Background: an optimization exercise with open tools, aiming at small area. Do not read the settings as production practice. In this exercise RTL edits were held to simulation tests only and were not proved equivalent to the original. The series may have gaps, and a smaller design here may also do less where the tests do not look. Power and IR drop assume default switching activity.

**Run 1: worst path highlighted**

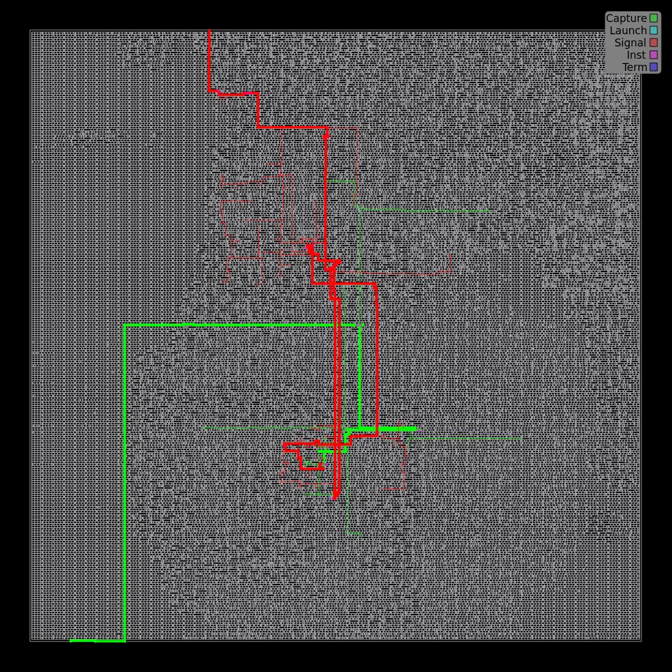
**Run 1: placement by cell class**

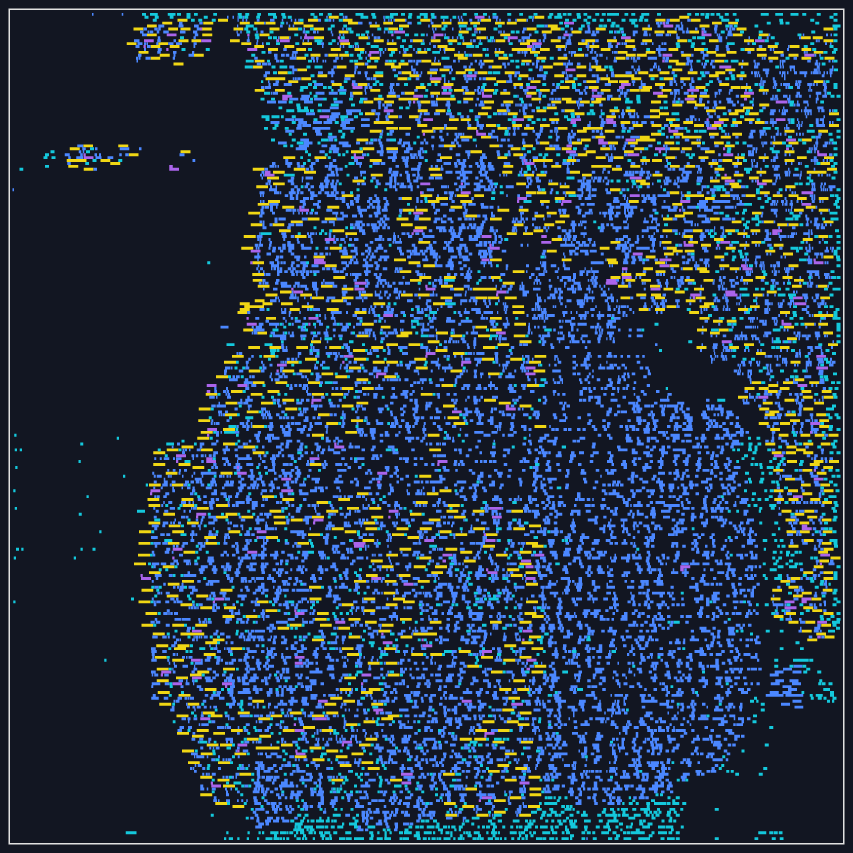
**Run 1: cell density map**

The bar under the picture is 200 µm long. 39 x 39 tiles, from dark blue (low) to red (high), 0 to 100% covered.
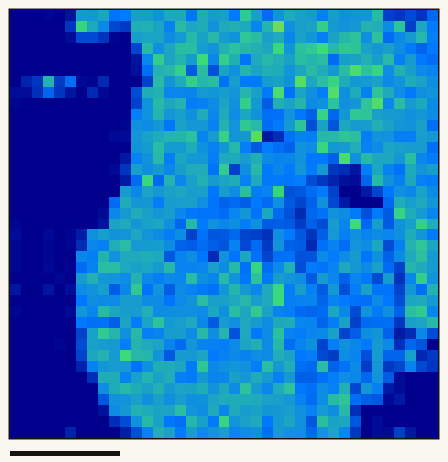
`design/flow/design.v`:
```
module tsn_switch_core (
    input  wire         clk,
    input  wire         rst_n,
    input  wire [3:0]   rx_valid,
    input  wire [3:0]   rx_sof,
    input  wire [3:0]   rx_eof,
    input  wire [127:0] rx_data,
    input  wire [7:0]   rx_mod,
    input  wire [3:0]   rx_error,
    input  wire [191:0] rx_dst_mac,
    input  wire [191:0] rx_src_mac,
    input  wire [63:0]  rx_ethertype,
    input  wire [47:0]  rx_vlan_id,
    input  wire [11:0]  rx_priority,
    input  wire [3:0]   rx_vlan_valid,
    output wire [3:0]   tx_valid,
    output wire [3:0]   tx_sof,
    output wire [3:0]   tx_eof,
    output wire [127:0] tx_data,
    output wire [7:0]   tx_mod,
    output wire [11:0]  tx_priority,
    input  wire [3:0]   tx_ready,
    input  wire [63:0]  ptp_time,
    input  wire         time_valid,
    output wire [63:0]  frame_timestamp,
    input  wire         learning_enable,
    input  wire         cut_through_enable,
    input  wire [15:0]  default_vlan,
    input  wire [3:0]   port_enable,
    input  wire         security_enable,
    input  wire [47:0]  allowed_mac_base,
    input  wire [15:0]  allowed_mac_mask,
    input  wire [15:0]  blocked_ethertypes,
    output wire [127:0] forwarded_frames_packed,
    output wire [127:0] dropped_frames_packed,
    output wire [31:0]  learned_addresses,
    output wire [31:0]  security_violations,
    output wire [15:0]  switch_status,
    output wire [31:0]  cut_through_count,
    output wire [31:0]  store_forward_count
);
    switching_matrix #(
        .NUM_PORTS(4),
        .MAC_TABLE_SIZE(8),
        .VLAN_TABLE_SIZE(256),
        .CUT_THROUGH_THRESHOLD(64)
    ) switch_matrix (
        .clk(clk),
        .rst_n(rst_n),
        .rx_valid(rx_valid),
        .rx_sof(rx_sof),
        .rx_eof(rx_eof),
        .rx_data(rx_data),
        .rx_mod(rx_mod),
        .rx_error(rx_error),
        .rx_dst_mac(rx_dst_mac),
        .rx_src_mac(rx_src_mac),
        .rx_ethertype(rx_ethertype),
        .rx_vlan_id(rx_vlan_id),
        .rx_priority(rx_priority),
        .rx_vlan_valid(rx_vlan_valid),
        .tx_valid(tx_valid),
        .tx_sof(tx_sof),
        .tx_eof(tx_eof),
        .tx_data(tx_data),
        .tx_mod(tx_mod),
        .tx_priority(tx_priority),
        .tx_ready(tx_ready),
        .ptp_time(ptp_time),
        .time_valid(time_valid),
        .frame_timestamp(frame_timestamp),
        .learning_enable(learning_enable),
        .cut_through_enable(cut_through_enable),
        .default_vlan(default_vlan),
        .port_enable(port_enable),
        .security_enable(security_enable),
        .allowed_mac_base(allowed_mac_base),
        .allowed_mac_mask(allowed_mac_mask),
        .blocked_ethertypes(blocked_ethertypes),
        .vlan_member_packed({1024{1'b1}}),
        .vlan_untag_packed({1024{1'b0}}),
        .forwarded_frames_packed(forwarded_frames_packed),
        .dropped_frames_packed(dropped_frames_packed),
        .learned_addresses(learned_addresses),
        .security_violations(security_violations),
        .switch_status(switch_status),
        .cut_through_count(cut_through_count),
        .store_forward_count(store_forward_count)
    );
endmodule

module switching_matrix #(
    parameter NUM_PORTS = 4,                 
    parameter MAC_TABLE_SIZE = 8,            
    parameter VLAN_TABLE_SIZE = 256,         
    parameter CUT_THROUGH_THRESHOLD = 64     
) (
    input  wire         clk,                 
    input  wire         rst_n,               
    input  wire [3:0]   rx_valid,            
    input  wire [3:0]   rx_sof,              
    input  wire [3:0]   rx_eof,              
    input  wire [127:0] rx_data,             
    input  wire [7:0]   rx_mod,              
    input  wire [3:0]   rx_error,            
    input  wire [191:0] rx_dst_mac,          
    input  wire [191:0] rx_src_mac,          
    input  wire [63:0]  rx_ethertype,        
    input  wire [47:0]  rx_vlan_id,          
    input  wire [11:0]  rx_priority,         
    input  wire [3:0]   rx_vlan_valid,       
    output wire [3:0]   tx_valid,            
    output wire [3:0]   tx_sof,              
    output wire [3:0]   tx_eof,              
    output wire [127:0] tx_data,             
    output wire [7:0]   tx_mod,              
    output wire [11:0]  tx_priority,         
    input  wire [3:0]   tx_ready,            
    input  wire [63:0]  ptp_time,            
    input  wire         time_valid,          
    output wire [63:0]  frame_timestamp,     
    input  wire         learning_enable,     
    input  wire         cut_through_enable,  
    input  wire [15:0]  default_vlan,        
    input  wire [3:0]   port_enable,         
    input  wire         security_enable,     
    input  wire [47:0]  allowed_mac_base,    
    input  wire [15:0]  allowed_mac_mask,    
    input  wire [15:0]  blocked_ethertypes,  
    input  wire [1023:0] vlan_member_packed,    
    input  wire [1023:0] vlan_untag_packed,     
    output wire [127:0]  forwarded_frames_packed,  
    output wire [127:0]  dropped_frames_packed,    
    output wire [31:0]  learned_addresses,       
    output wire [31:0]  security_violations,     
    output wire [15:0]  switch_status,           
    output wire [31:0]  cut_through_count,       
    output wire [31:0]  store_forward_count      
);
    reg [47:0]  mac_table_addr [0:MAC_TABLE_SIZE-1];     
    reg [1:0]   mac_table_port [0:MAC_TABLE_SIZE-1];     
    reg [11:0]  mac_table_vlan [0:MAC_TABLE_SIZE-1];     
    reg [31:0]  mac_table_timestamp [0:MAC_TABLE_SIZE-1];  
    reg         mac_table_valid [0:MAC_TABLE_SIZE-1];    
    reg [9:0]   mac_table_next_free;         
    reg [3:0]   forward_port_mask [0:3];     
    reg [2:0]   forward_priority [0:3];      
    reg         forward_valid [0:3];         
    reg         forward_drop [0:3];          
    reg         forward_cut_through [0:3];   
    reg [7:0]   cut_through_count_reg [0:3];  
    reg [63:0]  frame_start_time [0:3];       
    reg [31:0]  forwarded_frames_reg [0:3];
    reg [31:0]  dropped_frames_reg [0:3];
    reg [31:0]  learned_addresses_reg;
    reg [31:0]  security_violations_reg;
    reg [31:0]  cut_through_count_reg_total;
    reg [31:0]  store_forward_count_reg;
    wire [3:0] vlan_member [0:255];
    wire [3:0] vlan_untag [0:255];
    genvar v;
    generate
        for (v = 0; v < 256; v = v + 1) begin : unpack_vlan
            assign vlan_member[v] = vlan_member_packed[4*v+3:4*v];
            assign vlan_untag[v] = vlan_untag_packed[4*v+3:4*v];
        end
    endgenerate
    wire [47:0] port_src_mac [0:3];
    wire [47:0] port_dst_mac [0:3];
    wire [11:0] port_vlan_id [0:3];
    wire [15:0] port_ethertype [0:3];
    wire [2:0]  port_priority [0:3];
    genvar port;
    generate
        for (port = 0; port < NUM_PORTS; port = port + 1) begin : gen_fields
            assign port_src_mac[port] = rx_src_mac[(port*48) +: 48];
            assign port_dst_mac[port] = rx_dst_mac[(port*48) +: 48];
            assign port_vlan_id[port] = rx_vlan_valid[port] ? rx_vlan_id[(port*12) +: 12] : default_vlan[11:0];
            assign port_ethertype[port] = rx_ethertype[(port*16) +: 16];
            assign port_priority[port] = rx_priority[(port*3) +: 3];
        end
    endgenerate
    integer lp, li;
    reg learn_found;
    always @(posedge clk or negedge rst_n) begin
        if (!rst_n) begin
            for (li = 0; li < MAC_TABLE_SIZE; li = li + 1) begin
                mac_table_valid[li] <= 1'b0;
            end
            mac_table_next_free <= 10'h0;
            learned_addresses_reg <= 32'h0;
        end else begin
            for (lp = 0; lp < NUM_PORTS; lp = lp + 1) begin
                if (learning_enable && rx_valid[lp] && rx_sof[lp]) begin
                    learn_found = 1'b0;
                    for (li = 0; li < MAC_TABLE_SIZE; li = li + 1) begin
                        if (mac_table_valid[li] && 
                            mac_table_addr[li] == port_src_mac[lp] && 
                            mac_table_vlan[li] == port_vlan_id[lp]) begin
                            mac_table_port[li] <= lp[1:0];
                            mac_table_timestamp[li] <= ptp_time[31:0];
                            learn_found = 1'b1;
                        end
                    end
                    if (!learn_found && mac_table_next_free < MAC_TABLE_SIZE) begin
                        mac_table_addr[mac_table_next_free] <= port_src_mac[lp];
                        mac_table_port[mac_table_next_free] <= lp[1:0];
                        mac_table_vlan[mac_table_next_free] <= port_vlan_id[lp];
                        mac_table_timestamp[mac_table_next_free] <= ptp_time[31:0];
                        mac_table_valid[mac_table_next_free] <= 1'b1;
                        mac_table_next_free <= mac_table_next_free + 1;
                        learned_addresses_reg <= learned_addresses_reg + 1;
                    end
                end
            end
        end
    end
    integer fp, fi;
    reg [3:0] output_ports;
    reg drop_frame;
    reg security_violation;
    reg lookup_found;
    always @(posedge clk or negedge rst_n) begin
        if (!rst_n) begin
            for (fp = 0; fp < NUM_PORTS; fp = fp + 1) begin
                forward_port_mask[fp] <= 4'h0;
                forward_priority[fp] <= 3'h0;
                forward_valid[fp] <= 1'b0;
                forward_drop[fp] <= 1'b0;
                forward_cut_through[fp] <= 1'b0;
                cut_through_count_reg[fp] <= 8'h0;
                forwarded_frames_reg[fp] <= 32'h0;
                dropped_frames_reg[fp] <= 32'h0;
                frame_start_time[fp] <= 64'h0;
            end
            security_violations_reg <= 32'h0;
        end else begin
            for (fp = 0; fp < NUM_PORTS; fp = fp + 1) begin
                if (rx_valid[fp] && rx_sof[fp] && !rx_error[fp]) begin
                    output_ports = 4'h0;
                    drop_frame = 1'b0;
                    security_violation = 1'b0;
                    if (security_enable) begin
                        if ((port_src_mac[fp] & {32'hFFFFFFFF, allowed_mac_mask}) != 
                            (allowed_mac_base & {32'hFFFFFFFF, allowed_mac_mask})) begin
                            security_violation = 1'b1;
                            drop_frame = 1'b1;
                        end
                        if (blocked_ethertypes[port_ethertype[fp][3:0]]) begin
                            drop_frame = 1'b1;
                        end
                    end
                    if (!drop_frame) begin
                        if (port_dst_mac[fp][40]) begin  
                            if (port_dst_mac[fp] == 48'hFFFFFFFFFFFF) begin
                                output_ports = vlan_member[port_vlan_id[fp][7:0]] & ~(4'b0001 << fp);
                            end else begin
                                output_ports = vlan_member[port_vlan_id[fp][7:0]] & ~(4'b0001 << fp);
                            end
                        end else begin
                            lookup_found = 1'b0;
                            for (fi = 0; fi < MAC_TABLE_SIZE; fi = fi + 1) begin
                                if (mac_table_valid[fi] && 
                                    mac_table_addr[fi] == port_dst_mac[fp] && 
                                    mac_table_vlan[fi] == port_vlan_id[fp]) begin
                                    if (mac_table_port[fi] != fp[1:0]) begin  
                                        output_ports = 4'b0001 << mac_table_port[fi];
                                    end
                                    lookup_found = 1'b1;
                                end
                            end
                            if (!lookup_found) begin
                                output_ports = vlan_member[port_vlan_id[fp][7:0]] & ~(4'b0001 << fp);
                            end
                        end
                    end
                    output_ports = output_ports & port_enable;
                    forward_port_mask[fp] <= output_ports;
                    forward_priority[fp] <= port_priority[fp];
                    forward_valid[fp] <= 1'b1;
                    forward_drop[fp] <= drop_frame;
                    forward_cut_through[fp] <= cut_through_enable && 
                                               (cut_through_count_reg[fp] >= CUT_THROUGH_THRESHOLD) &&
                                               !drop_frame;
                    if (drop_frame) begin
                        dropped_frames_reg[fp] <= dropped_frames_reg[fp] + 1;
                        if (security_violation) begin
                            security_violations_reg <= security_violations_reg + 1;
                        end
                    end else if (|output_ports) begin
                        forwarded_frames_reg[fp] <= forwarded_frames_reg[fp] + 1;
                    end
                    frame_start_time[fp] <= ptp_time;
                end else if (rx_eof[fp]) begin
                    forward_valid[fp] <= 1'b0;
                    cut_through_count_reg[fp] <= 8'h0;
                end else if (rx_valid[fp]) begin
                    if (cut_through_count_reg[fp] < 8'hFF) begin
                        cut_through_count_reg[fp] <= cut_through_count_reg[fp] + 4;
                    end
                end
            end
        end
    end
    reg [3:0]  output_arbitration [0:3];  
    reg [1:0]  current_input [0:3];       
    reg        output_active [0:3];
    reg [31:0] output_data [0:3];
    reg        output_valid [0:3];
    reg        output_sof [0:3];
    reg        output_eof [0:3];
    reg [1:0]  output_mod [0:3];
    reg [2:0]  output_priority [0:3];
    integer op, oi, check_port;
    reg [1:0] selected_input;
    reg found;
    always @(posedge clk or negedge rst_n) begin
        if (!rst_n) begin
            for (op = 0; op < NUM_PORTS; op = op + 1) begin
                current_input[op] <= 2'h0;
                output_active[op] <= 1'b0;
                output_valid[op] <= 1'b0;
                output_sof[op] <= 1'b0;
                output_eof[op] <= 1'b0;
                output_data[op] <= 32'h0;
                output_mod[op] <= 2'h0;
                output_priority[op] <= 3'h0;
                output_arbitration[op] <= 4'h1;  
            end
            cut_through_count_reg_total <= 32'h0;
            store_forward_count_reg <= 32'h0;
        end else begin
            for (op = 0; op < NUM_PORTS; op = op + 1) begin
                output_sof[op] <= 1'b0;
                output_eof[op] <= 1'b0;
                if (!output_active[op] && tx_ready[op]) begin
                    found = 1'b0;
                    selected_input = 2'h0;
                    for (oi = 0; oi < NUM_PORTS; oi = oi + 1) begin
                        check_port = (oi + output_arbitration[op]) % NUM_PORTS;
                        if (!found && forward_valid[check_port] && 
                            forward_port_mask[check_port][op] && 
                            !forward_drop[check_port]) begin
                            selected_input = check_port[1:0];
                            found = 1'b1;
                        end
                    end
                    if (found) begin
                        current_input[op] <= selected_input;
                        output_active[op] <= 1'b1;
                        output_priority[op] <= forward_priority[selected_input];
                        output_sof[op] <= 1'b1;
                        output_valid[op] <= 1'b1;
                        output_arbitration[op] <= (output_arbitration[op] + 1) % NUM_PORTS;
                        output_data[op] <= rx_data[(selected_input*32) +: 32];
                        if (forward_cut_through[selected_input]) begin
                            cut_through_count_reg_total <= cut_through_count_reg_total + 1;
                        end else begin
                            store_forward_count_reg <= store_forward_count_reg + 1;
                        end
                    end
                end else if (output_active[op]) begin
                    output_valid[op] <= rx_valid[current_input[op]];
                    output_data[op] <= rx_data[(current_input[op]*32) +: 32];
                    output_mod[op] <= rx_mod[(current_input[op]*2) +: 2];
                    if (rx_eof[current_input[op]]) begin
                        output_eof[op] <= 1'b1;
                        output_active[op] <= 1'b0;
                    end
                end else begin
                    output_valid[op] <= 1'b0;
                end
            end
        end
    end
    generate
        for (port = 0; port < NUM_PORTS; port = port + 1) begin : gen_output
            assign tx_valid[port] = output_valid[port];
            assign tx_sof[port] = output_sof[port];
            assign tx_eof[port] = output_eof[port];
            assign tx_data[(port*32) +: 32] = output_data[port];
            assign tx_mod[(port*2) +: 2] = output_mod[port];
            assign tx_priority[(port*3) +: 3] = output_priority[port];
        end
    endgenerate
    assign forwarded_frames_packed = {forwarded_frames_reg[3], forwarded_frames_reg[2], 
                                     forwarded_frames_reg[1], forwarded_frames_reg[0]};
    assign dropped_frames_packed = {dropped_frames_reg[3], dropped_frames_reg[2], 
                                   dropped_frames_reg[1], dropped_frames_reg[0]};
    assign learned_addresses = learned_addresses_reg;
    assign security_violations = security_violations_reg;
    assign cut_through_count = cut_through_count_reg_total;
    assign store_forward_count = store_forward_count_reg;
    assign switch_status = {
        security_violations_reg[31],      
        |dropped_frames_reg[0],           
        |dropped_frames_reg[1],           
        |dropped_frames_reg[2],           
        |dropped_frames_reg[3],           
        cut_through_enable,               
        learning_enable,                  
        security_enable,                  
        port_enable                       
    };
    assign frame_timestamp = frame_start_time[0];  
endmodule
```
`design/flow/run.sh`:
```
#!/bin/bash
# synth_recipe.tcl (not shown) runs the flow's synth.tcl, then flattens the netlist and writes it again
# the make line also repeats each setting of config.mk as NAME=value (left out here)
make -C /OpenROAD-flow-scripts/flow DESIGN_CONFIG=/design/flow/config.mk WORK_HOME=/design/flow/orfs CLKGATE_MAP_FILE= SYNTH_SCRIPT=/design/flow/synth_recipe.tcl finish
```
`design/flow/config.mk`:
```
export PLATFORM = sky130hd
export DESIGN_NAME = tsn_switch_core
export DESIGN_NICKNAME = tsn_switch_core
export VERILOG_FILES = /design/flow/design.v
export SDC_FILE = /design/flow/constraint.sdc
export NUM_CORES = 4
export LEC_CHECK = 0
export CAP_MARGIN = 40
export CORE_MARGIN = 2
export CORE_UTILIZATION = 20
export PLACE_DENSITY = 0.35
export SLEW_MARGIN = 40
```
`design/flow/constraint.sdc`:
```
create_clock -name core_clock -period 10.0 [get_ports {clk}]
set_input_delay 2.0000 -clock core_clock [delete_from_list [all_inputs] [get_ports {clk}]]
set_output_delay 2.0000 -clock core_clock [all_outputs]
set_load 0.01 [all_outputs]
```
==> notes.md, run 1 <==
- Outcome: timing/DRC/antenna clean
- Antenna violations before repair: 209
- Top post-synthesis cells by count: xnor2_1, nand2_1, clkbuf_1
- Mapped cell area: 118,900 µm²
- Ports: 1,462
- Critical path arrival: 8.41 ns
- Final Hold Viols: 0
- Synth Area per Inst: 8.171 µm²
- Max-Cap Viols: 0
- Die Width: 775.2 µm
- Slew Viols, Final: 0
- DR vias/cell: just under 6
- Worst Path Max Fanout: 35
- Worst VDD drop: 0.0001636 V
- Reg clk slew, reported paths: 0.06 ns
- Period utilisation layout: 77.47%
- Int Power: roughly 14 mW
- Gate power share: 48.0%
- Post-CTS Hold Fix Bufs: 0
- Gate Count Post-Synth: roughly 15,000
- DRT iter0 DRCs: 24,020
- Detailed Place HPWL: approximately 850,000 µm
- Part of the power in registers: 26.7%
- Total number of vias: 139,600
- Max Clock Skew: 0.1213 ns
- Synth area leader: xnor2_1
- ANT nets after route: 0
- Total power: 27.25 mW
- Setup crit start kind: input pin
- Synth Warn #: 24
- Htree depth: 4
- Root Driver: clkbuf_16
- Switching Power: between 10 and 15 mW
- CTS Buf Count: 180
- Final nets: 16,380
- Global-route wire length before repair: ~1,400,000 µm
- RSZ-0062 raised after global routing: no
- Number of synthesized flops with an enable pin: 496
- Slew @ Worst Pin: 1.154 ns
- Sink Count: between 1,000 and 1,500
- Tmin final: 7.747 ns
- Detailed Routing Iterations Pass 1: 9
- Post-cts sizing count: 0
- Register area share after synthesis: 27.38%
- Critical Path RT: roughly 11 ns
- Final setup vio count: 0
- Worst Setup End Kind: flop
- Crit Path Category: input pin to flop
- Ys async rst share: 58.74%
- PortBufs: 1,404
- Vias in the first global route: 124,000
## Picture notes: 'worst path highlighted'
setup_tns: 0 ns
final cell count without fillers: 23,560

## Picture notes: 'placement by cell class'
Cyan marks remaining buffers and delay cells, cells 2,489, share of their area 16%. Yellow marks registers, cells 1,202, share of their area 23%. Blue marks remaining logic cells, cells 11,610, share of their area 57%. Purple marks clock drivers and dummy loads, cells 326, share of their area 4.2%.
placeable core area: 593,100 µm²
Final Cell Area: 151,000 µm²
register share of the cell area: 21.57%
Rows: 283
Final Util: 25.46%

## Picture notes: 'cell density map'
The fullest tile reaches 56%. 22% of the tiles are nearly empty. The emptiest ninth of the die: top left. The mean over all tiles is 24%.
Starting Density: 20.06%

[run 1: cell usage in the layout, fill, tap and decap left out, types with 342 or more instances in the layout]
cell             instances
xnor2_1               2478
nand2_1               1783
edfxtp_1               496
nand4_1                765
nor4_1                 529
clkdlybuf4s50_1       1187
xor2_1                1312
dfrtp_1                702
nand3_1                342
nor2_1                 436
buf_4                  998
o21ai_0                780
[run 1: power by group through the flow]
| stage | Combinational, mW | Clock [mW] | Sequential, mW |
|---|---|---|---|
| 2_1_floorplan | 6.23 | 0 | 6.74 |
| 3_3_place_gp | 12.2 | 0 | 7.46 |
| 3_5_place_dp | 12.4 | 0 | 7.34 |
| 4_1_cts | 12.4 | 6.98 | 7.25 |
| 5_1_grt | 13.2 | 7.13 | 7.33 |
| 6_report | 13.1 | 6.90 | 7.28 |
[run 1: logic make-up after synthesis]
logic type / synth area share (%)
and+or+nand+nor: 19.27
xor gates and xnor gates: 27.91
AOI/OAI and AO/OA: 13.90
buffers and inverters: 6.731
DFF: 27.38
muxes: 4.194
adders and majority gates: 0.6101
other: 0.003153
[run 1: layout make-up]
cell class	instances	area [µm²]
antenna	98	245.2
clock buffer	240	4954
clock inverter	86	962.2
fill	64460	442100
inverter	261	980.9
multi-input combinational	11350	79260
sequential	1202	32570
tap	7837	9806
timing repair buffer	2489	22210
[run 1: critical path: stages]
cell and delay (ns):
clkdlybuf4s50_1 0.62, mux2i_4 0.75, buf_4 0.32, xor2_1 0.09
nand2_1 0.07, or4_1 0.55, buf_4 0.33, nor4_2 0.06
buf_4 0.21, or4b_1 0.48, or4_4 0.60, or2_4 0.46
buf_4 0.30, nor2_4 0.11, buf_4 0.57, buf_4 0.55
a211o_1 0.15, o21ai_0 0.07
[run 1: layer usage]
layer  global-route usage, %  vias to the layer above  share of wire [%]
li1                        -                    52850                  -
met1                   43.47                    70130                 38
met2                   49.96                    12430                 39
met3                   15.07                     4046                 13
met4                   27.94                       86                9.9
met5                  0.5137                        -               0.12
[run 1: path summary, 6_finish.rpt]
kind	startpoint	end	slack [ns]	cells after the start
worst min register to register	switch_matrix.mac_table_next_free[5]	switch_matrix.mac_table_next_free[5]	0.37	0
worst max register to register	switch_matrix.mac_table_addr[5][15]	switch_matrix.mac_table_addr[7][24]	3.68	14
worst max-delay path	default_vlan[0]	switch_matrix.mac_table_addr[7][16]	2.25	18
worst min-delay path	switch_matrix.mac_table_next_free[5]	switch_matrix.mac_table_next_free[5]	0.37	0
min in group asynchronous	rst_n	switch_matrix.mac_table_valid[2]	1.68	2
max in group asynchronous	rst_n	switch_matrix.cut_through_count_reg_total[25]	6.73	4
[run 1: stage by stage]
stage	instance area (µm²)	utilization, %	cells	hold WS (ns)	worst slack [ns]
after global routing	150800	25.42	23480	0.3887	2.310
after CTS	150400	25.35	23450	0.3719	2.457
after global placement	143300	24.17	23040	0.3601	1.453
after detailed placement	144400	24.35	23120	0.3599	1.504
after floorplan	119000	-	14560	0.4214	4.189
final	151000	25.46	23560	0.3714	2.253
## Run 2: files that changed since run 1, shown whole
==> design/flow/design.v <==
module tsn_switch_core (
    input  wire         clk,
    input  wire         rst_n,
    input  wire [3:0]   rx_valid,
    input  wire [3:0]   rx_sof,
    input  wire [3:0]   rx_eof,
    input  wire [127:0] rx_data,
    input  wire [7:0]   rx_mod,
    input  wire [3:0]   rx_error,
    input  wire [191:0] rx_dst_mac,
    input  wire [191:0] rx_src_mac,
    input  wire [63:0]  rx_ethertype,
    input  wire [47:0]  rx_vlan_id,
    input  wire [11:0]  rx_priority,
    input  wire [3:0]   rx_vlan_valid,
    output wire [3:0]   tx_valid,
    output wire [3:0]   tx_sof,
    output wire [3:0]   tx_eof,
    output wire [127:0] tx_data,
    output wire [7:0]   tx_mod,
    output wire [11:0]  tx_priority,
    input  wire [3:0]   tx_ready,
    input  wire [63:0]  ptp_time,
    input  wire         time_valid,
    output wire [63:0]  frame_timestamp,
    input  wire         learning_enable,
    input  wire         cut_through_enable,
    input  wire [15:0]  default_vlan,
    input  wire [3:0]   port_enable,
    input  wire         security_enable,
    input  wire [47:0]  allowed_mac_base,
    input  wire [15:0]  allowed_mac_mask,
    input  wire [15:0]  blocked_ethertypes,
    output wire [127:0] forwarded_frames_packed,
    output wire [127:0] dropped_frames_packed,
    output wire [31:0]  learned_addresses,
    output wire [31:0]  security_violations,
    output wire [15:0]  switch_status,
    output wire [31:0]  cut_through_count,
    output wire [31:0]  store_forward_count
);
    switching_matrix #(
        .NUM_PORTS(4),
        .MAC_TABLE_SIZE(8),
        .VLAN_TABLE_SIZE(256),
        .CUT_THROUGH_THRESHOLD(64)
    ) switch_matrix (
        .clk(clk),
        .rst_n(rst_n),
        .rx_valid(rx_valid),
        .rx_sof(rx_sof),
        .rx_eof(rx_eof),
        .rx_data(rx_data),
        .rx_mod(rx_mod),
        .rx_error(rx_error),
        .rx_dst_mac(rx_dst_mac),
        .rx_src_mac(rx_src_mac),
        .rx_ethertype(rx_ethertype),
        .rx_vlan_id(rx_vlan_id),
        .rx_priority(rx_priority),
        .rx_vlan_valid(rx_vlan_valid),
        .tx_valid(tx_valid),
        .tx_sof(tx_sof),
        .tx_eof(tx_eof),
        .tx_data(tx_data),
        .tx_mod(tx_mod),
        .tx_priority(tx_priority),
        .tx_ready(tx_ready),
        .ptp_time(ptp_time),
        .time_valid(time_valid),
        .frame_timestamp(frame_timestamp),
        .learning_enable(learning_enable),
        .cut_through_enable(cut_through_enable),
        .default_vlan(default_vlan),
        .port_enable(port_enable),
        .security_enable(security_enable),
        .allowed_mac_base(allowed_mac_base),
        .allowed_mac_mask(allowed_mac_mask),
        .blocked_ethertypes(blocked_ethertypes),
        .vlan_member_packed({1024{1'b1}}),
        .vlan_untag_packed({1024{1'b0}}),
        .forwarded_frames_packed(forwarded_frames_packed),
        .dropped_frames_packed(dropped_frames_packed),
        .learned_addresses(learned_addresses),
        .security_violations(security_violations),
        .switch_status(switch_status),
        .cut_through_count(cut_through_count),
        .store_forward_count(store_forward_count)
    );
endmodule

module switching_matrix #(
    parameter NUM_PORTS = 4,
    parameter MAC_TABLE_SIZE = 8,
    parameter VLAN_TABLE_SIZE = 256,
    parameter CUT_THROUGH_THRESHOLD = 64
) (
    input  wire         clk,
    input  wire         rst_n,
    input  wire [3:0]   rx_valid,
    input  wire [3:0]   rx_sof,
    input  wire [3:0]   rx_eof,
    input  wire [127:0] rx_data,
    input  wire [7:0]   rx_mod,
    input  wire [3:0]   rx_error,
    input  wire [191:0] rx_dst_mac,
    input  wire [191:0] rx_src_mac,
    input  wire [63:0]  rx_ethertype,
    input  wire [47:0]  rx_vlan_id,
    input  wire [11:0]  rx_priority,
    input  wire [3:0]   rx_vlan_valid,
    output wire [3:0]   tx_valid,
    output wire [3:0]   tx_sof,
    output wire [3:0]   tx_eof,
    output wire [127:0] tx_data,
    output wire [7:0]   tx_mod,
    output wire [11:0]  tx_priority,
    input  wire [3:0]   tx_ready,
    input  wire [63:0]  ptp_time,
    input  wire         time_valid,
    output wire [63:0]  frame_timestamp,
    input  wire         learning_enable,
    input  wire         cut_through_enable,
    input  wire [15:0]  default_vlan,
    input  wire [3:0]   port_enable,
    input  wire         security_enable,
    input  wire [47:0]  allowed_mac_base,
    input  wire [15:0]  allowed_mac_mask,
    input  wire [15:0]  blocked_ethertypes,
    input  wire [1023:0] vlan_member_packed,
    input  wire [1023:0] vlan_untag_packed,
    output wire [127:0]  forwarded_frames_packed,
    output wire [127:0]  dropped_frames_packed,
    output wire [31:0]  learned_addresses,
    output wire [31:0]  security_violations,
    output wire [15:0]  switch_status,
    output wire [31:0]  cut_through_count,
    output wire [31:0]  store_forward_count
);
    integer p, i, o, k;
    reg [47:0] src [0:3];
    reg [47:0] dst [0:3];
    reg [11:0] vid [0:3];
    always @(*) begin
        for (p = 0; p < 4; p = p + 1) begin
            src[p] = rx_src_mac[p*48 +: 48];
            dst[p] = rx_dst_mac[p*48 +: 48];
            vid[p] = rx_vlan_valid[p] ? rx_vlan_id[p*12 +: 12] : default_vlan[11:0];
        end
    end
    reg [47:0] t_addr [0:7];
    reg [11:0] t_vlan [0:7];
    reg [1:0]  t_port [0:7];
    reg [3:0]  next_free;                  
    reg [7:0]  t_valid;
    reg [7:0]  vhit [0:3];                 
    reg [7:0]  lhit [0:3];                 
    reg [7:0]  fhit [0:3];                 
    reg [3:0]  learn_req, add;
    reg        any_add;
    reg [1:0]  add_port;
    reg [7:0]  slot_sel;
    reg [7:0]  port_we;
    reg [1:0]  port_wd [0:7];
    always @(*) begin
        for (i = 0; i < 8; i = i + 1)
            t_valid[i] = (next_free > i);
        for (p = 0; p < 4; p = p + 1) begin
            for (i = 0; i < 8; i = i + 1) begin
                vhit[p][i] = t_valid[i] && (t_vlan[i] == vid[p]);
                lhit[p][i] = vhit[p][i] && (t_addr[i] == src[p]);
                fhit[p][i] = vhit[p][i] && (t_addr[i] == dst[p]);
            end
            learn_req[p] = learning_enable && rx_valid[p] && rx_sof[p];
            add[p] = learn_req[p] && !(|lhit[p]) && !next_free[3];
        end
        any_add = |add;
        add_port = add[3] ? 2'd3 : add[2] ? 2'd2 : add[1] ? 2'd1 : 2'd0;
        for (i = 0; i < 8; i = i + 1)
            slot_sel[i] = any_add && (next_free[2:0] == i);
        for (i = 0; i < 8; i = i + 1) begin
            port_we[i] = slot_sel[i];
            port_wd[i] = add_port;
            for (p = 0; p < 4; p = p + 1) begin
                if (learn_req[p] && lhit[p][i]) begin
                    port_we[i] = 1'b1;
                    port_wd[i] = p;
                end
            end
        end
    end
    always @(posedge clk or negedge rst_n) begin
        if (!rst_n)
            next_free <= 4'd0;
        else if (any_add)
            next_free <= next_free + 4'd1;
    end
    always @(posedge clk) begin
        for (i = 0; i < 8; i = i + 1) begin
            if (slot_sel[i]) begin
                t_addr[i] <= src[add_port];
                t_vlan[i] <= vid[add_port];
            end
            if (port_we[i])
                t_port[i] <= port_wd[i];
        end
    end
    reg [3:0]  fwd_req;
    reg [3:0]  viol, drop;
    reg [3:0]  ports [0:3];
    reg [3:0]  uni;
    reg [3:0]  fwd_inc, drop_inc;
    always @(*) begin
        for (p = 0; p < 4; p = p + 1) begin
            fwd_req[p] = rx_valid[p] && rx_sof[p] && !rx_error[p];
            viol[p] = security_enable &&
                      ((src[p][47:16] != allowed_mac_base[47:16]) ||
                       (((src[p][15:0] ^ allowed_mac_base[15:0]) & allowed_mac_mask) != 16'h0));
            drop[p] = viol[p] || (security_enable && blocked_ethertypes[rx_ethertype[p*16 +: 4]]);
            uni = 4'h0;
            for (i = 0; i < 8; i = i + 1)
                if (fhit[p][i])
                    uni = uni | (4'b0001 << t_port[i]);
            if (drop[p])
                ports[p] = 4'h0;
            else if (dst[p][40] || !(|fhit[p]))
                ports[p] = ~(4'b0001 << p) & port_enable;
            else
                ports[p] = uni & ~(4'b0001 << p) & port_enable;
            drop_inc[p] = fwd_req[p] && drop[p];
            fwd_inc[p]  = fwd_req[p] && !drop[p] && (|ports[p]);
        end
    end
    reg [3:0]  pend [0:3];
    reg [2:0]  fprio [0:3];
    reg [3:0]  fct;
    reg [5:0]  wcnt [0:3];                 
    reg [63:0] ts0;
    reg [31:0] fwd_cnt [0:3];
    reg [31:0] drop_cnt [0:3];
    reg [31:0] sec_cnt;
    always @(posedge clk or negedge rst_n) begin
        if (!rst_n) begin
            for (p = 0; p < 4; p = p + 1) begin
                pend[p] <= 4'h0;
                fprio[p] <= 3'h0;
                fct[p] <= 1'b0;
                wcnt[p] <= 6'h0;
                fwd_cnt[p] <= 32'h0;
                drop_cnt[p] <= 32'h0;
            end
            ts0 <= 64'h0;
            sec_cnt <= 32'h0;
        end else begin
            for (p = 0; p < 4; p = p + 1) begin
                if (fwd_req[p]) begin
                    pend[p] <= ports[p];
                    fprio[p] <= rx_priority[p*3 +: 3];
                    fct[p] <= cut_through_enable && (wcnt[p][5:4] != 2'b00);
                end else if (rx_eof[p]) begin
                    pend[p] <= 4'h0;
                    wcnt[p] <= 6'h0;
                end else if (rx_valid[p]) begin
                    wcnt[p] <= wcnt[p] + 6'd1;
                end
                if (fwd_inc[p])
                    fwd_cnt[p] <= fwd_cnt[p] + 32'd1;
                if (drop_inc[p])
                    drop_cnt[p] <= drop_cnt[p] + 32'd1;
            end
            if (fwd_req[0])
                ts0 <= ptp_time;
            if (|(fwd_req & viol))
                sec_cnt <= sec_cnt + 32'd1;
        end
    end
    reg [1:0]  arb [0:3];
    reg [1:0]  cur [0:3];
    reg [3:0]  active;
    reg [3:0]  o_valid, o_sof, o_eof;
    reg [31:0] o_data [0:3];
    reg [1:0]  o_mod [0:3];
    reg [2:0]  o_prio [0:3];
    reg [31:0] ct_cnt, sf_cnt;
    reg [3:0]  start;                      
    reg [1:0]  sel [0:3];
    reg        hit;
    reg [1:0]  cp;
    reg [3:0]  ld_src [0:3];               
    reg        ct_inc, sf_inc;
    always @(*) begin
        ct_inc = 1'b0;
        sf_inc = 1'b0;
        for (o = 0; o < 4; o = o + 1) begin
            hit = 1'b0;
            sel[o] = 2'd0;
            for (k = 0; k < 4; k = k + 1) begin
                cp = arb[o] + k;
                if (!hit && cp != o && pend[cp][o]) begin
                    sel[o] = cp;
                    hit = 1'b1;
                end
            end
            start[o] = !active[o] && tx_ready[o] && hit;
            for (k = 0; k < 4; k = k + 1)
                ld_src[o][k] = (k != o) &&
                               ((active[o] && cur[o] == k) || (start[o] && sel[o] == k));
            if (start[o]) begin
                if (fct[sel[o]])
                    ct_inc = 1'b1;
                else
                    sf_inc = 1'b1;
            end
        end
    end
    reg [31:0] dnext;
    always @(posedge clk or negedge rst_n) begin
        if (!rst_n) begin
            for (o = 0; o < 4; o = o + 1) begin
                arb[o] <= 2'd1;
                cur[o] <= 2'd0;
                active[o] <= 1'b0;
                o_valid[o] <= 1'b0;
                o_sof[o] <= 1'b0;
                o_eof[o] <= 1'b0;
                o_data[o] <= 32'h0;
                o_mod[o] <= 2'h0;
                o_prio[o] <= 3'h0;
            end
            ct_cnt <= 32'h0;
            sf_cnt <= 32'h0;
        end else begin
            for (o = 0; o < 4; o = o + 1) begin
                o_sof[o] <= start[o];
                o_eof[o] <= active[o] && rx_eof[cur[o]];
                if (|ld_src[o]) begin
                    dnext = 32'h0;
                    for (k = 0; k < 4; k = k + 1)
                        if (ld_src[o][k])
                            dnext = dnext | rx_data[k*32 +: 32];
                    o_data[o] <= dnext;
                end
                if (start[o]) begin
                    cur[o] <= sel[o];
                    active[o] <= 1'b1;
                    o_prio[o] <= fprio[sel[o]];
                    o_valid[o] <= 1'b1;
                    arb[o] <= arb[o] + 2'd1;
                end else if (active[o]) begin
                    o_valid[o] <= rx_valid[cur[o]];
                    o_mod[o] <= rx_mod[cur[o]*2 +: 2];
                    if (rx_eof[cur[o]])
                        active[o] <= 1'b0;
                end else if (!tx_ready[o]) begin
                    o_valid[o] <= 1'b0;
                end
            end
            if (ct_inc)
                ct_cnt <= ct_cnt + 32'd1;
            if (sf_inc)
                sf_cnt <= sf_cnt + 32'd1;
        end
    end
    genvar g;
    generate
        for (g = 0; g < 4; g = g + 1) begin : gen_out
            assign tx_valid[g] = o_valid[g];
            assign tx_sof[g] = o_sof[g];
            assign tx_eof[g] = o_eof[g];
            assign tx_data[g*32 +: 32] = o_data[g];
            assign tx_mod[g*2 +: 2] = o_mod[g];
            assign tx_priority[g*3 +: 3] = o_prio[g];
            assign forwarded_frames_packed[g*32 +: 32] = fwd_cnt[g];
            assign dropped_frames_packed[g*32 +: 32] = drop_cnt[g];
        end
    endgenerate
    assign learned_addresses = {28'h0, next_free};
    assign security_violations = sec_cnt;
    assign cut_through_count = ct_cnt;
    assign store_forward_count = sf_cnt;
    assign frame_timestamp = ts0;
    assign switch_status = {
        sec_cnt[31],
        |drop_cnt[0],
        |drop_cnt[1],
        |drop_cnt[2],
        |drop_cnt[3],
        cut_through_enable,
        learning_enable,
        security_enable,
        port_enable
    };
endmodule
==> run 2 against run 1 <==
Effect of this change: still clean on timing, DRC and antenna; final area is 18% lower; global-route usage is 3.3 points higher; utilization is 1.2 points higher; critical path type unchanged; sequential power is 6.0% lower; non-clock buffer count is 146 lower; first-iteration DRC count is 33% lower; critical path depth is 5 lower.
==> notes.md, run 2 <==
- Sink Count: roughly 1,100
- Slew @ Worst Pin: 1.027 ns
- Max-Cap Viols: 0
- PortBufs: between 1,000 and 1,500
- Met2 GRT Util: 58.24%
- Detailed Routing Iterations Pass 1: 9
- Gate Count Post-Synth: 9,960
- Gate power share: ~43%
- Worst Setup End Kind: flop
- Outcome: timing/DRC/antenna clean
- Ports: ~1,500
- Dpl cell area: 118,900 µm²
- Global-route wire length before repair: 1,173,000 µm
- Antenna violations before repair: 168
- Int Power: 12.46 mW
- Total power: 22.68 mW
- Number of synthesized flops with an enable pin: 496
- # fillers: 49,530
- Starting Density: ~20%
- Synth area leader: xnor2_1
- Commonest non-fill, non-tap cell in the layout: xnor2_1
- Ys async rst share: 56.79%
- Critical Path RT: approximately 11 ns
- Crit Path Category: input pin to flop
- Setup WS pre-CTS: 1.768 ns
- Post-CTS Hold Fix Bufs: 0
- Max Clock Skew: 0.09475 ns
- Reg clk slew, reported paths: 0.06 ns
- DRT iter0 DRCs: 16,040
-- run 2: changes by cell type after synthesis, sizes merged, moves of 167 or more --
cell | before | now
xor2 | 1312 | 1637
o21ai | 828 | 83
nand2 | 1804 | 645
clkbuf | 1395 | 846
mux2i | 296 | 68
a22oi | 267 | 45
inv | 257 | 90
o211ai | 312 | 10
-- run 2: critical path, cell delays in order --
cell and delay [ns]:
clkdlybuf4s50_1 0.46, buf_4 0.35, mux2i_2 0.77, xor2_1 0.20, nand4_1 0.11, nor4_1 0.51
nand3_1 0.79, nor4_2 0.65, buf_4 0.29, or4_4 0.19, buf_12 0.36, nor2_1 0.16
a211oi_4 0.86
-- run 2: layer usage --
layer	share of wire, %	wire length, µm	up-vias
met1	37	355600	51560
met4	11	103400	72
met5	0.052	506	-
li1	-	-	37310
met3	11	102200	2753
met2	42	404700	8461
-- run 2: kinds of logic after synthesis --
kind of cell             count (synthesis)  synth area share [%]
AO/OA/AOI/OAI                          634                 5.004
XOR/XNOR                              4002                 37.41
adder cells (fa/ha/maj)                 57                0.7613
buffers and inverters                 1164                 4.913
flip-flops                            1148                 33.32
multiplexers                           138                 2.492
other                                    1              0.004003
AND/OR/NAND/NOR                       2816                 16.09
-- run 2: cell type report --
| type | count | area (µm²) | share of cell area, % |
|---|---|---|---|
| tap | 6198 | 7755 | 6.228 |
| clock inverter | 73 | 853.3 | 0.6853 |
| inverter | 90 | 337.8 | 0.2713 |
| clock buffer | 211 | 4428 | 3.556 |
| multi-input combinational | 7679 | 58960 | 47.35 |
| timing repair buffer | 2343 | 20740 | 16.66 |
| antenna | 89 | 222.7 | 0.1789 |
| sequential | 1148 | 31210 | 25.07 |
-- run 2: power by group through the flow --
stage | registers, mW | logic (mW) | clock network, mW
6_report | 6.84 | 9.74 | 6.10
5_1_grt | 6.89 | 9.92 | 6.35
4_1_cts | 6.86 | 9.46 | 6.18
3_5_place_dp | 6.94 | 9.42 | 0
3_3_place_gp | 6.96 | 9.29 | 0
2_1_floorplan | 6.36 | 3.97 | 0
-- run 2: path summary, 6_finish.rpt --
path	from	to	depth (start not counted)	slack, ns
setup reg to reg	switch_matrix.t_addr[4][41]	switch_matrix.t_addr[3][20]	12	4.16
min in group asynchronous	rst_n	switch_matrix.o_data[3][10]	1	0.91
setup / recovery	rx_vlan_valid[3]	switch_matrix.t_addr[0][27]	13	2.54
max in group asynchronous	rst_n	switch_matrix.drop_cnt[3][8]	4	7.29
hold / removal	switch_matrix.fwd_cnt[2][31]	switch_matrix.fwd_cnt[2][31]	1	0.46
hold reg to reg	switch_matrix.fwd_cnt[2][31]	switch_matrix.fwd_cnt[2][31]	1	0.46
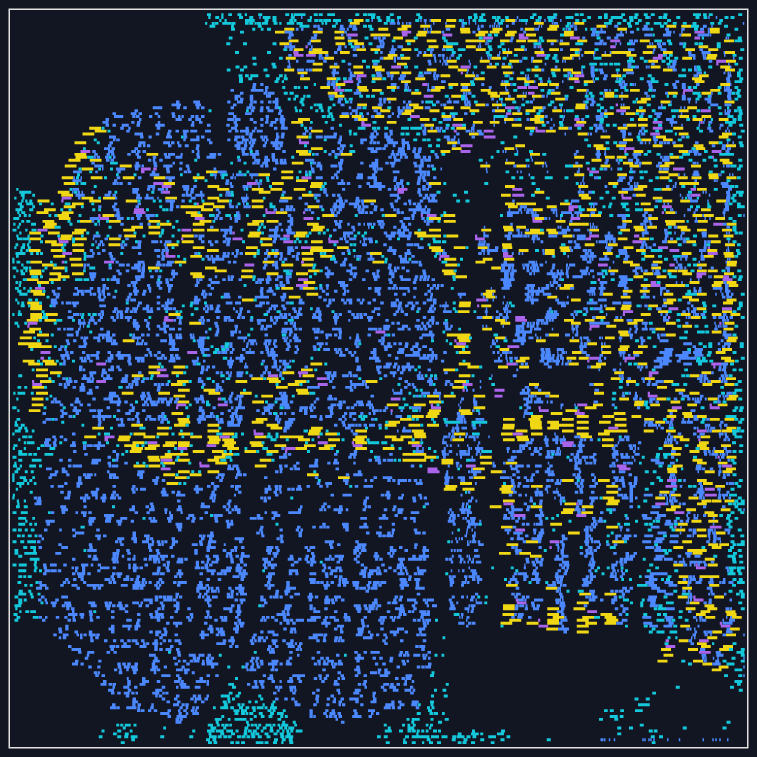
**Above:** run 2 (placement by cell class).
Blue marks remaining logic cells, cells 7,769, share of their area 51%. Cyan marks remaining buffers and delay cells, cells 2,343, share of their area 18%. Yellow marks registers, cells 1,148, share of their area 27%. Purple marks clock drivers and dummy loads, cells 284, share of their area 4.5%.
Final Cell Area: 124,500 µm²
register share of the cell area: 25.07%
placeable core area: 467,000 µm²

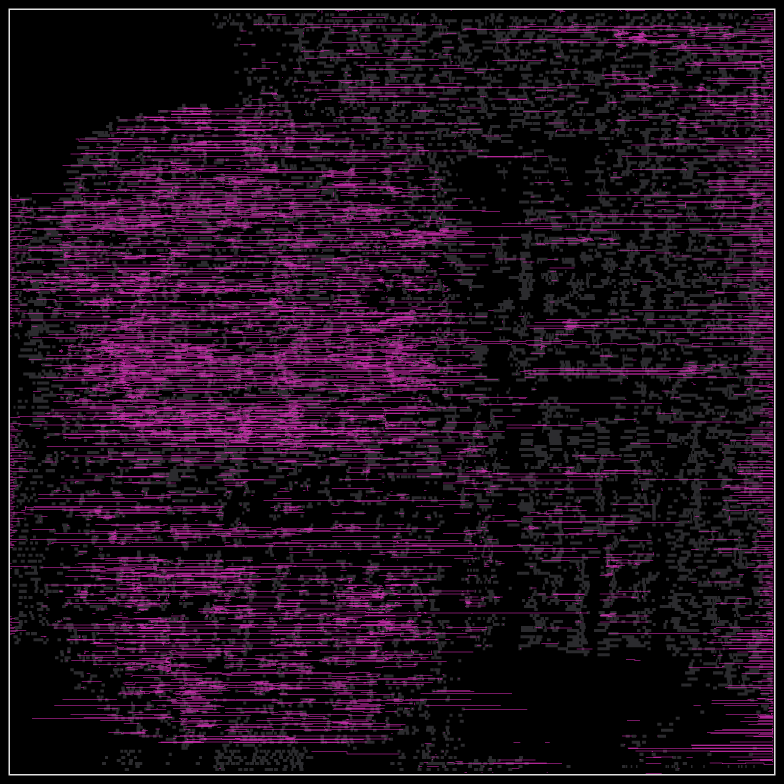
**Above:** run 2 (the metal 3 layer).
The wires run mostly horizontal. The longest straight run is 377 µm. 2,432 nets have wire on it. The layer carries 102 mm of wire.
total number of vias: 100,200
final wirelength: 966,500 µm
met3 Usage GRT: 13.36%

--- run 3 (diff from run 2) ---
--- a/design/flow/design.v
+++ b/design/flow/design.v
@@ -239,12 +239,54 @@
     reg [31:0] fwd_cnt [0:3];
     reg [31:0] drop_cnt [0:3];
     reg [31:0] sec_cnt;
+    reg [31:0] fwd_tgl [0:3];
+    reg [31:0] drop_tgl [0:3];
+    reg [31:0] sec_tgl;
+    reg        fwd_lo [0:3];
+    reg        drop_lo [0:3];
+    reg        sec_lo;
+    integer    ci, cn;
+    always @(*) begin
+        for (cn = 0; cn < 4; cn = cn + 1) begin
+            fwd_lo[cn] = 1'b1;
+            drop_lo[cn] = 1'b1;
+            for (ci = 0; ci < 32; ci = ci + 1) begin
+                if (ci % 8 == 0) begin
+                    if (ci > 0) begin
+                        fwd_lo[cn] = fwd_lo[cn] & (&fwd_cnt[cn][ci-8 +: 8]);
+                        drop_lo[cn] = drop_lo[cn] & (&drop_cnt[cn][ci-8 +: 8]);
+                    end
+                    fwd_tgl[cn][ci] = fwd_inc[cn] & fwd_lo[cn];
+                    drop_tgl[cn][ci] = drop_inc[cn] & drop_lo[cn];
+                end else begin
+                    fwd_tgl[cn][ci] = fwd_tgl[cn][ci-1] & fwd_cnt[cn][ci-1];
+                    drop_tgl[cn][ci] = drop_tgl[cn][ci-1] & drop_cnt[cn][ci-1];
+                end
+            end
+        end
+        sec_lo = 1'b1;
+        for (ci = 0; ci < 32; ci = ci + 1) begin
+            if (ci % 8 == 0) begin
+                if (ci > 0)
+                    sec_lo = sec_lo & (&sec_cnt[ci-8 +: 8]);
+                sec_tgl[ci] = (|(fwd_req & viol)) & sec_lo;
+            end else begin
+                sec_tgl[ci] = sec_tgl[ci-1] & sec_cnt[ci-1];
+            end
+        end
+    end
+    always @(posedge clk) begin
+        for (p = 0; p < 4; p = p + 1) begin
+            if (fwd_req[p]) begin
+                fprio[p] <= rx_priority[p*3 +: 3];
+                fct[p] <= cut_through_enable && (wcnt[p][5:4] != 2'b00);
+            end
+        end
+    end
     always @(posedge clk or negedge rst_n) begin
         if (!rst_n) begin
             for (p = 0; p < 4; p = p + 1) begin
                 pend[p] <= 4'h0;
-                fprio[p] <= 3'h0;
-                fct[p] <= 1'b0;
                 wcnt[p] <= 6'h0;
                 fwd_cnt[p] <= 32'h0;
                 drop_cnt[p] <= 32'h0;
@@ -255,23 +297,18 @@
             for (p = 0; p < 4; p = p + 1) begin
                 if (fwd_req[p]) begin
                     pend[p] <= ports[p];
-                    fprio[p] <= rx_priority[p*3 +: 3];
-                    fct[p] <= cut_through_enable && (wcnt[p][5:4] != 2'b00);
                 end else if (rx_eof[p]) begin
                     pend[p] <= 4'h0;
                     wcnt[p] <= 6'h0;
                 end else if (rx_valid[p]) begin
                     wcnt[p] <= wcnt[p] + 6'd1;
                 end
-                if (fwd_inc[p])
-                    fwd_cnt[p] <= fwd_cnt[p] + 32'd1;
-                if (drop_inc[p])
-                    drop_cnt[p] <= drop_cnt[p] + 32'd1;
+                fwd_cnt[p] <= fwd_cnt[p] ^ fwd_tgl[p];
+                drop_cnt[p] <= drop_cnt[p] ^ drop_tgl[p];
             end
             if (fwd_req[0])
                 ts0 <= ptp_time;
-            if (|(fwd_req & viol))
-                sec_cnt <= sec_cnt + 32'd1;
+            sec_cnt <= sec_cnt ^ sec_tgl;
         end
     end
     reg [1:0]  arb [0:3];
@@ -314,11 +351,35 @@
         end
     end
     reg [31:0] dnext;
+    reg [31:0] ct_tgl, sf_tgl;
+    reg        ct_lo, sf_lo;
+    integer    ei;
+    always @(*) begin
+        ct_lo = 1'b1;
+        sf_lo = 1'b1;
+        for (ei = 0; ei < 32; ei = ei + 1) begin
+            if (ei % 8 == 0) begin
+                if (ei > 0) begin
+                    ct_lo = ct_lo & (&ct_cnt[ei-8 +: 8]);
+                    sf_lo = sf_lo & (&sf_cnt[ei-8 +: 8]);
+                end
+                ct_tgl[ei] = ct_inc & ct_lo;
+                sf_tgl[ei] = sf_inc & sf_lo;
+            end else begin
+                ct_tgl[ei] = ct_tgl[ei-1] & ct_cnt[ei-1];
+                sf_tgl[ei] = sf_tgl[ei-1] & sf_cnt[ei-1];
+            end
+        end
+    end
+    always @(posedge clk) begin
+        for (o = 0; o < 4; o = o + 1)
+            if (start[o])
+                cur[o] <= sel[o];
+    end
     always @(posedge clk or negedge rst_n) begin
         if (!rst_n) begin
             for (o = 0; o < 4; o = o + 1) begin
                 arb[o] <= 2'd1;
-                cur[o] <= 2'd0;
                 active[o] <= 1'b0;
                 o_valid[o] <= 1'b0;
                 o_sof[o] <= 1'b0;
@@ -341,7 +402,6 @@
                     o_data[o] <= dnext;
                 end
                 if (start[o]) begin
-                    cur[o] <= sel[o];
                     active[o] <= 1'b1;
                     o_prio[o] <= fprio[sel[o]];
                     o_valid[o] <= 1'b1;
@@ -355,10 +415,8 @@
                     o_valid[o] <= 1'b0;
                 end
             end
-            if (ct_inc)
-                ct_cnt <= ct_cnt + 32'd1;
-            if (sf_inc)
-                sf_cnt <= sf_cnt + 32'd1;
+            ct_cnt <= ct_cnt ^ ct_tgl;
+            sf_cnt <= sf_cnt ^ sf_tgl;
         end
     end
     genvar g;
==> design/flow/flow/run.sh (new file) <==
#!/bin/bash
# The standard layout (standard.sh) with these changes:
#  - after the standard synthesis, the combinational logic is mapped again
#    with ABC's area-oriented mapper (amap); flip-flops, their names and
#    cell types are left exactly as the standard synthesis made them
#  - ports get the smallest buffer, sky130_fd_sc_hd__buf_1
#  - the buffers Yosys/ABC inserted are removed at floorplan
set -euo pipefail
WORK=$(pwd)
R=$WORK/orfs/results/$FLOW_PLATFORM/tsn_switch_core/base
LIB=$FLOW_HOME/platforms/$FLOW_PLATFORM/lib/sky130_fd_sc_hd__tt_025C_1v80.lib
YOSYS=$FLOW_HOME/../tools/install/yosys/bin/yosys
[[ -x $YOSYS ]] || YOSYS=yosys

export BUFFER_PORTS_ARGS="-buffer_cell sky130_fd_sc_hd__buf_1"
export REMOVE_ABC_BUFFERS=1
export CTS_ARGS="-sink_clustering_enable -repair_clock_nets -dont_use_dummy_load"

# 1. standard synthesis
bash standard.sh synth > make_synth.log 2>&1

# 2. remap the combinational cells
cp $R/1_2_yosys.v $WORK/standard_synth.v
printf 'strash\ndch -f\namap\ntopo\n' > $WORK/amap.abc
cat > $WORK/remap.ys <<EOT
read_liberty -ignore_miss_func $LIB
blackbox sky130_fd_sc_hd__df* sky130_fd_sc_hd__edf* sky130_fd_sc_hd__sdf* sky130_fd_sc_hd__sedf* sky130_fd_sc_hd__dl* sky130_fd_sc_hd__conb_1
read_verilog $WORK/standard_synth.v
hierarchy -check -top $FLOW_TOP
flatten
opt_clean -purge
abc -script $WORK/amap.abc -liberty $LIB -dont_use sky130_fd_sc_hd__probe_p_8 -dont_use sky130_fd_sc_hd__probec_p_8 -dont_use sky130_fd_sc_hd__lpflow_*
opt_clean -purge
hilomap -singleton -hicell sky130_fd_sc_hd__conb_1 HI -locell sky130_fd_sc_hd__conb_1 LO
insbuf -buf sky130_fd_sc_hd__buf_1 A X
splitnets
opt_clean -purge
check
stat -liberty $LIB
write_verilog -noattr -nohex -nodec $WORK/remapped.v
EOT
$YOSYS -l $WORK/remap.log -q $WORK/remap.ys > /dev/null
cp $WORK/remapped.v $R/1_2_yosys.v
rm -f $R/1_synth.odb $R/1_synth.sdc

# 3. the rest of the standard layout
bash standard.sh > make_layout.log 2>&1
==> design/flow/standard.sh (new file) <==
#!/bin/bash
# synth_recipe.tcl (not shown) runs the flow's synth.tcl, then flattens the netlist and writes it again
# the make line also repeats each setting of config.mk as NAME=value (left out here)
make -C /OpenROAD-flow-scripts/flow DESIGN_CONFIG=/design/flow/config.mk WORK_HOME=/design/flow/orfs CLKGATE_MAP_FILE= SYNTH_SCRIPT=/design/flow/synth_recipe.tcl "${@:-finish}"
--- a/design/flow/config.mk
+++ b/design/flow/config.mk
@@ -5,8 +5,9 @@
 export SDC_FILE = /design/flow/constraint.sdc
 export NUM_CORES = 4
 export LEC_CHECK = 0
-export CAP_MARGIN = 40
+export CAP_MARGIN = 0
 export CORE_MARGIN = 2
 export CORE_UTILIZATION = 20
+export GPL_TIMING_DRIVEN = 0
 export PLACE_DENSITY = 0.35
-export SLEW_MARGIN = 40
+export SLEW_MARGIN = 0
removed: design/flow/run.sh
==> run 3 against run 2 <==
Effect of this change: the run now fails in global routing (5_1_grt); synthesized area is 9.8% lower; synthesized cell count is 4.1% higher.
==> notes.md, run 3 <==
- Outcome: aborted with a tool error
- Die Width: roughly 650 µm
- Post-CTS Hold Fix Bufs: 0
- Synth Area per Inst: between 8 and 9 µm²
- Htree depth: 4
- CTS Buf Count: 157
- Total global-route track usage: 82.72%
- Routability cong.: 1.505
- Starting Density: 20.10%
- Setup WS pre-CTS: -2.798 ns
- Synth Warn #: 28
- PortBufs: 1,376
- Detailed Place HPWL: 1,231,000 µm
- Gate Count Post-Synth: 10,370
- Clock buffer depth: 4
- Total grt overflow: 2,389
- Root Driver: clkbuf_16
- Global-route wire length before repair: ~2,300,000 µm
- Failed at: global routing (5_1_grt)
- Vias in the first global route: between 150k and 200k
- Rows: 238
- Mapped cell area: 84,520 µm²
- Die Y-Extent: ~650 µm
- Maximum number of pins on one net before global-route repair: a little under 80
- Log Error: [ERROR GRT-0116] Global routing finished with congestion. Check the congestion regions in the DRC Viewer.
- Placed Cells: 17,260
- Ports: 1,462
==> run 3: worst max-delay path by stage <==
stage,start,endpoint,slack (ns),cells after the start
2_1_floorplan,rx_vlan_valid[2],switch_matrix.t_port[2][0],-5.20,15
3_5_place_dp,rx_vlan_valid[2],switch_matrix.fwd_cnt[2][31],-2.80,25
3_3_place_gp,rx_src_mac[116],switch_matrix.t_port[6][0],-54.99,14
4_1_cts,rx_vlan_valid[0],switch_matrix.fwd_cnt[0][31],0.001,23
==> run 3: through the flow <==
stage | instance area, µm² | setup TNS, ns
after CTS | 109000 | 0
after global placement | 94560 | -
after detailed placement | 104600 | -1275.37
after floorplan | 82340 | -3238.79
==> run 3: timing repair <==
action                                  4_1_cts
pin swaps                                     8
gates resized for setup                      60
endpoints found under the setup margin      840
buffers inserted                             24
==> run 3: power by group through the flow <==
stage	Clock (mW)	Combinational, mW	Sequential, mW
4_1_cts	5.14	6.83	6.15
2_1_floorplan	0	2.38	6.17
3_5_place_dp	0	6.81	6.23
3_3_place_gp	0	6.45	6.20
==> run 3: routing by layer <==
layer	GRT overflow	GRT usage, %
met5	36	61.65
met4	707	75.96
met3	463	75.41
met2	831	91.04
met1	352	84.74
--- run 4 (diff from run 3) ---
--- a/design/flow/config.mk
+++ b/design/flow/config.mk
@@ -7,7 +7,7 @@
 export LEC_CHECK = 0
 export CAP_MARGIN = 0
 export CORE_MARGIN = 2
-export CORE_UTILIZATION = 20
+export CORE_UTILIZATION = 13
 export GPL_TIMING_DRIVEN = 0
-export PLACE_DENSITY = 0.35
+export PLACE_DENSITY = 0.3
 export SLEW_MARGIN = 0
==> run 4 against run 3 <==
Effect of this change: the flow stops in global placement (3_3_place_gp); synthesized cell count unchanged; synthesized area unchanged.
==> notes.md, run 4 <==
- Ports: between 1,000 and 1,500
- Outcome: aborted with a tool error
- Mapped cell area: 84,520 µm²
- Synth Warn #: 28
- Starting Density: a little over an eighth
- Synth Area per Inst: 8.151 µm²
- Gate Count Post-Synth: 10,370
- Failed at: global placement (3_3_place_gp)
- Rows: about 300
- Die Y-Extent: 810.3 µm
- PortBufs: approximately 1,400
- Log Error: [ERROR GPL-0305] RePlAce diverged during gradient descent calculation, resulting in an invalid step length (Inf or NaN). This is often caused by numerical instability ...
- Die Width: approximately 800 µm
--- run 5 (diff from run 4) ---
==> design/flow/flow/run.sh (replaced) <==
#!/bin/bash
# The standard layout (standard.sh) with these changes:
#  - ports get the smallest buffer, sky130_fd_sc_hd__buf_1
#  - the buffers Yosys/ABC inserted are removed at floorplan
#  - after the (unchanged) standard synthesis, buf_8/12/16 join the platform's
#    don't-use list, so repair builds buffer trees from smaller buffers
set -euo pipefail
export BUFFER_PORTS_ARGS="-buffer_cell sky130_fd_sc_hd__buf_1"
export REMOVE_ABC_BUFFERS=1
export CTS_ARGS="-sink_clustering_enable -repair_clock_nets -dont_use_dummy_load -buf_list sky130_fd_sc_hd__clkbuf_8 -sink_clustering_size 25 -sink_clustering_max_diameter 60"

# standard synthesis, unchanged
bash standard.sh synth > make_synth.log 2>&1

# the rest of the layout, with the extra don't-use cells on make's command line
# (the platform's own list is repeated, as a command-line value replaces it)
PLATFORM_DU=$(sed -n '/^export DONT_USE_CELLS += /,/^#/p' "$FLOW_HOME/platforms/$FLOW_PLATFORM/config.mk" | grep -o 'sky130_fd_sc_hd__[a-z0-9_]*' | tr '\n' ' ')
bash standard.sh "DONT_USE_CELLS=$PLATFORM_DU sky130_fd_sc_hd__buf_8 sky130_fd_sc_hd__buf_12 sky130_fd_sc_hd__buf_16" finish > make_layout.log 2>&1
==> design/flow/config.mk (replaced) <==
export PLATFORM = sky130hd
export DESIGN_NAME = tsn_switch_core
export DESIGN_NICKNAME = tsn_switch_core
export VERILOG_FILES = /design/flow/design.v
export SDC_FILE = /design/flow/constraint.sdc
export NUM_CORES = 4
export LEC_CHECK = 0
export CAP_MARGIN = 30
export CORE_MARGIN = 2
export CORE_UTILIZATION = 20
export GPL_TIMING_DRIVEN = 0
export PLACE_DENSITY = 0.35
export SLEW_MARGIN = 30
==> run 5 against run 4 <==
Effect of this change: the run now finishes clean; synthesized cell count shrank 9.5%; synthesized area increased by 10%.
==> notes.md, run 5 <==
- Dpl cell area: roughly 120,000 µm²
- Worst VDD drop: between 0.00015 and 0.0002 V
- Tmin final: 8.295 ns
- Die Width: 685.8 µm
- Detailed Routing Iterations Pass 1: 22
- Top post-synthesis cells by count: xnor2_1, xor2_1, clkbuf_1
- Rows: 250
- Ys async rst share: 54.70%
- Critical path arrival: 9.28 ns
- Slew @ Worst Pin: 1.243 ns
- Setup crit start kind: input pin
- Total power: roughly 17 mW
- Outcome: timing/DRC/antenna clean
- Vias in the first global route: 90,220
- Detailed Place HPWL: 774,100 µm
- Sink Count: approximately 1,100
- Htree depth: 4
- Final setup margin: between 1.5 and 2 ns
- DRT iter0 DRCs: ~19,000
- Die Y-Extent: about 690 µm
- Max Clock Skew: 0.1977 ns
- DR vias/cell: 5.843
- Post-CTS Hold Fix Bufs: 0
- Global-route wire length before repair: 1,151,000 µm
- Most frequent cells in the layout: xnor2_1, xor2_1, buf_6
- Area of the multi-input gates: around 60,000 µm²
- Final setup vio count: 0
- Critical Path RT: 10.98 ns
- Placed Cells: ~17,000
- CTS Buf Count: 187
- Total grt overflow: 0
- Total global-route track usage: roughly 39%
- Mapped cell area: 92,970 µm²
- Synth area leader: xnor2_1
- PortBufs: roughly 1,400
- Root Driver: clkbuf_8
- Register area share after synthesis: roughly a third
- Slew Viols, Final: 0
- Postcts setup bufs: 0
- Synth Warn #: 28
- WHS: 0.4662 ns
==> run 5: layout make-up <==
type	instances	area share, %
Sequential cell	1148	26.49
Inverter	56	0.1883
Clock buffer	187	2.176
Multi-Input combinational cell	7185	49.39
Tap cell	6174	6.530
Timing Repair Buffer	2456	14.95
Antenna cell	132	0.2792
==> run 5: worst max-delay path: stages <==
cell,delay (ns)
buf_2,0.32
buf_6,0.28
mux2i_4,0.71
xnor2_1,0.13
nor4_1,1.00
nand4_1,0.57
buf_6,0.35
nor4_2,0.39
buf_4,0.27
buf_6,0.18
nor4b_1,0.08
a31oi_2,0.36
a311o_1,0.57
nand3_2,0.29
nor3b_2,0.24
ha_1,0.18
ha_1,0.18
ha_1,0.18
ha_1,0.19
ha_1,0.18
ha_1,0.19
ha_1,0.19
xor2_1,0.14
==> run 5: cell families after synthesis <==
kind of cell               after synthesis  share of synthesized area (%)
other                                    1                       0.004034
DFF                                   1148                          33.71
xor gates and xnor gates              3705                          34.90
muxes                                  247                          3.989
buffers and inverters                 1082                          4.689
AOI/OAI and AO/OA                      576                          4.494
and+or+nand+nor                       2275                          13.50
adders and majority gates              350                          4.710
==> run 5: worst paths after layout <==
path | start | endpoint | slack, ns | cells after the start
max | rx_vlan_valid[1] | switch_matrix.fwd_cnt[1][15] | 1.70 | 23
min in group asynchronous | rst_n | switch_matrix.ts0[33] | 0.79 | 1
max reg2reg | switch_matrix.t_addr[6][13] | switch_matrix.fwd_cnt[3][31] | 2.34 | 20
max in group asynchronous | rst_n | switch_matrix.sec_cnt[2] | 6.57 | 8
min reg2reg | switch_matrix.ct_cnt[31] | switch_matrix.ct_cnt[31] | 0.47 | 1
min | switch_matrix.ct_cnt[31] | switch_matrix.ct_cnt[31] | 0.47 | 1
==> run 5: power by group <==
group / switching [mW] / total (mW) / internal, mW
clock network: 2.15 / 3.78 / 1.63
registers: 0.617 / 6.13 / 5.52
logic: 4.72 / 6.81 / 2.09
total: 7.48 / 16.7 / 9.24
==> run 5: per-layer routing <==
layer  GRT usage (%)  up-vias  part of all wire [%]
met3           22.83     3736                    15
met2           53.39    10390                    39
met5           8.327        -                  0.51
li1                -    36030                     -
met1           40.90    51030                    35
met4           34.37      119                    11
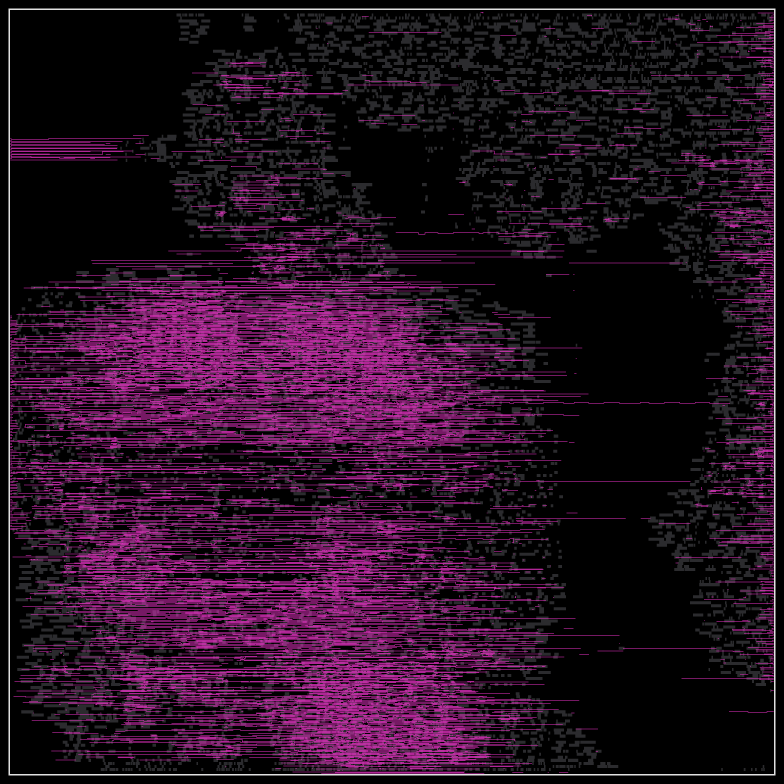
**Above:** run 5 (the metal 3 layer).
The wires run mostly horizontal. The longest straight run is 361 µm.
total number of vias: 101,300
final wirelength: 950,400 µm
met3 Usage GRT: 22.83%

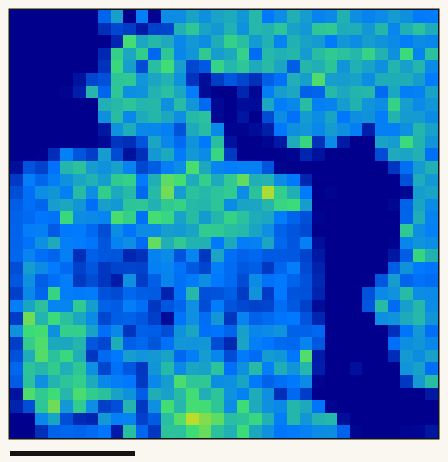
**Above:** run 5 (cell density map).
The bar under the picture is 200 µm long. 34 x 34 tiles, from dark blue (low) to red (high), 0 to 100% covered.
The mean over all tiles is 23%. The fullest tile reaches 66%. 21% of the tiles are nearly empty.
placeable core area: 463,300 µm²
Starting Density: 20.07%
Final Util: 25.54%

--- run 6 (changed files replaced; the others as in run 5) ---
==> design/flow/design.v <==
module tsn_switch_core (
    input  wire         clk,
    input  wire         rst_n,
    input  wire [3:0]   rx_valid,
    input  wire [3:0]   rx_sof,
    input  wire [3:0]   rx_eof,
    input  wire [127:0] rx_data,
    input  wire [7:0]   rx_mod,
    input  wire [3:0]   rx_error,
    input  wire [191:0] rx_dst_mac,
    input  wire [191:0] rx_src_mac,
    input  wire [63:0]  rx_ethertype,
    input  wire [47:0]  rx_vlan_id,
    input  wire [11:0]  rx_priority,
    input  wire [3:0]   rx_vlan_valid,
    output wire [3:0]   tx_valid,
    output wire [3:0]   tx_sof,
    output wire [3:0]   tx_eof,
    output wire [127:0] tx_data,
    output wire [7:0]   tx_mod,
    output wire [11:0]  tx_priority,
    input  wire [3:0]   tx_ready,
    input  wire [63:0]  ptp_time,
    input  wire         time_valid,
    output wire [63:0]  frame_timestamp,
    input  wire         learning_enable,
    input  wire         cut_through_enable,
    input  wire [15:0]  default_vlan,
    input  wire [3:0]   port_enable,
    input  wire         security_enable,
    input  wire [47:0]  allowed_mac_base,
    input  wire [15:0]  allowed_mac_mask,
    input  wire [15:0]  blocked_ethertypes,
    output wire [127:0] forwarded_frames_packed,
    output wire [127:0] dropped_frames_packed,
    output wire [31:0]  learned_addresses,
    output wire [31:0]  security_violations,
    output wire [15:0]  switch_status,
    output wire [31:0]  cut_through_count,
    output wire [31:0]  store_forward_count
);
    switching_matrix #(
        .NUM_PORTS(4),
        .MAC_TABLE_SIZE(8),
        .VLAN_TABLE_SIZE(256),
        .CUT_THROUGH_THRESHOLD(64)
    ) switch_matrix (
        .clk(clk),
        .rst_n(rst_n),
        .rx_valid(rx_valid),
        .rx_sof(rx_sof),
        .rx_eof(rx_eof),
        .rx_data(rx_data),
        .rx_mod(rx_mod),
        .rx_error(rx_error),
        .rx_dst_mac(rx_dst_mac),
        .rx_src_mac(rx_src_mac),
        .rx_ethertype(rx_ethertype),
        .rx_vlan_id(rx_vlan_id),
        .rx_priority(rx_priority),
        .rx_vlan_valid(rx_vlan_valid),
        .tx_valid(tx_valid),
        .tx_sof(tx_sof),
        .tx_eof(tx_eof),
        .tx_data(tx_data),
        .tx_mod(tx_mod),
        .tx_priority(tx_priority),
        .tx_ready(tx_ready),
        .ptp_time(ptp_time),
        .time_valid(time_valid),
        .frame_timestamp(frame_timestamp),
        .learning_enable(learning_enable),
        .cut_through_enable(cut_through_enable),
        .default_vlan(default_vlan),
        .port_enable(port_enable),
        .security_enable(security_enable),
        .allowed_mac_base(allowed_mac_base),
        .allowed_mac_mask(allowed_mac_mask),
        .blocked_ethertypes(blocked_ethertypes),
        .vlan_member_packed({1024{1'b1}}),
        .vlan_untag_packed({1024{1'b0}}),
        .forwarded_frames_packed(forwarded_frames_packed),
        .dropped_frames_packed(dropped_frames_packed),
        .learned_addresses(learned_addresses),
        .security_violations(security_violations),
        .switch_status(switch_status),
        .cut_through_count(cut_through_count),
        .store_forward_count(store_forward_count)
    );
endmodule

module switching_matrix #(
    parameter NUM_PORTS = 4,
    parameter MAC_TABLE_SIZE = 8,
    parameter VLAN_TABLE_SIZE = 256,
    parameter CUT_THROUGH_THRESHOLD = 64
) (
    input  wire         clk,
    input  wire         rst_n,
    input  wire [3:0]   rx_valid,
    input  wire [3:0]   rx_sof,
    input  wire [3:0]   rx_eof,
    input  wire [127:0] rx_data,
    input  wire [7:0]   rx_mod,
    input  wire [3:0]   rx_error,
    input  wire [191:0] rx_dst_mac,
    input  wire [191:0] rx_src_mac,
    input  wire [63:0]  rx_ethertype,
    input  wire [47:0]  rx_vlan_id,
    input  wire [11:0]  rx_priority,
    input  wire [3:0]   rx_vlan_valid,
    output wire [3:0]   tx_valid,
    output wire [3:0]   tx_sof,
    output wire [3:0]   tx_eof,
    output wire [127:0] tx_data,
    output wire [7:0]   tx_mod,
    output wire [11:0]  tx_priority,
    input  wire [3:0]   tx_ready,
    input  wire [63:0]  ptp_time,
    input  wire         time_valid,
    output wire [63:0]  frame_timestamp,
    input  wire         learning_enable,
    input  wire         cut_through_enable,
    input  wire [15:0]  default_vlan,
    input  wire [3:0]   port_enable,
    input  wire         security_enable,
    input  wire [47:0]  allowed_mac_base,
    input  wire [15:0]  allowed_mac_mask,
    input  wire [15:0]  blocked_ethertypes,
    input  wire [1023:0] vlan_member_packed,
    input  wire [1023:0] vlan_untag_packed,
    output wire [127:0]  forwarded_frames_packed,
    output wire [127:0]  dropped_frames_packed,
    output wire [31:0]  learned_addresses,
    output wire [31:0]  security_violations,
    output wire [15:0]  switch_status,
    output wire [31:0]  cut_through_count,
    output wire [31:0]  store_forward_count
);
    reg [47:0] src [0:3];
    reg [47:0] dst [0:3];
    reg [11:0] vid [0:3];
    integer    hp;
    always @(*) begin
        for (hp = 0; hp < 4; hp = hp + 1) begin
            src[hp] = rx_src_mac[hp*48 +: 48];
            dst[hp] = rx_dst_mac[hp*48 +: 48];
            vid[hp] = rx_vlan_valid[hp] ? rx_vlan_id[hp*12 +: 12] : default_vlan[11:0];
        end
    end
    reg [47:0] t_addr [0:7];
    reg [11:0] t_vlan [0:7];
    reg [1:0]  t_port [0:7];
    reg [3:0]  next_free;                  
    reg [7:0]  t_valid;
    reg [7:0]  vhit [0:3];                 
    reg [7:0]  lhit [0:3];                 
    reg [7:0]  fhit [0:3];                 
    reg [3:0]  learn_req, add;
    reg        any_add;
    reg [1:0]  add_port;
    reg [7:0]  free_slot;
    reg [7:0]  port_we;
    reg [1:0]  port_wd [0:7];
    integer    lp, li;
    always @(*) begin
        for (li = 0; li < 8; li = li + 1) begin
            t_valid[li] = (next_free > li);
            free_slot[li] = (next_free == li);
        end
        for (lp = 0; lp < 4; lp = lp + 1) begin
            for (li = 0; li < 8; li = li + 1) begin
                vhit[lp][li] = t_valid[li] && (t_vlan[li] == vid[lp]);
                lhit[lp][li] = vhit[lp][li] && (t_addr[li] == src[lp]);
                fhit[lp][li] = vhit[lp][li] && (t_addr[li] == dst[lp]);
            end
            learn_req[lp] = learning_enable && rx_valid[lp] && rx_sof[lp];
            add[lp] = learn_req[lp] && !(|lhit[lp]) && !next_free[3];
        end
        any_add = |add;
        add_port = add[3] ? 2'd3 : add[2] ? 2'd2 : add[1] ? 2'd1 : 2'd0;
        for (li = 0; li < 8; li = li + 1) begin
            port_we[li] = free_slot[li];
            port_wd[li] = add_port;
            for (lp = 0; lp < 4; lp = lp + 1) begin
                if (learn_req[lp] && lhit[lp][li]) begin
                    port_we[li] = 1'b1;
                    port_wd[li] = lp;
                end
            end
        end
    end
    always @(posedge clk or negedge rst_n) begin
        if (!rst_n)
            next_free <= 4'd0;
        else if (any_add)
            next_free <= next_free + 4'd1;
    end
    integer wi;
    always @(posedge clk) begin
        for (wi = 0; wi < 8; wi = wi + 1) begin
            if (free_slot[wi]) begin
                t_addr[wi] <= src[add_port];
                t_vlan[wi] <= vid[add_port];
            end
            if (port_we[wi])
                t_port[wi] <= port_wd[wi];
        end
    end
    reg [3:0]  fwd_req;
    reg [3:0]  viol, drop;
    reg [3:0]  ports [0:3];
    reg [3:0]  uni;
    reg [3:0]  fwd_inc, drop_inc;
    integer    fp, fi;
    always @(*) begin
        for (fp = 0; fp < 4; fp = fp + 1) begin
            fwd_req[fp] = rx_valid[fp] && rx_sof[fp] && !rx_error[fp];
            viol[fp] = security_enable &&
                       ((src[fp][47:16] != allowed_mac_base[47:16]) ||
                        (((src[fp][15:0] ^ allowed_mac_base[15:0]) & allowed_mac_mask) != 16'h0));
            drop[fp] = viol[fp] || (security_enable && blocked_ethertypes[rx_ethertype[fp*16 +: 4]]);
            uni = 4'h0;
            for (fi = 0; fi < 8; fi = fi + 1)
                if (fhit[fp][fi])
                    uni = uni | (4'b0001 << t_port[fi]);
            if (drop[fp])
                ports[fp] = 4'h0;
            else if (dst[fp][40] || !(|fhit[fp]))
                ports[fp] = ~(4'b0001 << fp) & port_enable;
            else
                ports[fp] = uni & ~(4'b0001 << fp) & port_enable;
            drop_inc[fp] = fwd_req[fp] && drop[fp];
            fwd_inc[fp]  = fwd_req[fp] && !drop[fp] && (|ports[fp]);
        end
    end
    reg [3:0]  pend [0:3];
    reg [2:0]  fprio [0:3];                
    reg [3:0]  fct;                        
    reg [5:0]  wcnt [0:3];                 
    reg [63:0] ts0;
    reg [31:0] fwd_cnt [0:3];
    reg [31:0] drop_cnt [0:3];
    reg [31:0] sec_cnt;
    reg [31:0] fwd_tgl [0:3];
    reg [31:0] drop_tgl [0:3];
    reg [31:0] sec_tgl;
    reg        fwd_lo, drop_lo, sec_lo;
    integer    cn, ci;
    always @(*) begin
        for (cn = 0; cn < 4; cn = cn + 1) begin
            fwd_lo = 1'b1;
            drop_lo = 1'b1;
            for (ci = 0; ci < 32; ci = ci + 1) begin
                if (ci % 8 == 0) begin
                    if (ci > 0) begin
                        fwd_lo = fwd_lo & (&fwd_cnt[cn][ci-8 +: 8]);
                        drop_lo = drop_lo & (&drop_cnt[cn][ci-8 +: 8]);
                    end
                    fwd_tgl[cn][ci] = fwd_inc[cn] & fwd_lo;
                    drop_tgl[cn][ci] = drop_inc[cn] & drop_lo;
                end else begin
                    fwd_tgl[cn][ci] = fwd_tgl[cn][ci-1] & fwd_cnt[cn][ci-1];
                    drop_tgl[cn][ci] = drop_tgl[cn][ci-1] & drop_cnt[cn][ci-1];
                end
            end
        end
        sec_lo = 1'b1;
        for (ci = 0; ci < 32; ci = ci + 1) begin
            if (ci % 8 == 0) begin
                if (ci > 0)
                    sec_lo = sec_lo & (&sec_cnt[ci-8 +: 8]);
                sec_tgl[ci] = (|(fwd_req & viol)) & sec_lo;
            end else begin
                sec_tgl[ci] = sec_tgl[ci-1] & sec_cnt[ci-1];
            end
        end
    end
    integer dp;
    always @(posedge clk) begin
        for (dp = 0; dp < 4; dp = dp + 1) begin
            if (fwd_req[dp]) begin
                fprio[dp] <= rx_priority[dp*3 +: 3];
                fct[dp] <= cut_through_enable && (wcnt[dp][5:4] != 2'b00);
            end
        end
    end
    integer rp;
    always @(posedge clk or negedge rst_n) begin
        if (!rst_n) begin
            for (rp = 0; rp < 4; rp = rp + 1) begin
                pend[rp] <= 4'h0;
                wcnt[rp] <= 6'h0;
                fwd_cnt[rp] <= 32'h0;
                drop_cnt[rp] <= 32'h0;
            end
            ts0 <= 64'h0;
            sec_cnt <= 32'h0;
        end else begin
            for (rp = 0; rp < 4; rp = rp + 1) begin
                if (fwd_req[rp]) begin
                    pend[rp] <= ports[rp];
                end else if (rx_eof[rp]) begin
                    pend[rp] <= 4'h0;
                    wcnt[rp] <= 6'h0;
                end else if (rx_valid[rp]) begin
                    wcnt[rp] <= wcnt[rp] + 6'd1;
                end
                fwd_cnt[rp] <= fwd_cnt[rp] ^ fwd_tgl[rp];
                drop_cnt[rp] <= drop_cnt[rp] ^ drop_tgl[rp];
            end
            if (fwd_req[0])
                ts0 <= ptp_time;
            sec_cnt <= sec_cnt ^ sec_tgl;
        end
    end
    reg [1:0]  arb [0:3];
    reg [1:0]  cur [0:3];                  
    reg [3:0]  active;
    reg [3:0]  o_valid, o_sof, o_eof;
    reg [31:0] o_data [0:3];
    reg [1:0]  o_mod [0:3];
    reg [2:0]  o_prio [0:3];
    reg [31:0] ct_cnt, sf_cnt;
    reg [3:0]  start;                      
    reg [1:0]  sel [0:3];
    reg        hit;
    reg [1:0]  cand;
    reg [3:0]  ld_src [0:3];               
    reg        ct_inc, sf_inc;
    integer    so, sk;
    always @(*) begin
        ct_inc = 1'b0;
        sf_inc = 1'b0;
        for (so = 0; so < 4; so = so + 1) begin
            hit = 1'b0;
            sel[so] = 2'd0;
            for (sk = 0; sk < 4; sk = sk + 1) begin
                cand = arb[so] + sk;
                if (!hit && cand != so && pend[cand][so]) begin
                    sel[so] = cand;
                    hit = 1'b1;
                end
            end
            start[so] = !active[so] && tx_ready[so] && hit;
            for (sk = 0; sk < 4; sk = sk + 1)
                ld_src[so][sk] = (sk != so) &&
                                 ((active[so] && cur[so] == sk) || (start[so] && sel[so] == sk));
            if (start[so]) begin
                if (fct[sel[so]])
                    ct_inc = 1'b1;
                else
                    sf_inc = 1'b1;
            end
        end
    end
    reg [31:0] ct_tgl, sf_tgl;
    reg        ct_lo, sf_lo;
    integer    ei;
    always @(*) begin
        ct_lo = 1'b1;
        sf_lo = 1'b1;
        for (ei = 0; ei < 32; ei = ei + 1) begin
            if (ei % 8 == 0) begin
                if (ei > 0) begin
                    ct_lo = ct_lo & (&ct_cnt[ei-8 +: 8]);
                    sf_lo = sf_lo & (&sf_cnt[ei-8 +: 8]);
                end
                ct_tgl[ei] = ct_inc & ct_lo;
                sf_tgl[ei] = sf_inc & sf_lo;
            end else begin
                ct_tgl[ei] = ct_tgl[ei-1] & ct_cnt[ei-1];
                sf_tgl[ei] = sf_tgl[ei-1] & sf_cnt[ei-1];
            end
        end
    end
    integer co;
    always @(posedge clk) begin
        for (co = 0; co < 4; co = co + 1)
            if (start[co])
                cur[co] <= sel[co];
    end
    reg [31:0] dnext;
    integer    oo, ok;
    always @(posedge clk or negedge rst_n) begin
        if (!rst_n) begin
            for (oo = 0; oo < 4; oo = oo + 1) begin
                arb[oo] <= 2'd1;
                active[oo] <= 1'b0;
                o_valid[oo] <= 1'b0;
                o_sof[oo] <= 1'b0;
                o_eof[oo] <= 1'b0;
                o_data[oo] <= 32'h0;
                o_mod[oo] <= 2'h0;
                o_prio[oo] <= 3'h0;
            end
            ct_cnt <= 32'h0;
            sf_cnt <= 32'h0;
        end else begin
            for (oo = 0; oo < 4; oo = oo + 1) begin
                o_sof[oo] <= start[oo];
                o_eof[oo] <= active[oo] && rx_eof[cur[oo]];
                if (|ld_src[oo]) begin
                    dnext = 32'h0;
                    for (ok = 0; ok < 4; ok = ok + 1)
                        if (ld_src[oo][ok])
                            dnext = dnext | rx_data[ok*32 +: 32];
                    o_data[oo] <= dnext;
                end
                if (start[oo]) begin
                    active[oo] <= 1'b1;
                    o_prio[oo] <= fprio[sel[oo]];
                    o_valid[oo] <= 1'b1;
                    arb[oo] <= arb[oo] + 2'd1;
                end else if (active[oo]) begin
                    o_valid[oo] <= rx_valid[cur[oo]];
                    o_mod[oo] <= rx_mod[cur[oo]*2 +: 2];
                    if (rx_eof[cur[oo]])
                        active[oo] <= 1'b0;
                end else if (!tx_ready[oo]) begin
                    o_valid[oo] <= 1'b0;
                end
            end
            ct_cnt <= ct_cnt ^ ct_tgl;
            sf_cnt <= sf_cnt ^ sf_tgl;
        end
    end
    genvar g;
    generate
        for (g = 0; g < 4; g = g + 1) begin : gen_out
            assign tx_valid[g] = o_valid[g];
            assign tx_sof[g] = o_sof[g];
            assign tx_eof[g] = o_eof[g];
            assign tx_data[g*32 +: 32] = o_data[g];
            assign tx_mod[g*2 +: 2] = o_mod[g];
            assign tx_priority[g*3 +: 3] = o_prio[g];
            assign forwarded_frames_packed[g*32 +: 32] = fwd_cnt[g];
            assign dropped_frames_packed[g*32 +: 32] = drop_cnt[g];
        end
    endgenerate
    assign learned_addresses = {28'h0, next_free};
    assign security_violations = sec_cnt;
    assign cut_through_count = ct_cnt;
    assign store_forward_count = sf_cnt;
    assign frame_timestamp = ts0;
    assign switch_status = {
        sec_cnt[31],
        |drop_cnt[0],
        |drop_cnt[1],
        |drop_cnt[2],
        |drop_cnt[3],
        cut_through_enable,
        learning_enable,
        security_enable,
        port_enable
    };
endmodule
==> design/flow/flow/run.sh <==
#!/bin/bash
# The standard layout (standard.sh) with these changes:
#  - ports get the smallest buffer, sky130_fd_sc_hd__buf_1
#  - the buffers Yosys/ABC inserted are removed at floorplan
#  - after the (unchanged) standard synthesis, the buffers larger than buf_4
#    join the platform's don't-use list, so repair fixes slew and load with
#    small buffers
set -euo pipefail
export BUFFER_PORTS_ARGS="-buffer_cell sky130_fd_sc_hd__buf_1"
export REMOVE_ABC_BUFFERS=1
export CTS_ARGS="-sink_clustering_enable -repair_clock_nets -dont_use_dummy_load -buf_list sky130_fd_sc_hd__clkbuf_8 -sink_clustering_size 20 -sink_clustering_max_diameter 50"

# standard synthesis, unchanged
bash standard.sh synth > make_synth.log 2>&1

# the rest of the layout, with the extra don't-use cells on make's command line
# (the platform's own list is repeated, as a command-line value replaces it)
PLATFORM_DU=$(sed -n '/^export DONT_USE_CELLS += /,/^#/p' "$FLOW_HOME/platforms/$FLOW_PLATFORM/config.mk" | grep -o 'sky130_fd_sc_hd__[a-z0-9_]*' | tr '\n' ' ')
EXTRA_DU="sky130_fd_sc_hd__buf_6 sky130_fd_sc_hd__buf_8 sky130_fd_sc_hd__buf_12 sky130_fd_sc_hd__buf_16 sky130_fd_sc_hd__bufbuf_8 sky130_fd_sc_hd__bufbuf_16 sky130_fd_sc_hd__bufinv_8 sky130_fd_sc_hd__bufinv_16"
bash standard.sh "DONT_USE_CELLS=$PLATFORM_DU $EXTRA_DU" finish > make_layout.log 2>&1
==> design/flow/config.mk <==
export PLATFORM = sky130hd
export DESIGN_NAME = tsn_switch_core
export DESIGN_NICKNAME = tsn_switch_core
export VERILOG_FILES = /design/flow/design.v
export SDC_FILE = /design/flow/constraint.sdc
export NUM_CORES = 4
export LEC_CHECK = 0
export CAP_MARGIN = 30
export CORE_MARGIN = 2
export CORE_UTILIZATION = 25
export GPL_TIMING_DRIVEN = 0
export PLACE_DENSITY = 0.35
export SETUP_SLACK_MARGIN = 0.3
export SLEW_MARGIN = 30
==> run 6 against run 5 <==
Effect of this change: clock power up about 10%; count of clock-buffer cells in the layout is 38 higher; first-iteration DRC count is 2.1% lower; final area shrank 7.0%; wire length down 7.3%; flip-flop and latch count stayed put; via count is 3.5% lower; final cell count fell by 9.7%; synthesized area down 1.1%; global-route usage rose by 6.7 points; synthesized cell count is 0.31% lower; fmax grew 0.63%; largest cell class unchanged.
==> notes.md, run 6 <==
- Ports: 1,462
- Detailed Place HPWL: 684,000 µm
- Slew @ Worst Pin: 1.246 ns
- Max-Cap Viols: 0
- Worst Setup End Kind: flop
- Vias in the first global route: 88,690
- Area of the multi-input gates: 57,410 µm²
- Post-CTS Hold Fix Bufs: 0
- Mapped cell area: slightly above 90,000 µm²
- Clock buffer depth: 4
- Final setup vio count: 0
- RSZ-0062 raised after global routing: no
- Setup crit start kind: input pin
- Rows: approximately 220
- Final Hold Viols: 0
- ANT nets after route: 0
- Crit Path Category: input pin to flop
- Total global-route track usage: 45.44%
- Total number of vias: approximately 100,000
- Critical Path RT: approximately 11 ns
- CTS Buf Count: 225
- Worst Path Max Fanout: 49
- Period utilisation layout: 82.44%
- Antenna violations before repair: between 80 and 90
- Total grt overflow: 0
- Synth Area per Inst: roughly 9.8 µm²
- Root Driver: clkbuf_8
- Most frequent cells in the layout: xnor2_1, xor2_1, buf_1
- Commonest non-fill, non-tap cell in the layout: xnor2_1
- DR vias/cell: about 6.2
- Die Width: 610.5 µm
- Outcome: timing/DRC/antenna clean
- Slew Viols, Final: 0
- Final nets: 11,980
- Max Clock Skew: about 0.24 ns
- Final wirelength: 881,400 µm
- Register area share after synthesis: roughly a third
- Synth Warn #: 26
- # fillers: a little under 40,000
- Detailed Routing Iterations Pass 1: 14
- Starting Density: 25.14%
- Number of synthesized flops with an enable pin: 520
- Sink Count: approximately 1,100
- Reg clk slew, reported paths: 0.07 ns
- Maximum number of pins on one net before global-route repair: 60
- Global-route wire length before repair: 1,076,000 µm
- Clk Latency, worst-skew pair: 1.24 ns
- Htree depth: 4
- Synth area leader: xnor2_1
- Critical path arrival: 9.00 ns
- DRT iter0 DRCs: 18,280
- PortBufs: 1,376
- Postcts setup bufs: 0
- Cell Pwr Density: roughly 210 nW/µm²
- Placeable core area: 365,800 µm²
- WHS: 0.4605 ns
## run 6: cell count changes after synthesis, moves of 38 or more
| cell | before | now |
|---|---|---|
| or3_1 | 17 | 58 |
| mux2_4 | 46 | 0 |
| xnor2_1 | 2076 | 2179 |
| mux2i_1 | 89 | 24 |
| o22ai_1 | 24 | 76 |
| xor2_1 | 1629 | 1527 |
| nor4_1 | 625 | 587 |
| a21oi_1 | 138 | 199 |
## run 6: logic make-up (layout without fill, tap and decap cells)
logic type / after synthesis / count (layout) / synth area share (%)
flops: 1148 / 1148 / 34.07
mux: 128 / 128 / 2.469
other cells: 1 / 85 / 0.004078
simple gates: 2237 / 2237 / 13.49
xor+xnor: 3706 / 3706 / 35.30
fa+ha+maj: 348 / 348 / 4.735
compound gates: 700 / 700 / 5.249
buf+inv: 1087 / 2495 / 4.687
## run 6: final cells by class
class / instances / area share (%)
antenna: 53 / 0.1206
multi-input combinational: 7151 / 52.20
sequential: 1148 / 28.49
tap: 4816 / 5.479
timing repair buffer: 2218 / 10.71
clock buffer: 225 / 2.816
inverter: 52 / 0.1866
## run 6: critical path, cell delays in order
cell     delay, ns
buf_2         0.27
buf_4         0.37
mux2i_4       0.80
xnor2_1       0.15
nor4_1        0.38
nand4_1       0.80
buf_4         0.52
nor4_2        0.34
buf_2         0.36
buf_2         0.33
nor4_1        0.15
nand2_4       0.28
buf_4         0.65
nand3_4       0.17
buf_4         0.36
o22ai_1       0.31
a21oi_4       0.19
buf_4         0.33
## run 6: through the flow
stage	total power, mW	cells	util (%)	setup WS, ns	cell area (µm²)
global route	22.83	15620	30.04	1.883	109900
global placement	17.11	14540	27.11	-28.80	99160
detailed placement	17.67	15380	29.17	1.041	106700
finish	22.55	15660	30.07	1.756	110000
CTS	21.87	15600	30.01	2.164	109800
floorplan	11.21	8351	-	1.895	87960
## run 6: worst paths after layout
kind	endpoint	depth (start not counted)	start	slack [ns]
setup / recovery	switch_matrix.t_addr[7][27]	18	rx_vlan_valid[2]	1.76
hold / removal	switch_matrix.sf_cnt[31]	1	switch_matrix.sf_cnt[31]	0.46
setup reg to reg	switch_matrix.fwd_cnt[3][31]	19	switch_matrix.t_addr[0][30]	2.59
hold reg to reg	switch_matrix.sf_cnt[31]	1	switch_matrix.sf_cnt[31]	0.46
max in group asynchronous	switch_matrix.o_data[1][1]	10	rst_n	5.13
min in group asynchronous	switch_matrix.sf_cnt[23]	1	rst_n	0.84
## run 6: per-layer routing
layer / track usage (%) / vias up / routed length [µm]
met4: 37.76 / 81 / 93980
met3: 26.35 / 3290 / 131400
met5: 5.502 / - / 2925
li1: - / 35350 / -
met1: 48.54 / 49370 / 303400
met2: 63.78 / 9691 / 349700
## run 6: report_power, final
group	switching, mW	total (mW)	internal [mW]
Sequential	1.33	7.29	5.96
Clock	2.22	4.17	1.95
Combinational	7.98	11.1	3.12
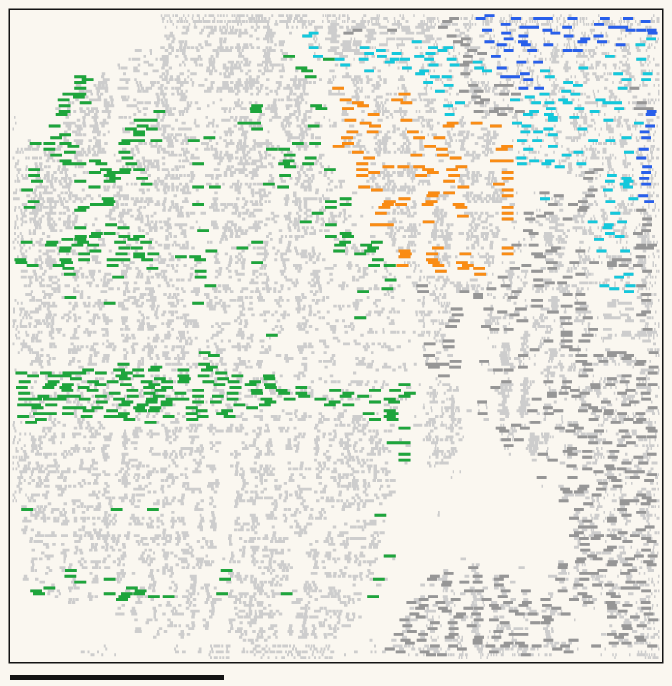
**Above:** run 6 (sequential cells coloured by netlist name).
The bar under the picture is 200 µm long. Other sequential cells in the stronger grey, the rest of the logic in the fainter grey.
Blue marks `switch_matrix.ts0`, flops 64, where top right. Orange marks `switch_matrix.t_vlan`, flops 96. Cyan marks `switch_matrix.o_data`, flops 128, where top right. Green marks `switch_matrix.t_addr`, flops 384.
Another 476 sequential cells are not coloured.
Reg area: 31,340 µm²
Final Util: 30.07%
sequential group power: 7.29 mW

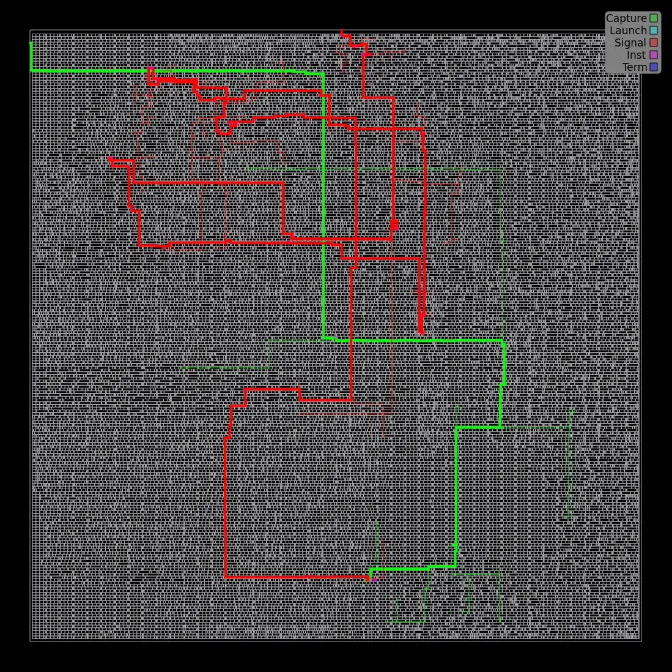
**Above:** run 6 (worst path highlighted).
Tmin final: 8.244 ns
final setup margin: 1.756 ns
final cell count without fillers: 15,660

--- run 7 (diff from run 6) ---
==> design/flow/flow/run.sh (replaced) <==
#!/bin/bash
# The standard layout (standard.sh) with these changes:
#  - ports get the smallest buffer, sky130_fd_sc_hd__buf_1
#  - the buffers Yosys/ABC inserted are removed at floorplan
#  - after the (unchanged) standard synthesis, the buffers larger than buf_2
#    join the platform's don't-use list, so repair fixes slew and load with
#    small buffers
set -euo pipefail
export BUFFER_PORTS_ARGS="-buffer_cell sky130_fd_sc_hd__buf_1"
export REMOVE_ABC_BUFFERS=1
export CTS_ARGS="-sink_clustering_enable -repair_clock_nets -dont_use_dummy_load -buf_list sky130_fd_sc_hd__clkbuf_8 -sink_clustering_size 20 -sink_clustering_max_diameter 50"

# standard synthesis, unchanged
bash standard.sh synth > make_synth.log 2>&1

# the rest of the layout, with the extra don't-use cells on make's command line
# (the platform's own list is repeated, as a command-line value replaces it)
PLATFORM_DU=$(sed -n '/^export DONT_USE_CELLS += /,/^#/p' "$FLOW_HOME/platforms/$FLOW_PLATFORM/config.mk" | grep -o 'sky130_fd_sc_hd__[a-z0-9_]*' | tr '\n' ' ')
EXTRA_DU="sky130_fd_sc_hd__buf_4 sky130_fd_sc_hd__buf_6 sky130_fd_sc_hd__buf_8 sky130_fd_sc_hd__buf_12 sky130_fd_sc_hd__buf_16 sky130_fd_sc_hd__bufbuf_8 sky130_fd_sc_hd__bufbuf_16 sky130_fd_sc_hd__bufinv_8 sky130_fd_sc_hd__bufinv_16"
bash standard.sh "DONT_USE_CELLS=$PLATFORM_DU $EXTRA_DU" finish > make_layout.log 2>&1
--- a/design/flow/config.mk
+++ b/design/flow/config.mk
@@ -10,5 +10,5 @@
 export CORE_UTILIZATION = 25
 export GPL_TIMING_DRIVEN = 0
 export PLACE_DENSITY = 0.35
-export SETUP_SLACK_MARGIN = 0.3
+export SETUP_SLACK_MARGIN = 0.5
 export SLEW_MARGIN = 30
==> run 7 against run 6 <==
Effect of this change: fmax down 14%; largest power group unchanged; highest routed layer unchanged; final area down 1.7%; clock skew down 0.029 ns; hold slack better by 0.00065 ns.
==> notes.md, run 7 <==
- Clock buffer depth: 4
- CTS Buf Count: 216
- Slew @ Worst Pin: 1.229 ns
- PortBufs: 1,376
- Mapped cell area: 91,960 µm²
- Post-CTS Hold Fix Bufs: 0
- Vias in the first global route: 89,110
- Register area share after synthesis: 34.07%
- Most Frequent Cell on Critical Path: buf_2
- Routability cong.: around 1.2
- Outcome: timing/DRC/antenna clean
- Worst path cell trace: buf_2 -> buf_2 -> mux2i_4 -> xnor2_1 -> nor4_1 -> nand4_1 -> nor4_2 -> buf_2 -> nor2_1 -> nand3_4 -> buf_2 -> clkbuf_4 -> buf_2 -> clkbuf_4 -> nand3_4 -> buf_2 -> o22ai_1 -> a21oi_4 -> clkbuf_8
- Final nets: roughly 12,000
- Placed Cells: 15,390
- Top post-synthesis cells by count: xnor2_1, xor2_1, clkbuf_1
- Synth area leader: xnor2_1
- DR vias/cell: 6.263
- Ports: 1,462
- Detailed Routing Iterations Pass 1: 14
- Most frequent cells in the layout: xnor2_1, xor2_1, buf_2
- RSZ-0062 raised after global routing: no
- Tmin final: 9.560 ns
- Clk Latency, worst-skew pair: 1.17 ns
- Slowest-stage cell, CP: o22ai_1
- Commonest non-fill, non-tap cell in the layout: xnor2_1
- Setup crit start kind: input pin
- Final Cell Area: 108,100 µm²
- Cell Pwr Density: 205.6 nW/µm²
- Total power: between 20 and 25 mW
- Sink Count: 1,148
- Die Width: 610.5 µm
- Synth Area per Inst: a little under 10 µm²
-- run 7: cell counts after synthesis --
No cell type changed its count.
-- run 7: final timing paths --
| check | startpoint | endpoint | slack, ns | depth (start not counted) |
|---|---|---|---|---|
| worst max-delay path | rx_vlan_valid[3] | switch_matrix.t_addr[7][38] | 0.44 | 19 |
| worst min-delay path | switch_matrix.fwd_cnt[3][31] | switch_matrix.fwd_cnt[3][31] | 0.46 | 1 |
| worst min register to register | switch_matrix.fwd_cnt[3][31] | switch_matrix.fwd_cnt[3][31] | 0.46 | 1 |
| worst max register to register | switch_matrix.t_addr[0][26] | switch_matrix.t_addr[7][38] | 1.73 | 17 |
| min in group asynchronous | rst_n | switch_matrix.sf_cnt[23] | 0.90 | 1 |
| max in group asynchronous | rst_n | switch_matrix.o_data[3][20] | 3.25 | 10 |
-- run 7: power breakdown --
group / switching (mW) / leakage [nW] / total (mW) / internal (mW)
logic: 7.95 / 26.0 / 10.9 / 2.93
registers: 1.34 / 12.9 / 7.30 / 5.96
clock network: 2.17 / 1.55 / 4.05 / 1.87
-- run 7: logic make-up after synthesis --
family / synth area share (%)
xor gates and xnor gates: 35.30
buffers and inverters: 4.687
adders and majority gates: 4.735
and+or+nand+nor: 13.49
DFF: 34.07
muxes: 2.469
other: 0.004078
AOI/OAI and AO/OA: 5.249
-- run 7: metal layers --
layer | vias to the layer above | track usage, % | routed length [µm]
met3 | 3284 | 27.31 | 132800
met5 | - | 7.710 | 3011
met1 | 49620 | 48.13 | 300900
li1 | 35380 | - | -
met4 | 73 | 36.94 | 91970
met2 | 9856 | 64.22 | 351100
-- run 7: what timing repair did --
item                                    4_1_cts  5_1_grt
pin swaps                                     1        0
gates cloned                                  1        0
resized for setup                             0        2
endpoints found under the setup margin      135      177
buffers inserted                              2        0
hold endpoints to repair                      0        0
-- run 7: area by class of cell --
| type | instances | area share (%) |
|---|---|---|
| diodes | 70 | 0.1621 |
| repair buffers | 2229 | 9.202 |
| clock buffers | 216 | 2.751 |
| well taps | 4816 | 5.576 |
| flip-flops and latches | 1148 | 29.00 |
| multi-input cells | 7151 | 53.12 |
| inverters | 52 | 0.1899 |
-- run 7: through the flow --
step	utilization [%]	hold WS (ns)
6_report	29.54	0.4611
5_1_grt	29.50	0.4837
4_1_cts	29.48	0.4649
3_5_place_dp	28.66	0.4531
3_3_place_gp	27.11	0.4522
2_1_floorplan	-	0.4466
-- run 7: critical path: cells and delay by family --
kind / cells / cell delay [ns]
multiplexers: 1 / 0.75
AND/OR/NAND/NOR: 6 / 1.98
AO/OA/AOI/OAI: 2 / 0.92
buffers and inverters: 9 / 4.30
XOR/XNOR: 1 / 0.27
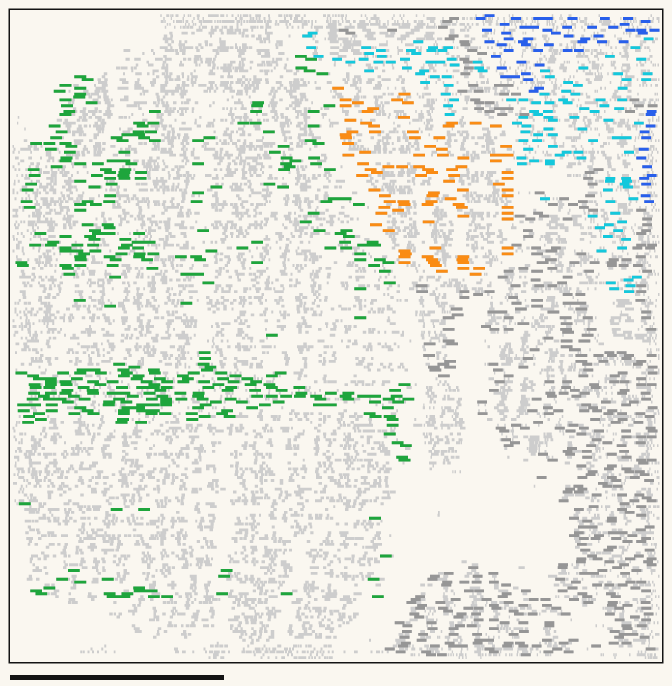
**Above:** run 7 (sequential cells coloured by netlist name).
The bar under the picture is 200 µm long. Other sequential cells in the stronger grey, the rest of the logic in the fainter grey.
Blue marks `switch_matrix.ts0`, flops 64, where top right. Green marks `switch_matrix.t_addr`, flops 384. Cyan marks `switch_matrix.o_data`, flops 128, where top right. Orange marks `switch_matrix.t_vlan`, flops 96.
Another 476 sequential cells are not coloured.
sequential group power: 7.30 mW
register share of the cell area: 29.00%

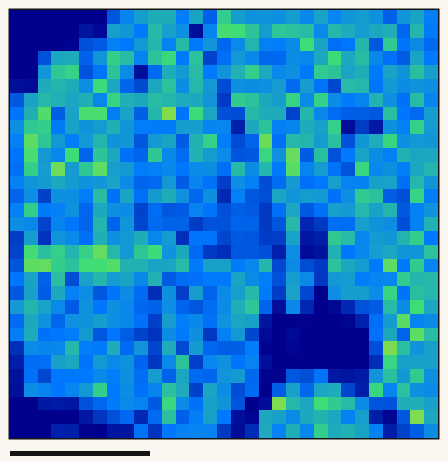
**Above:** run 7 (cell density map).
The bar under the picture is 200 µm long. 31 x 31 tiles, from dark blue (low) to red (high), 0 to 100% covered.
7.4% of the tiles are nearly empty. The mean over all tiles is 27%. The fullest tile reaches 59%.
Starting Density: 25.14%
placeable core area: 365,800 µm²

--- run 8 (diff from run 7) ---
--- a/design/flow/config.mk
+++ b/design/flow/config.mk
@@ -7,7 +7,7 @@
 export LEC_CHECK = 0
 export CAP_MARGIN = 30
 export CORE_MARGIN = 2
-export CORE_UTILIZATION = 25
+export CORE_UTILIZATION = 30
 export GPL_TIMING_DRIVEN = 0
 export PLACE_DENSITY = 0.35
 export SETUP_SLACK_MARGIN = 0.5
==> run 8 against run 7 <==
Effect of this change: first-iteration DRC count grew 16%; synthesized area unchanged; non-clock buffer count up 58; final cell count down 4.0%; clock power is 6.7% lower; die area is 17% lower; sequential power increased by 2%; count of clock-buffer cells in the layout fell by 20; clock skew shrank 0.037 ns; wire length grew 3.3%; combinational power grew 4%; via count rose by 4.1%; critical path type unchanged; critical endpoint is now switch_matrix.t_addr[3][21]; largest cell class unchanged.
==> notes.md, run 8 <==
- Outcome: timing/DRC/antenna clean
- Ys async rst share: approximately 55%
- Worst Path Max Fanout: 34
- Tmin final: 9.681 ns
- Critical Path RT: 10.70 ns
- Die Y-Extent: between 500 and 600 µm
- Stages on the worst setup path: 17
- ANT nets after route: 0
- Slowest-stage cell, CP: mux2i_4
- CTS Buf Count: 196
- Hold path cells: 1
- Global-route wire length before repair: ~1,100,000 µm
- Dpl cell area: 104,100 µm²
- Setup_tns: 0 ns
- Delay-heaviest family, CP: buffers and inverters
- Register area share after synthesis: 34.07%
- Max Clock Skew: 0.1747 ns
- Final nets: around 12,000
- Rows: just over 200
- Most Frequent Cell on Critical Path: buf_2
- Total number of vias: 102,200
- Post-CTS Hold Fix Bufs: 0
- Commonest non-fill, non-tap cell in the layout: xnor2_1
- Total power: 22.47 mW
- Final Cell Area: 107,200 µm²
- Htree depth: 4
- Final wirelength: around 900,000 µm
- Met2 GRT Util: 71.59%
- Slew Viols, Final: 0
- Synth Area per Inst: 9.830 µm²
- Root Driver: clkbuf_8
- Worst Setup End Kind: flop
- Number of synthesized flops with an enable pin: 520
- Reg2reg path depth: 14
- Clk Latency, worst-skew pair: 1.12 ns
- Max incr delay on CP: 0.82 ns
- Most frequent cells in the layout: xnor2_1, xor2_1, buf_2
- RSZ-0062 raised after global routing: no
- Maximum number of pins on one net before global-route repair: 48
- Synth area leader: xnor2_1
- Worst VDD drop: 0.0002065 V
- Max-Cap Viols: 0
- GRT busiest layer: met2
- Setup crit start kind: input pin
- Total global-route track usage: a little under three fifths
- Slew @ Worst Pin: 1.228 ns
- Met1 usage: 60.54%
- Clock buffer depth: 4
- Met3 Usage GRT: between 30% and 40%
- Crit Path Category: input pin to flop
- Sink Count: between 1,000 and 1,500
- DRT iter0 DRCs: between 20,000 and 25,000
- Final setup vio count: 0
- Top post-synthesis cells by count: xnor2_1, xor2_1, clkbuf_1
- Synth Warn #: 26
- Die Width: between 500 and 600 µm
- Mapped cell area: 91,960 µm²
==> run 8: final timing paths <==
kind | slack, ns | endpoint | from
max reg2reg | 1.44 | switch_matrix.t_addr[3][21] | switch_matrix.next_free[3]
max in group asynchronous | 2.60 | switch_matrix.drop_cnt[1][10] | rst_n
min | 0.46 | switch_matrix.fwd_cnt[3][31] | switch_matrix.fwd_cnt[3][31]
max | 0.32 | switch_matrix.t_addr[3][21] | rx_vlan_valid[3]
min reg2reg | 0.46 | switch_matrix.fwd_cnt[3][31] | switch_matrix.fwd_cnt[3][31]
min in group asynchronous | 0.73 | switch_matrix.ts0[47] | rst_n
==> run 8: cell type report <==
class | count | area [µm²]
diodes | 122 | 305.3
inverters | 52 | 205.2
repair buffers | 2287 | 10180
multi-input cells | 7151 | 57370
clock buffers | 196 | 2698
well taps | 4100 | 5130
flip-flops and latches | 1148 | 31340
fillers | 31900 | 198100
==> run 8: routing by layer <==
metal / vias to the layer above / routed length (µm)
met5: - / 5116
met4: 104 / 106900
met3: 3460 / 154500
met2: 11400 / 330000
met1: 51740 / 312300
li1: 35500 / -
==> run 8: cell families (layout without fill, tap and decap cells) <==
logic type	Yosys count	after routing	share of synthesized area [%]
compound gates	700	700	5.249
xor+xnor	3706	3706	35.30
fa+ha+maj	348	348	4.735
buf+inv	1087	2535	4.687
flops	1148	1148	34.07
mux	128	128	2.469
other cells	1	154	0.004078
simple gates	2237	2237	13.49
==> run 8: stage by stage <==
step	setup slack [ns]	hold slack, ns	std cells
after floorplan	1.895	0.4466	8351
after global placement	-28.08	0.4505	13830
after detailed placement	-0.8170	0.4533	14730
after CTS	0.8160	0.4671	14930
after global routing	0.6500	0.4835	14980
final	0.3190	0.4640	15060
==> run 8: repair_timing <==
item                       4_1_cts  5_1_grt
hold endpoints to repair         0        0
gates resized for setup          1        2
pin swaps                        1        2
cloned                           1        0
buffers inserted                 2        2
setup endpoints to repair      109       65
==> run 8: where the power goes <==
group	leakage (nW)	switching (mW)	total, mW	internal, mW
Clock	1.41	2.07	3.78	1.71
Sequential	12.9	1.46	7.42	5.96
Combinational	26.2	8.37	11.3	2.90
Total	40.6	11.9	22.5	10.6
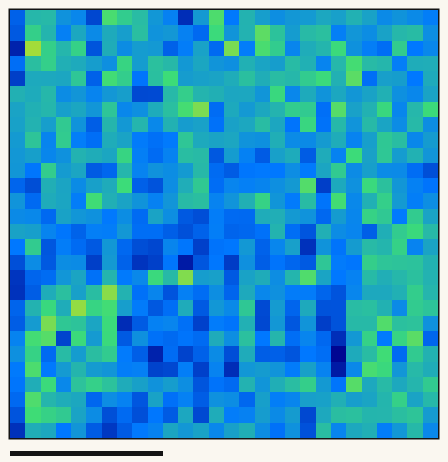
**Above:** run 8 (cell density map).
The bar under the picture is 200 µm long. 28 x 28 tiles, from dark blue (low) to red (high), 0 to 100% covered.
The mean over all tiles is 33%. 0.10% of the tiles are nearly empty. The fullest tile reaches 63%.
Final Util: 35.12%
Starting Density: 30.12%
placeable core area: 305,300 µm²

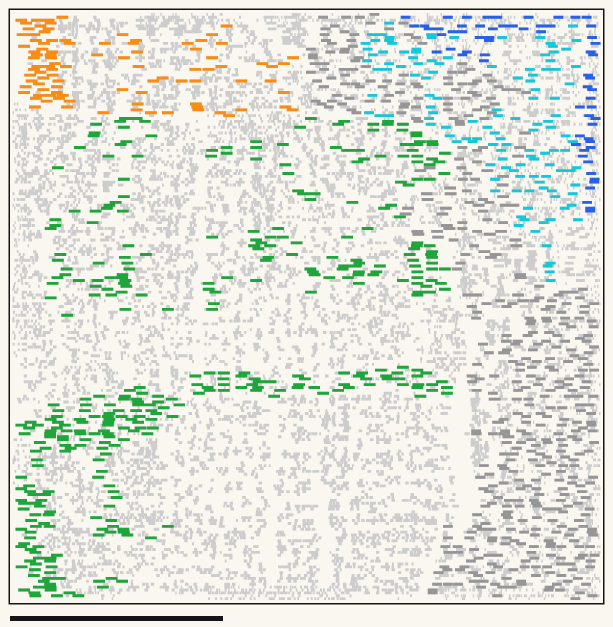
**Above:** run 8 (sequential cells coloured by netlist name).
The bar under the picture is 200 µm long. Other sequential cells in the stronger grey, the rest of the logic in the fainter grey.
Blue marks `switch_matrix.ts0`, flops 64, where top right. Green marks `switch_matrix.t_addr`, flops 384, where all over the die. Cyan marks `switch_matrix.o_data`, flops 128, where top right. Orange marks `switch_matrix.t_vlan`, flops 96.
Another 476 sequential cells are not coloured.
sequential group power: 7.42 mW
register share of the cell area: 29.22%
Reg area: 31,340 µm²

--- run 9 (diff from run 8) ---
--- a/design/flow/config.mk
+++ b/design/flow/config.mk
@@ -7,8 +7,8 @@
 export LEC_CHECK = 0
 export CAP_MARGIN = 30
 export CORE_MARGIN = 2
-export CORE_UTILIZATION = 30
+export CORE_UTILIZATION = 25
 export GPL_TIMING_DRIVEN = 0
 export PLACE_DENSITY = 0.35
 export SETUP_SLACK_MARGIN = 0.5
-export SLEW_MARGIN = 30
+export SLEW_MARGIN = 25
==> run 9 against run 8 <==
Effect of this change: still clean; final area increased by 0.32%; hold slack got worse by 0.0022 ns; final cell count increased by 3.5%; synthesized cell count unchanged; utilization decreased by 5.7 points; critical path depth increased by 2.
==> notes.md, run 9 <==
- Outcome: timing/DRC/antenna clean
- Antenna violations before repair: 73
- Placed Cells: 15,280
- Post-CTS Hold Fix Bufs: 0
- Synth Warn #: 26
- Detailed Place HPWL: a little under 700,000 µm
- Final Hold Viols: 0
- Final nets: 11,890
- Worst Hold Path EP: switch_matrix.sf_cnt[31]
- RSZ-0062 raised after global routing: no
- Gate Count Post-Synth: 9,355
- Worst Setup End Kind: flop
- Routability cong.: 1.206
- Ports: 1,462
- DRT iter0 DRCs: about 18,000
- Max incr delay on CP: around 0.8 ns
- Worst VDD drop: 0.0001321 V
- Root Driver: clkbuf_8
- Reg clk slew, reported paths: 0.08 ns
- Period utilisation layout: 97.43%
- Global-route wire length before repair: 1,071,000 µm
- Critical Path RT: 10.61 ns
- Final setup vio count: 0
- Final wirelength: 875,800 µm
- DR vias/cell: 6.247
- Sink Count: 1,148
- Synth area leader: xnor2_1
- Die Width: 610.5 µm
- Clk Latency, worst-skew pair: 1.23 ns
- ANT nets after route: 0
[run 9: cell counts after synthesis]
No cell type changed its count.
[run 9: cells by family after synthesis]
group / after synthesis / share of synthesized area, %
AOI/OAI and AO/OA: 700 / 5.249
xor gates and xnor gates: 3706 / 35.30
adders and majority gates: 348 / 4.735
buffers and inverters: 1087 / 4.687
DFF: 1148 / 34.07
muxes: 128 / 2.469
other: 1 / 0.004078
and+or+nand+nor: 2237 / 13.49
[run 9: timing repair]
action / 4_1_cts / 5_1_grt
gates cloned: 1 / 0
pin swaps: 1 / 0
setup buffers: 2 / 0
endpoints found under the hold margin: 0 / 0
setup endpoints to repair: 12 / 46
resized for setup: 0 / 1
[run 9: area by class of cell]
| class | instances | area [µm²] | area share, % |
|---|---|---|---|
| multi-input cells | 7151 | 57360 | 53.32 |
| flip-flops and latches | 1148 | 31340 | 29.13 |
| repair buffers | 2129 | 9430 | 8.766 |
| well taps | 4816 | 6026 | 5.602 |
| clock buffers | 224 | 3083 | 2.866 |
| inverters | 52 | 205.2 | 0.1907 |
| diodes | 56 | 140.1 | 0.1303 |
[run 9: power breakdown]
part / internal, mW / leakage (nW) / switching [mW]
logic: 2.89 / 25.6 / 7.79
registers: 5.96 / 12.9 / 1.46
clock network: 1.94 / 1.61 / 2.22
[run 9: worst max path at each step]
stage / start / endpoint / slack (ns)
after floorplan: rx_vlan_valid[3] / switch_matrix.t_addr[0][0] / 1.89
after global placement: rst_n / switch_matrix.o_data[2][21] / -28.80
after detailed placement: rx_vlan_valid[3] / switch_matrix.t_addr[4][38] / -0.68
after CTS: rx_vlan_valid[3] / switch_matrix.t_addr[5][39] / 0.75
after global routing: rx_vlan_valid[3] / switch_matrix.t_addr[4][44] / 0.51
final: rx_vlan_valid[3] / switch_matrix.t_addr[7][44] / 0.26
[run 9: metal layers]
metal,part of all wire [%],track usage (%),up-vias
met5,0.33,5.850,-
met4,11,37.42,88
met3,15,26.08,3215
met2,40,63.77,9737
met1,34,48.34,49110
li1,-,-,35160
[run 9: per-stage QoR]
stage                     utilization, %  setup TNS [ns]  cell area (µm²)  setup slack [ns]
after floorplan                        -               0            87960             1.895
after global placement             27.11               -            99160            -28.80
after detailed placement           28.49         -146.81           104200           -0.6833
after CTS                          29.34               0           107300            0.7539
after global routing               29.37               0           107400            0.5073
final                              29.41               0           107600            0.2565
[run 9: critical path, delay by kind of cell]
kind	cells	cell delay [ns]
AOI/OAI and AO/OA	2	0.42
xor gates and xnor gates	1	0.26
buffers and inverters	9	4.62
muxes	1	0.77
and+or+nand+nor	6	2.00
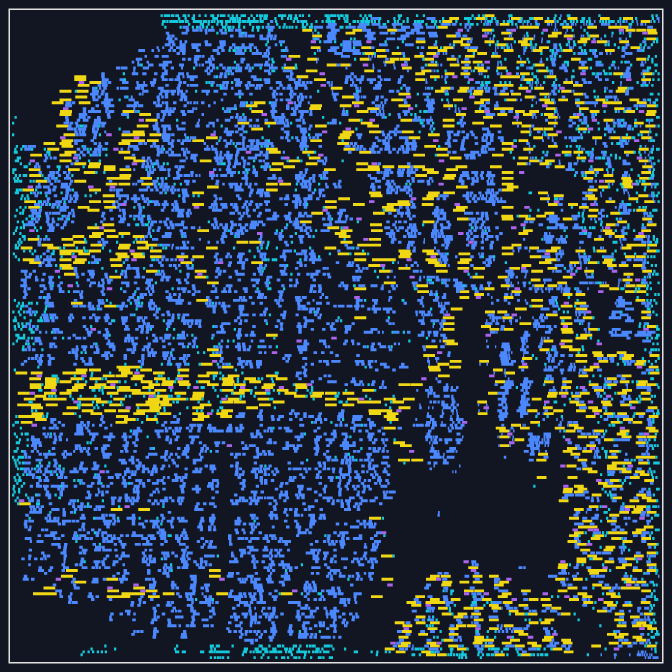
**Above:** run 9 (placement by cell class).
Purple marks clock-net drivers, cells 224, share of their area 3.0%. Cyan marks remaining buffers and delay cells, cells 2,129, share of their area 9.3%. Yellow marks registers, cells 1,148, share of their area 31%. Blue marks remaining logic cells, cells 7,203, share of their area 57%.
Final Cell Area: 107,600 µm²
Final Util: 29.41%
register share of the cell area: 29.13%

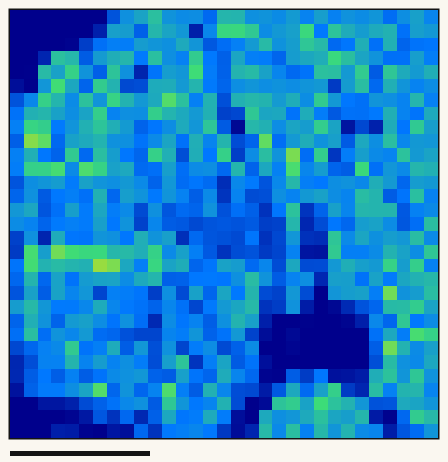
**Above:** run 9 (cell density map).
The bar under the picture is 200 µm long. 31 x 31 tiles, from dark blue (low) to red (high), 0 to 100% covered.
7.5% of the tiles are nearly empty. The fullest tile reaches 62%. The mean over all tiles is 27%.
Starting Density: 25.14%
placeable core area: 365,800 µm²

--- run 10 (diff from run 9) ---
--- a/design/flow/config.mk
+++ b/design/flow/config.mk
@@ -8,6 +8,7 @@
 export CAP_MARGIN = 30
 export CORE_MARGIN = 2
 export CORE_UTILIZATION = 25
+export GPL_ROUTABILITY_DRIVEN = 0
 export GPL_TIMING_DRIVEN = 0
 export PLACE_DENSITY = 0.35
 export SETUP_SLACK_MARGIN = 0.5
==> run 10 against run 9 <==
Effect of this change: still clean; final cell count down 0.72%; clock skew up 0.0089 ns; flip-flop and latch count unchanged; via count up 3.0%; critical path depth down 2; sequential power up 2%; register-to-register slack better by 0.48 ns; critical path type unchanged; critical endpoint is now switch_matrix.t_addr[1][20].
==> notes.md, run 10 <==
- Vias in the first global route: 87,150
- Max-Cap Viols: 0
- Htree depth: 4
- Outcome: timing/DRC/antenna clean
- Die Y-Extent: 610.5 µm
- Period utilisation layout: 93.66%
- Placeable core area: 365,800 µm²
- Detailed Routing Iterations Pass 1: 25
- Final setup margin: approximately 0.63 ns
- Total number of vias: 100,300
- Critical Path RT: 10.74 ns
- Worst VDD drop: between 0.0001 and 0.00015 V
- PortBufs: 1,376
- Commonest non-fill, non-tap cell in the layout: xnor2_1
- Total grt overflow: 0
- Delay-heaviest family, CP: buffers and inverters
- Synth Area in Adders: 4.735%
- Detailed Place HPWL: 627,000 µm
- Synth area leader: xnor2_1
- Final nets: 11,760
- DRT iter0 DRCs: 21,680
- Root Driver: clkbuf_8
- Cell Pwr Density: 204.0 nW/µm²
- Complex-gate fraction of the synthesized area: 5.249%
- Register area share after synthesis: 34.07%
- Clock buffer depth: 4
- Setup crit start kind: input pin
- Slew Viols, Final: 0
- Mapped cell area: 91,960 µm²
- Post-CTS Hold Fix Bufs: 0
- Most frequent cells in the layout: xnor2_1, xor2_1, buf_1
- Critical path arrival: 10.11 ns
- Sink Count: 1,148
- Number of synthesized flops with an enable pin: 520
- Final cell count without fillers: about 15,000
- Worst Setup End Kind: flop
- Max incr delay on CP: 1.04 ns
- ANT nets after route: 0
- Ports: 1,462
- Simple-gate share of the synthesized area: 13.49%
- Synth Warn #: 26
- Setup_tns: 0 ns
- Placed Cells: 15,170
- Maximum number of pins on one net before global-route repair: 48
- Tmin final: 9.366 ns
- Setup WS pre-CTS: -0.2374 ns
- Reg clk slew, reported paths: 0.06 ns
- Slowest-stage cell, CP: nor4_2
- Worst path cell trace: buf_2 -> buf_2 -> mux2i_4 -> xnor2_1 -> nor4_1 -> nand4_1 -> buf_2 -> nor4_2 -> buf_2 -> nor4_1 -> nand2_4 -> buf_2 -> nand3_4 -> buf_2 -> o22ai_1 -> a21oi_2 -> buf_2
- Largest family of logic cells by synthesized area: XOR/XNOR gates
==> run 10: worst paths after layout <==
kind,startpoint,endpoint,slack (ns),cells past startpoint
setup / recovery,rx_vlan_valid[2],switch_matrix.t_addr[1][20],0.63,17
hold / removal,switch_matrix.fwd_cnt[3][31],switch_matrix.fwd_cnt[3][31],0.46,1
setup reg to reg,switch_matrix.next_free[3],switch_matrix.t_addr[1][20],1.99,14
hold reg to reg,switch_matrix.fwd_cnt[3][31],switch_matrix.fwd_cnt[3][31],0.46,1
max in group asynchronous,rst_n,switch_matrix.ts0[11],1.72,13
min in group asynchronous,rst_n,switch_matrix.sf_cnt[23],0.93,1
==> run 10: stage by stage <==
stage	area (µm²)	total power [mW]
after detailed placement	103300	17.01
final	106500	21.71
after global placement	99160	16.75
after floorplan	87960	11.21
after global routing	106400	21.94
after CTS	106100	20.85
==> run 10: routing by layer <==
layer  routed length [µm]  vias up  global-route usage [%]
met5                 7427        -                   15.51
met2               314700    11210                   57.21
met1               275900    50370                   44.57
met4                82130      159                   30.86
li1                     -    34950                       -
met3               141700     3571                   28.67
==> run 10: kinds of logic (layout without fill, tap and decap cells) <==
family / count (synthesis) / after routing
and+or+nand+nor: 2237 / 2237
xor gates and xnor gates: 3706 / 3706
AOI/OAI and AO/OA: 700 / 700
adders and majority gates: 348 / 348
buffers and inverters: 1087 / 2273
muxes: 128 / 128
other: 1 / 108
DFF: 1148 / 1148
==> run 10: repair_timing <==
action	in CTS	in global routing
buffers inserted	0	0
endpoints found under the setup margin	0	57
endpoints found under the hold margin	0	0
resized for setup	0	3
==> run 10: power breakdown <==
| part | internal (mW) | switching (mW) |
|---|---|---|
| clock network | 1.74 | 2.07 |
| registers | 5.96 | 1.59 |
| logic | 2.86 | 7.51 |
| total | 10.6 | 11.2 |
==> run 10: cell type report <==
type / instances / area, µm²
Fill cell: 38890 / 259400
Multi-Input combinational cell: 7151 / 57130
Sequential cell: 1148 / 31340
Timing Repair Buffer: 2022 / 8833
Tap cell: 4816 / 6026
Clock buffer: 199 / 2739
Inverter: 52 / 205.2
Antenna cell: 76 / 190.2
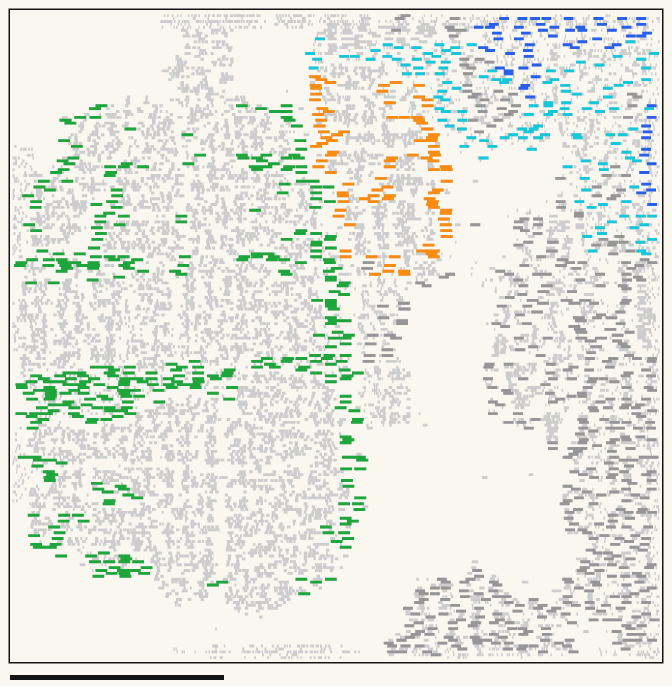
**Above:** run 10 (sequential cells coloured by netlist name).
The bar under the picture is 200 µm long. Other sequential cells in the stronger grey, the rest of the logic in the fainter grey.
Blue marks `switch_matrix.ts0`, flops 64, where top right. Orange marks `switch_matrix.t_vlan`, flops 96, where top middle. Green marks `switch_matrix.t_addr`, flops 384. Cyan marks `switch_matrix.o_data`, flops 128, where top right.
Final Util: 29.10%
sequential group power: 7.55 mW
Reg area: 31,340 µm²
register share of the cell area: 29.43%

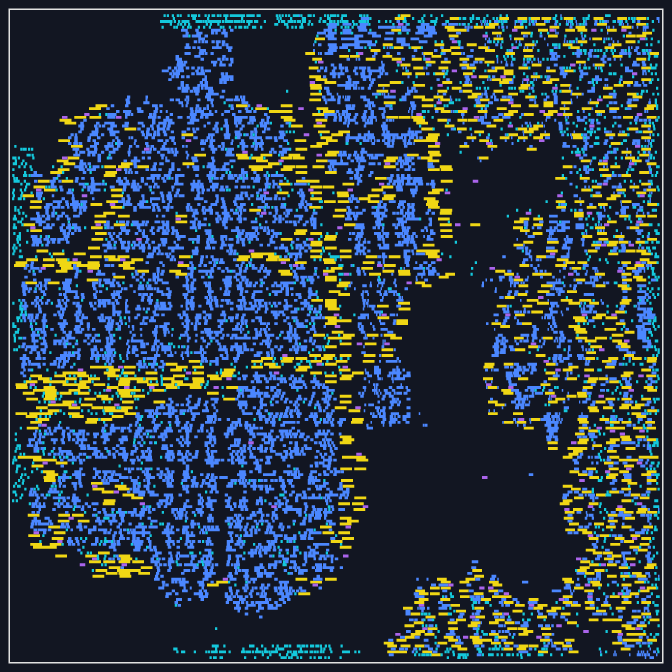
**Above:** run 10 (placement by cell class).
Cyan marks remaining buffers and delay cells, cells 2,022, share of their area 8.8%. Purple marks clock-net drivers, cells 199, share of their area 2.7%. Yellow marks registers, cells 1,148, share of their area 31%. Blue marks remaining logic cells, cells 7,203, share of their area 57%.
Final Cell Area: 106,500 µm²
Rows: 222


==> screenshots <==
Sequential cells coloured by netlist name.
The bar under the picture is 200 µm long. Other sequential cells in the stronger grey, the rest of the logic in the fainter grey.
panel A
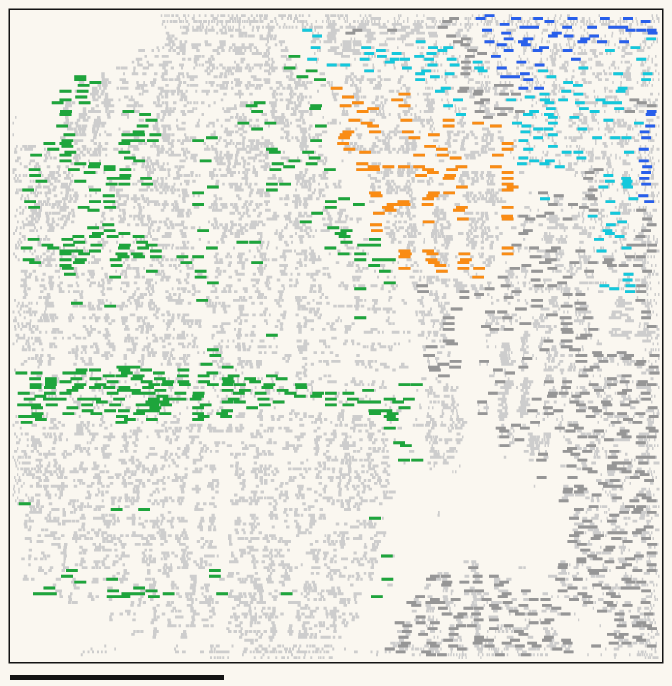
panel B
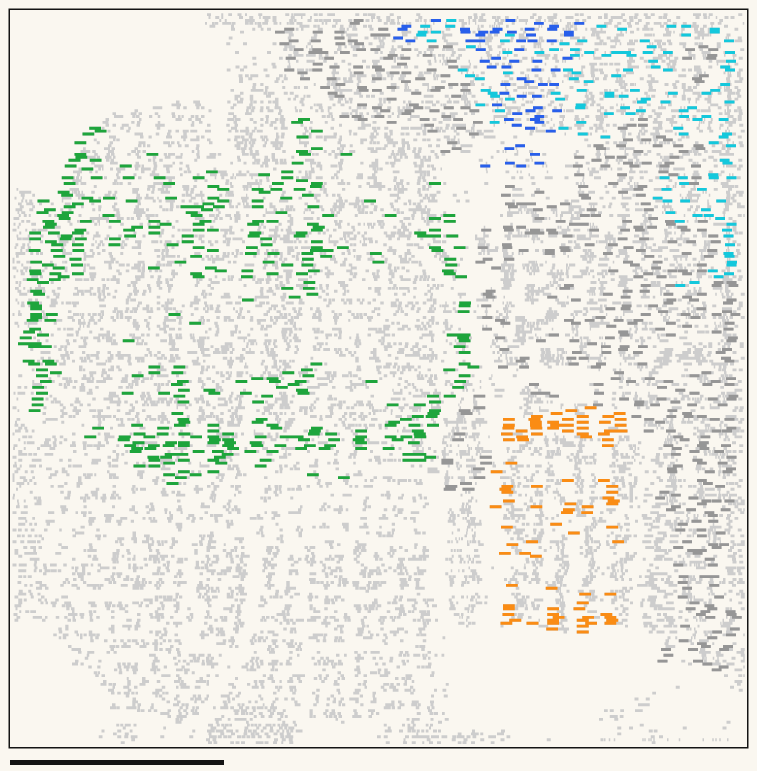
panel C
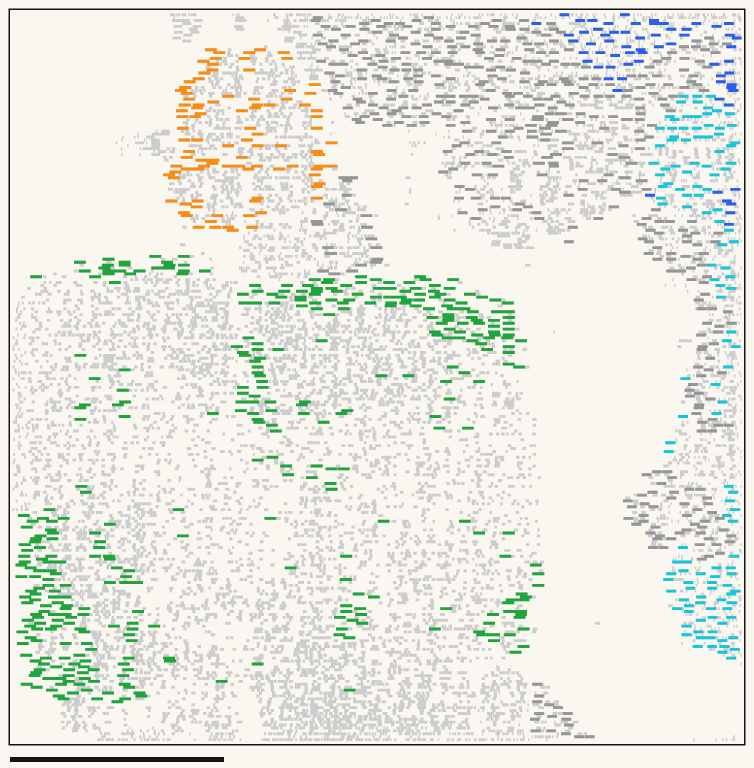
panel D
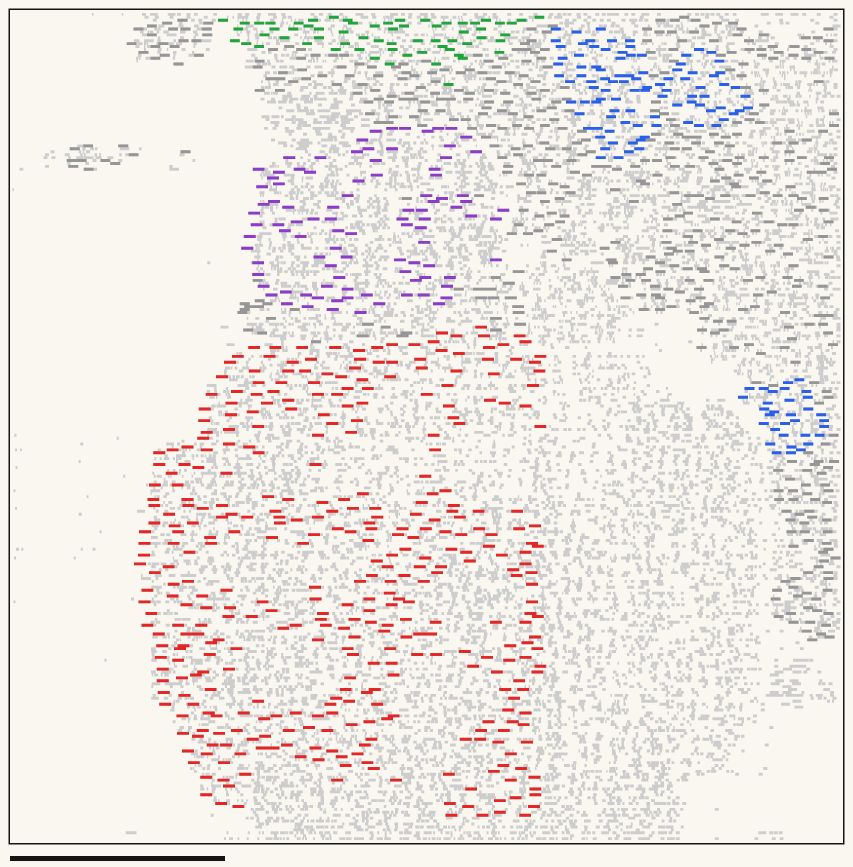
Panel C is run 5.
Panel B is run 2.
Panel D is run 1.
Panel A is run 9.
The one with the smallest die is panel A.
The one with the largest die is panel D.

Key to panel A:
Cyan marks `switch_matrix.o_data`, flops 128, where top right. Orange marks `switch_matrix.t_vlan`, flops 96. Green marks `switch_matrix.t_addr`, flops 384. Blue marks `switch_matrix.ts0`, flops 64, where top right.
Another 476 sequential cells are not coloured.

[what the ideal ports hide]
The results above use ideal ports. As a check the final layouts listed here were re-extracted and re-timed, cells and wires unchanged.
Step 1 (the two cells are an assumption about what drives the block):
set clk [get_ports {clk}]
set_driving_cell -lib_cell sky130_fd_sc_hd__clkbuf_16 $clk
set_driving_cell -lib_cell sky130_fd_sc_hd__buf_2 [delete_from_list [all_inputs] $clk]
Step 2 adds t to the input delays and takes it off the output delays; t is the mean of the earliest and latest rising clock arrival at the registers after step 1. Input paths then give back, and output paths get back, about the clock's delay inside the block.
Three values: ideal, step 1, step 2; two values: the first two.
| run | t, ns | setup WS [ns] | worst hold slack (ns) | worst slew at a driven data input, ns |
|---|---|---|---|---|
| run 1 | 1.088 | 2.253 / 2.333 / 1.245 | 0.371 / 0.371 / 0.371 | 0.26 |
| run 2 | 1.042 | 2.536 / 2.588 / 1.545 | 0.463 / 0.463 / 0.463 | 0.36 |
| run 5 | 1.224 | 1.705 / 1.779 / 0.555 | 0.466 / 0.466 / 0.466 | 0.49 |
| run 6 | 1.235 | 1.756 / 1.853 / 0.618 | 0.460 / 0.460 / 0.460 | 0.21 |
| run 7 | 1.184 | 0.440 / 0.533 / -0.651 | 0.461 / 0.461 / 0.461 | 0.23 |
| run 8 | 1.156 | 0.319 / 0.414 / -0.742 | 0.464 / 0.464 / 0.464 | 0.28 |
| run 9 | 1.246 | 0.257 / 0.347 / -0.899 | 0.462 / 0.462 / 0.462 | 0.24 |
| run 10 | 1.146 | 0.634 / 0.729 / -0.417 | 0.461 / 0.461 / 0.461 | 0.26 |
With both steps, setup timing fails in run 7, run 8, run 9 and run 10, where it was met with ideal ports. For run 9, which loses most, drivers alone change the setup slack by +0.090 ns; drivers and shift together by -1.156 ns.
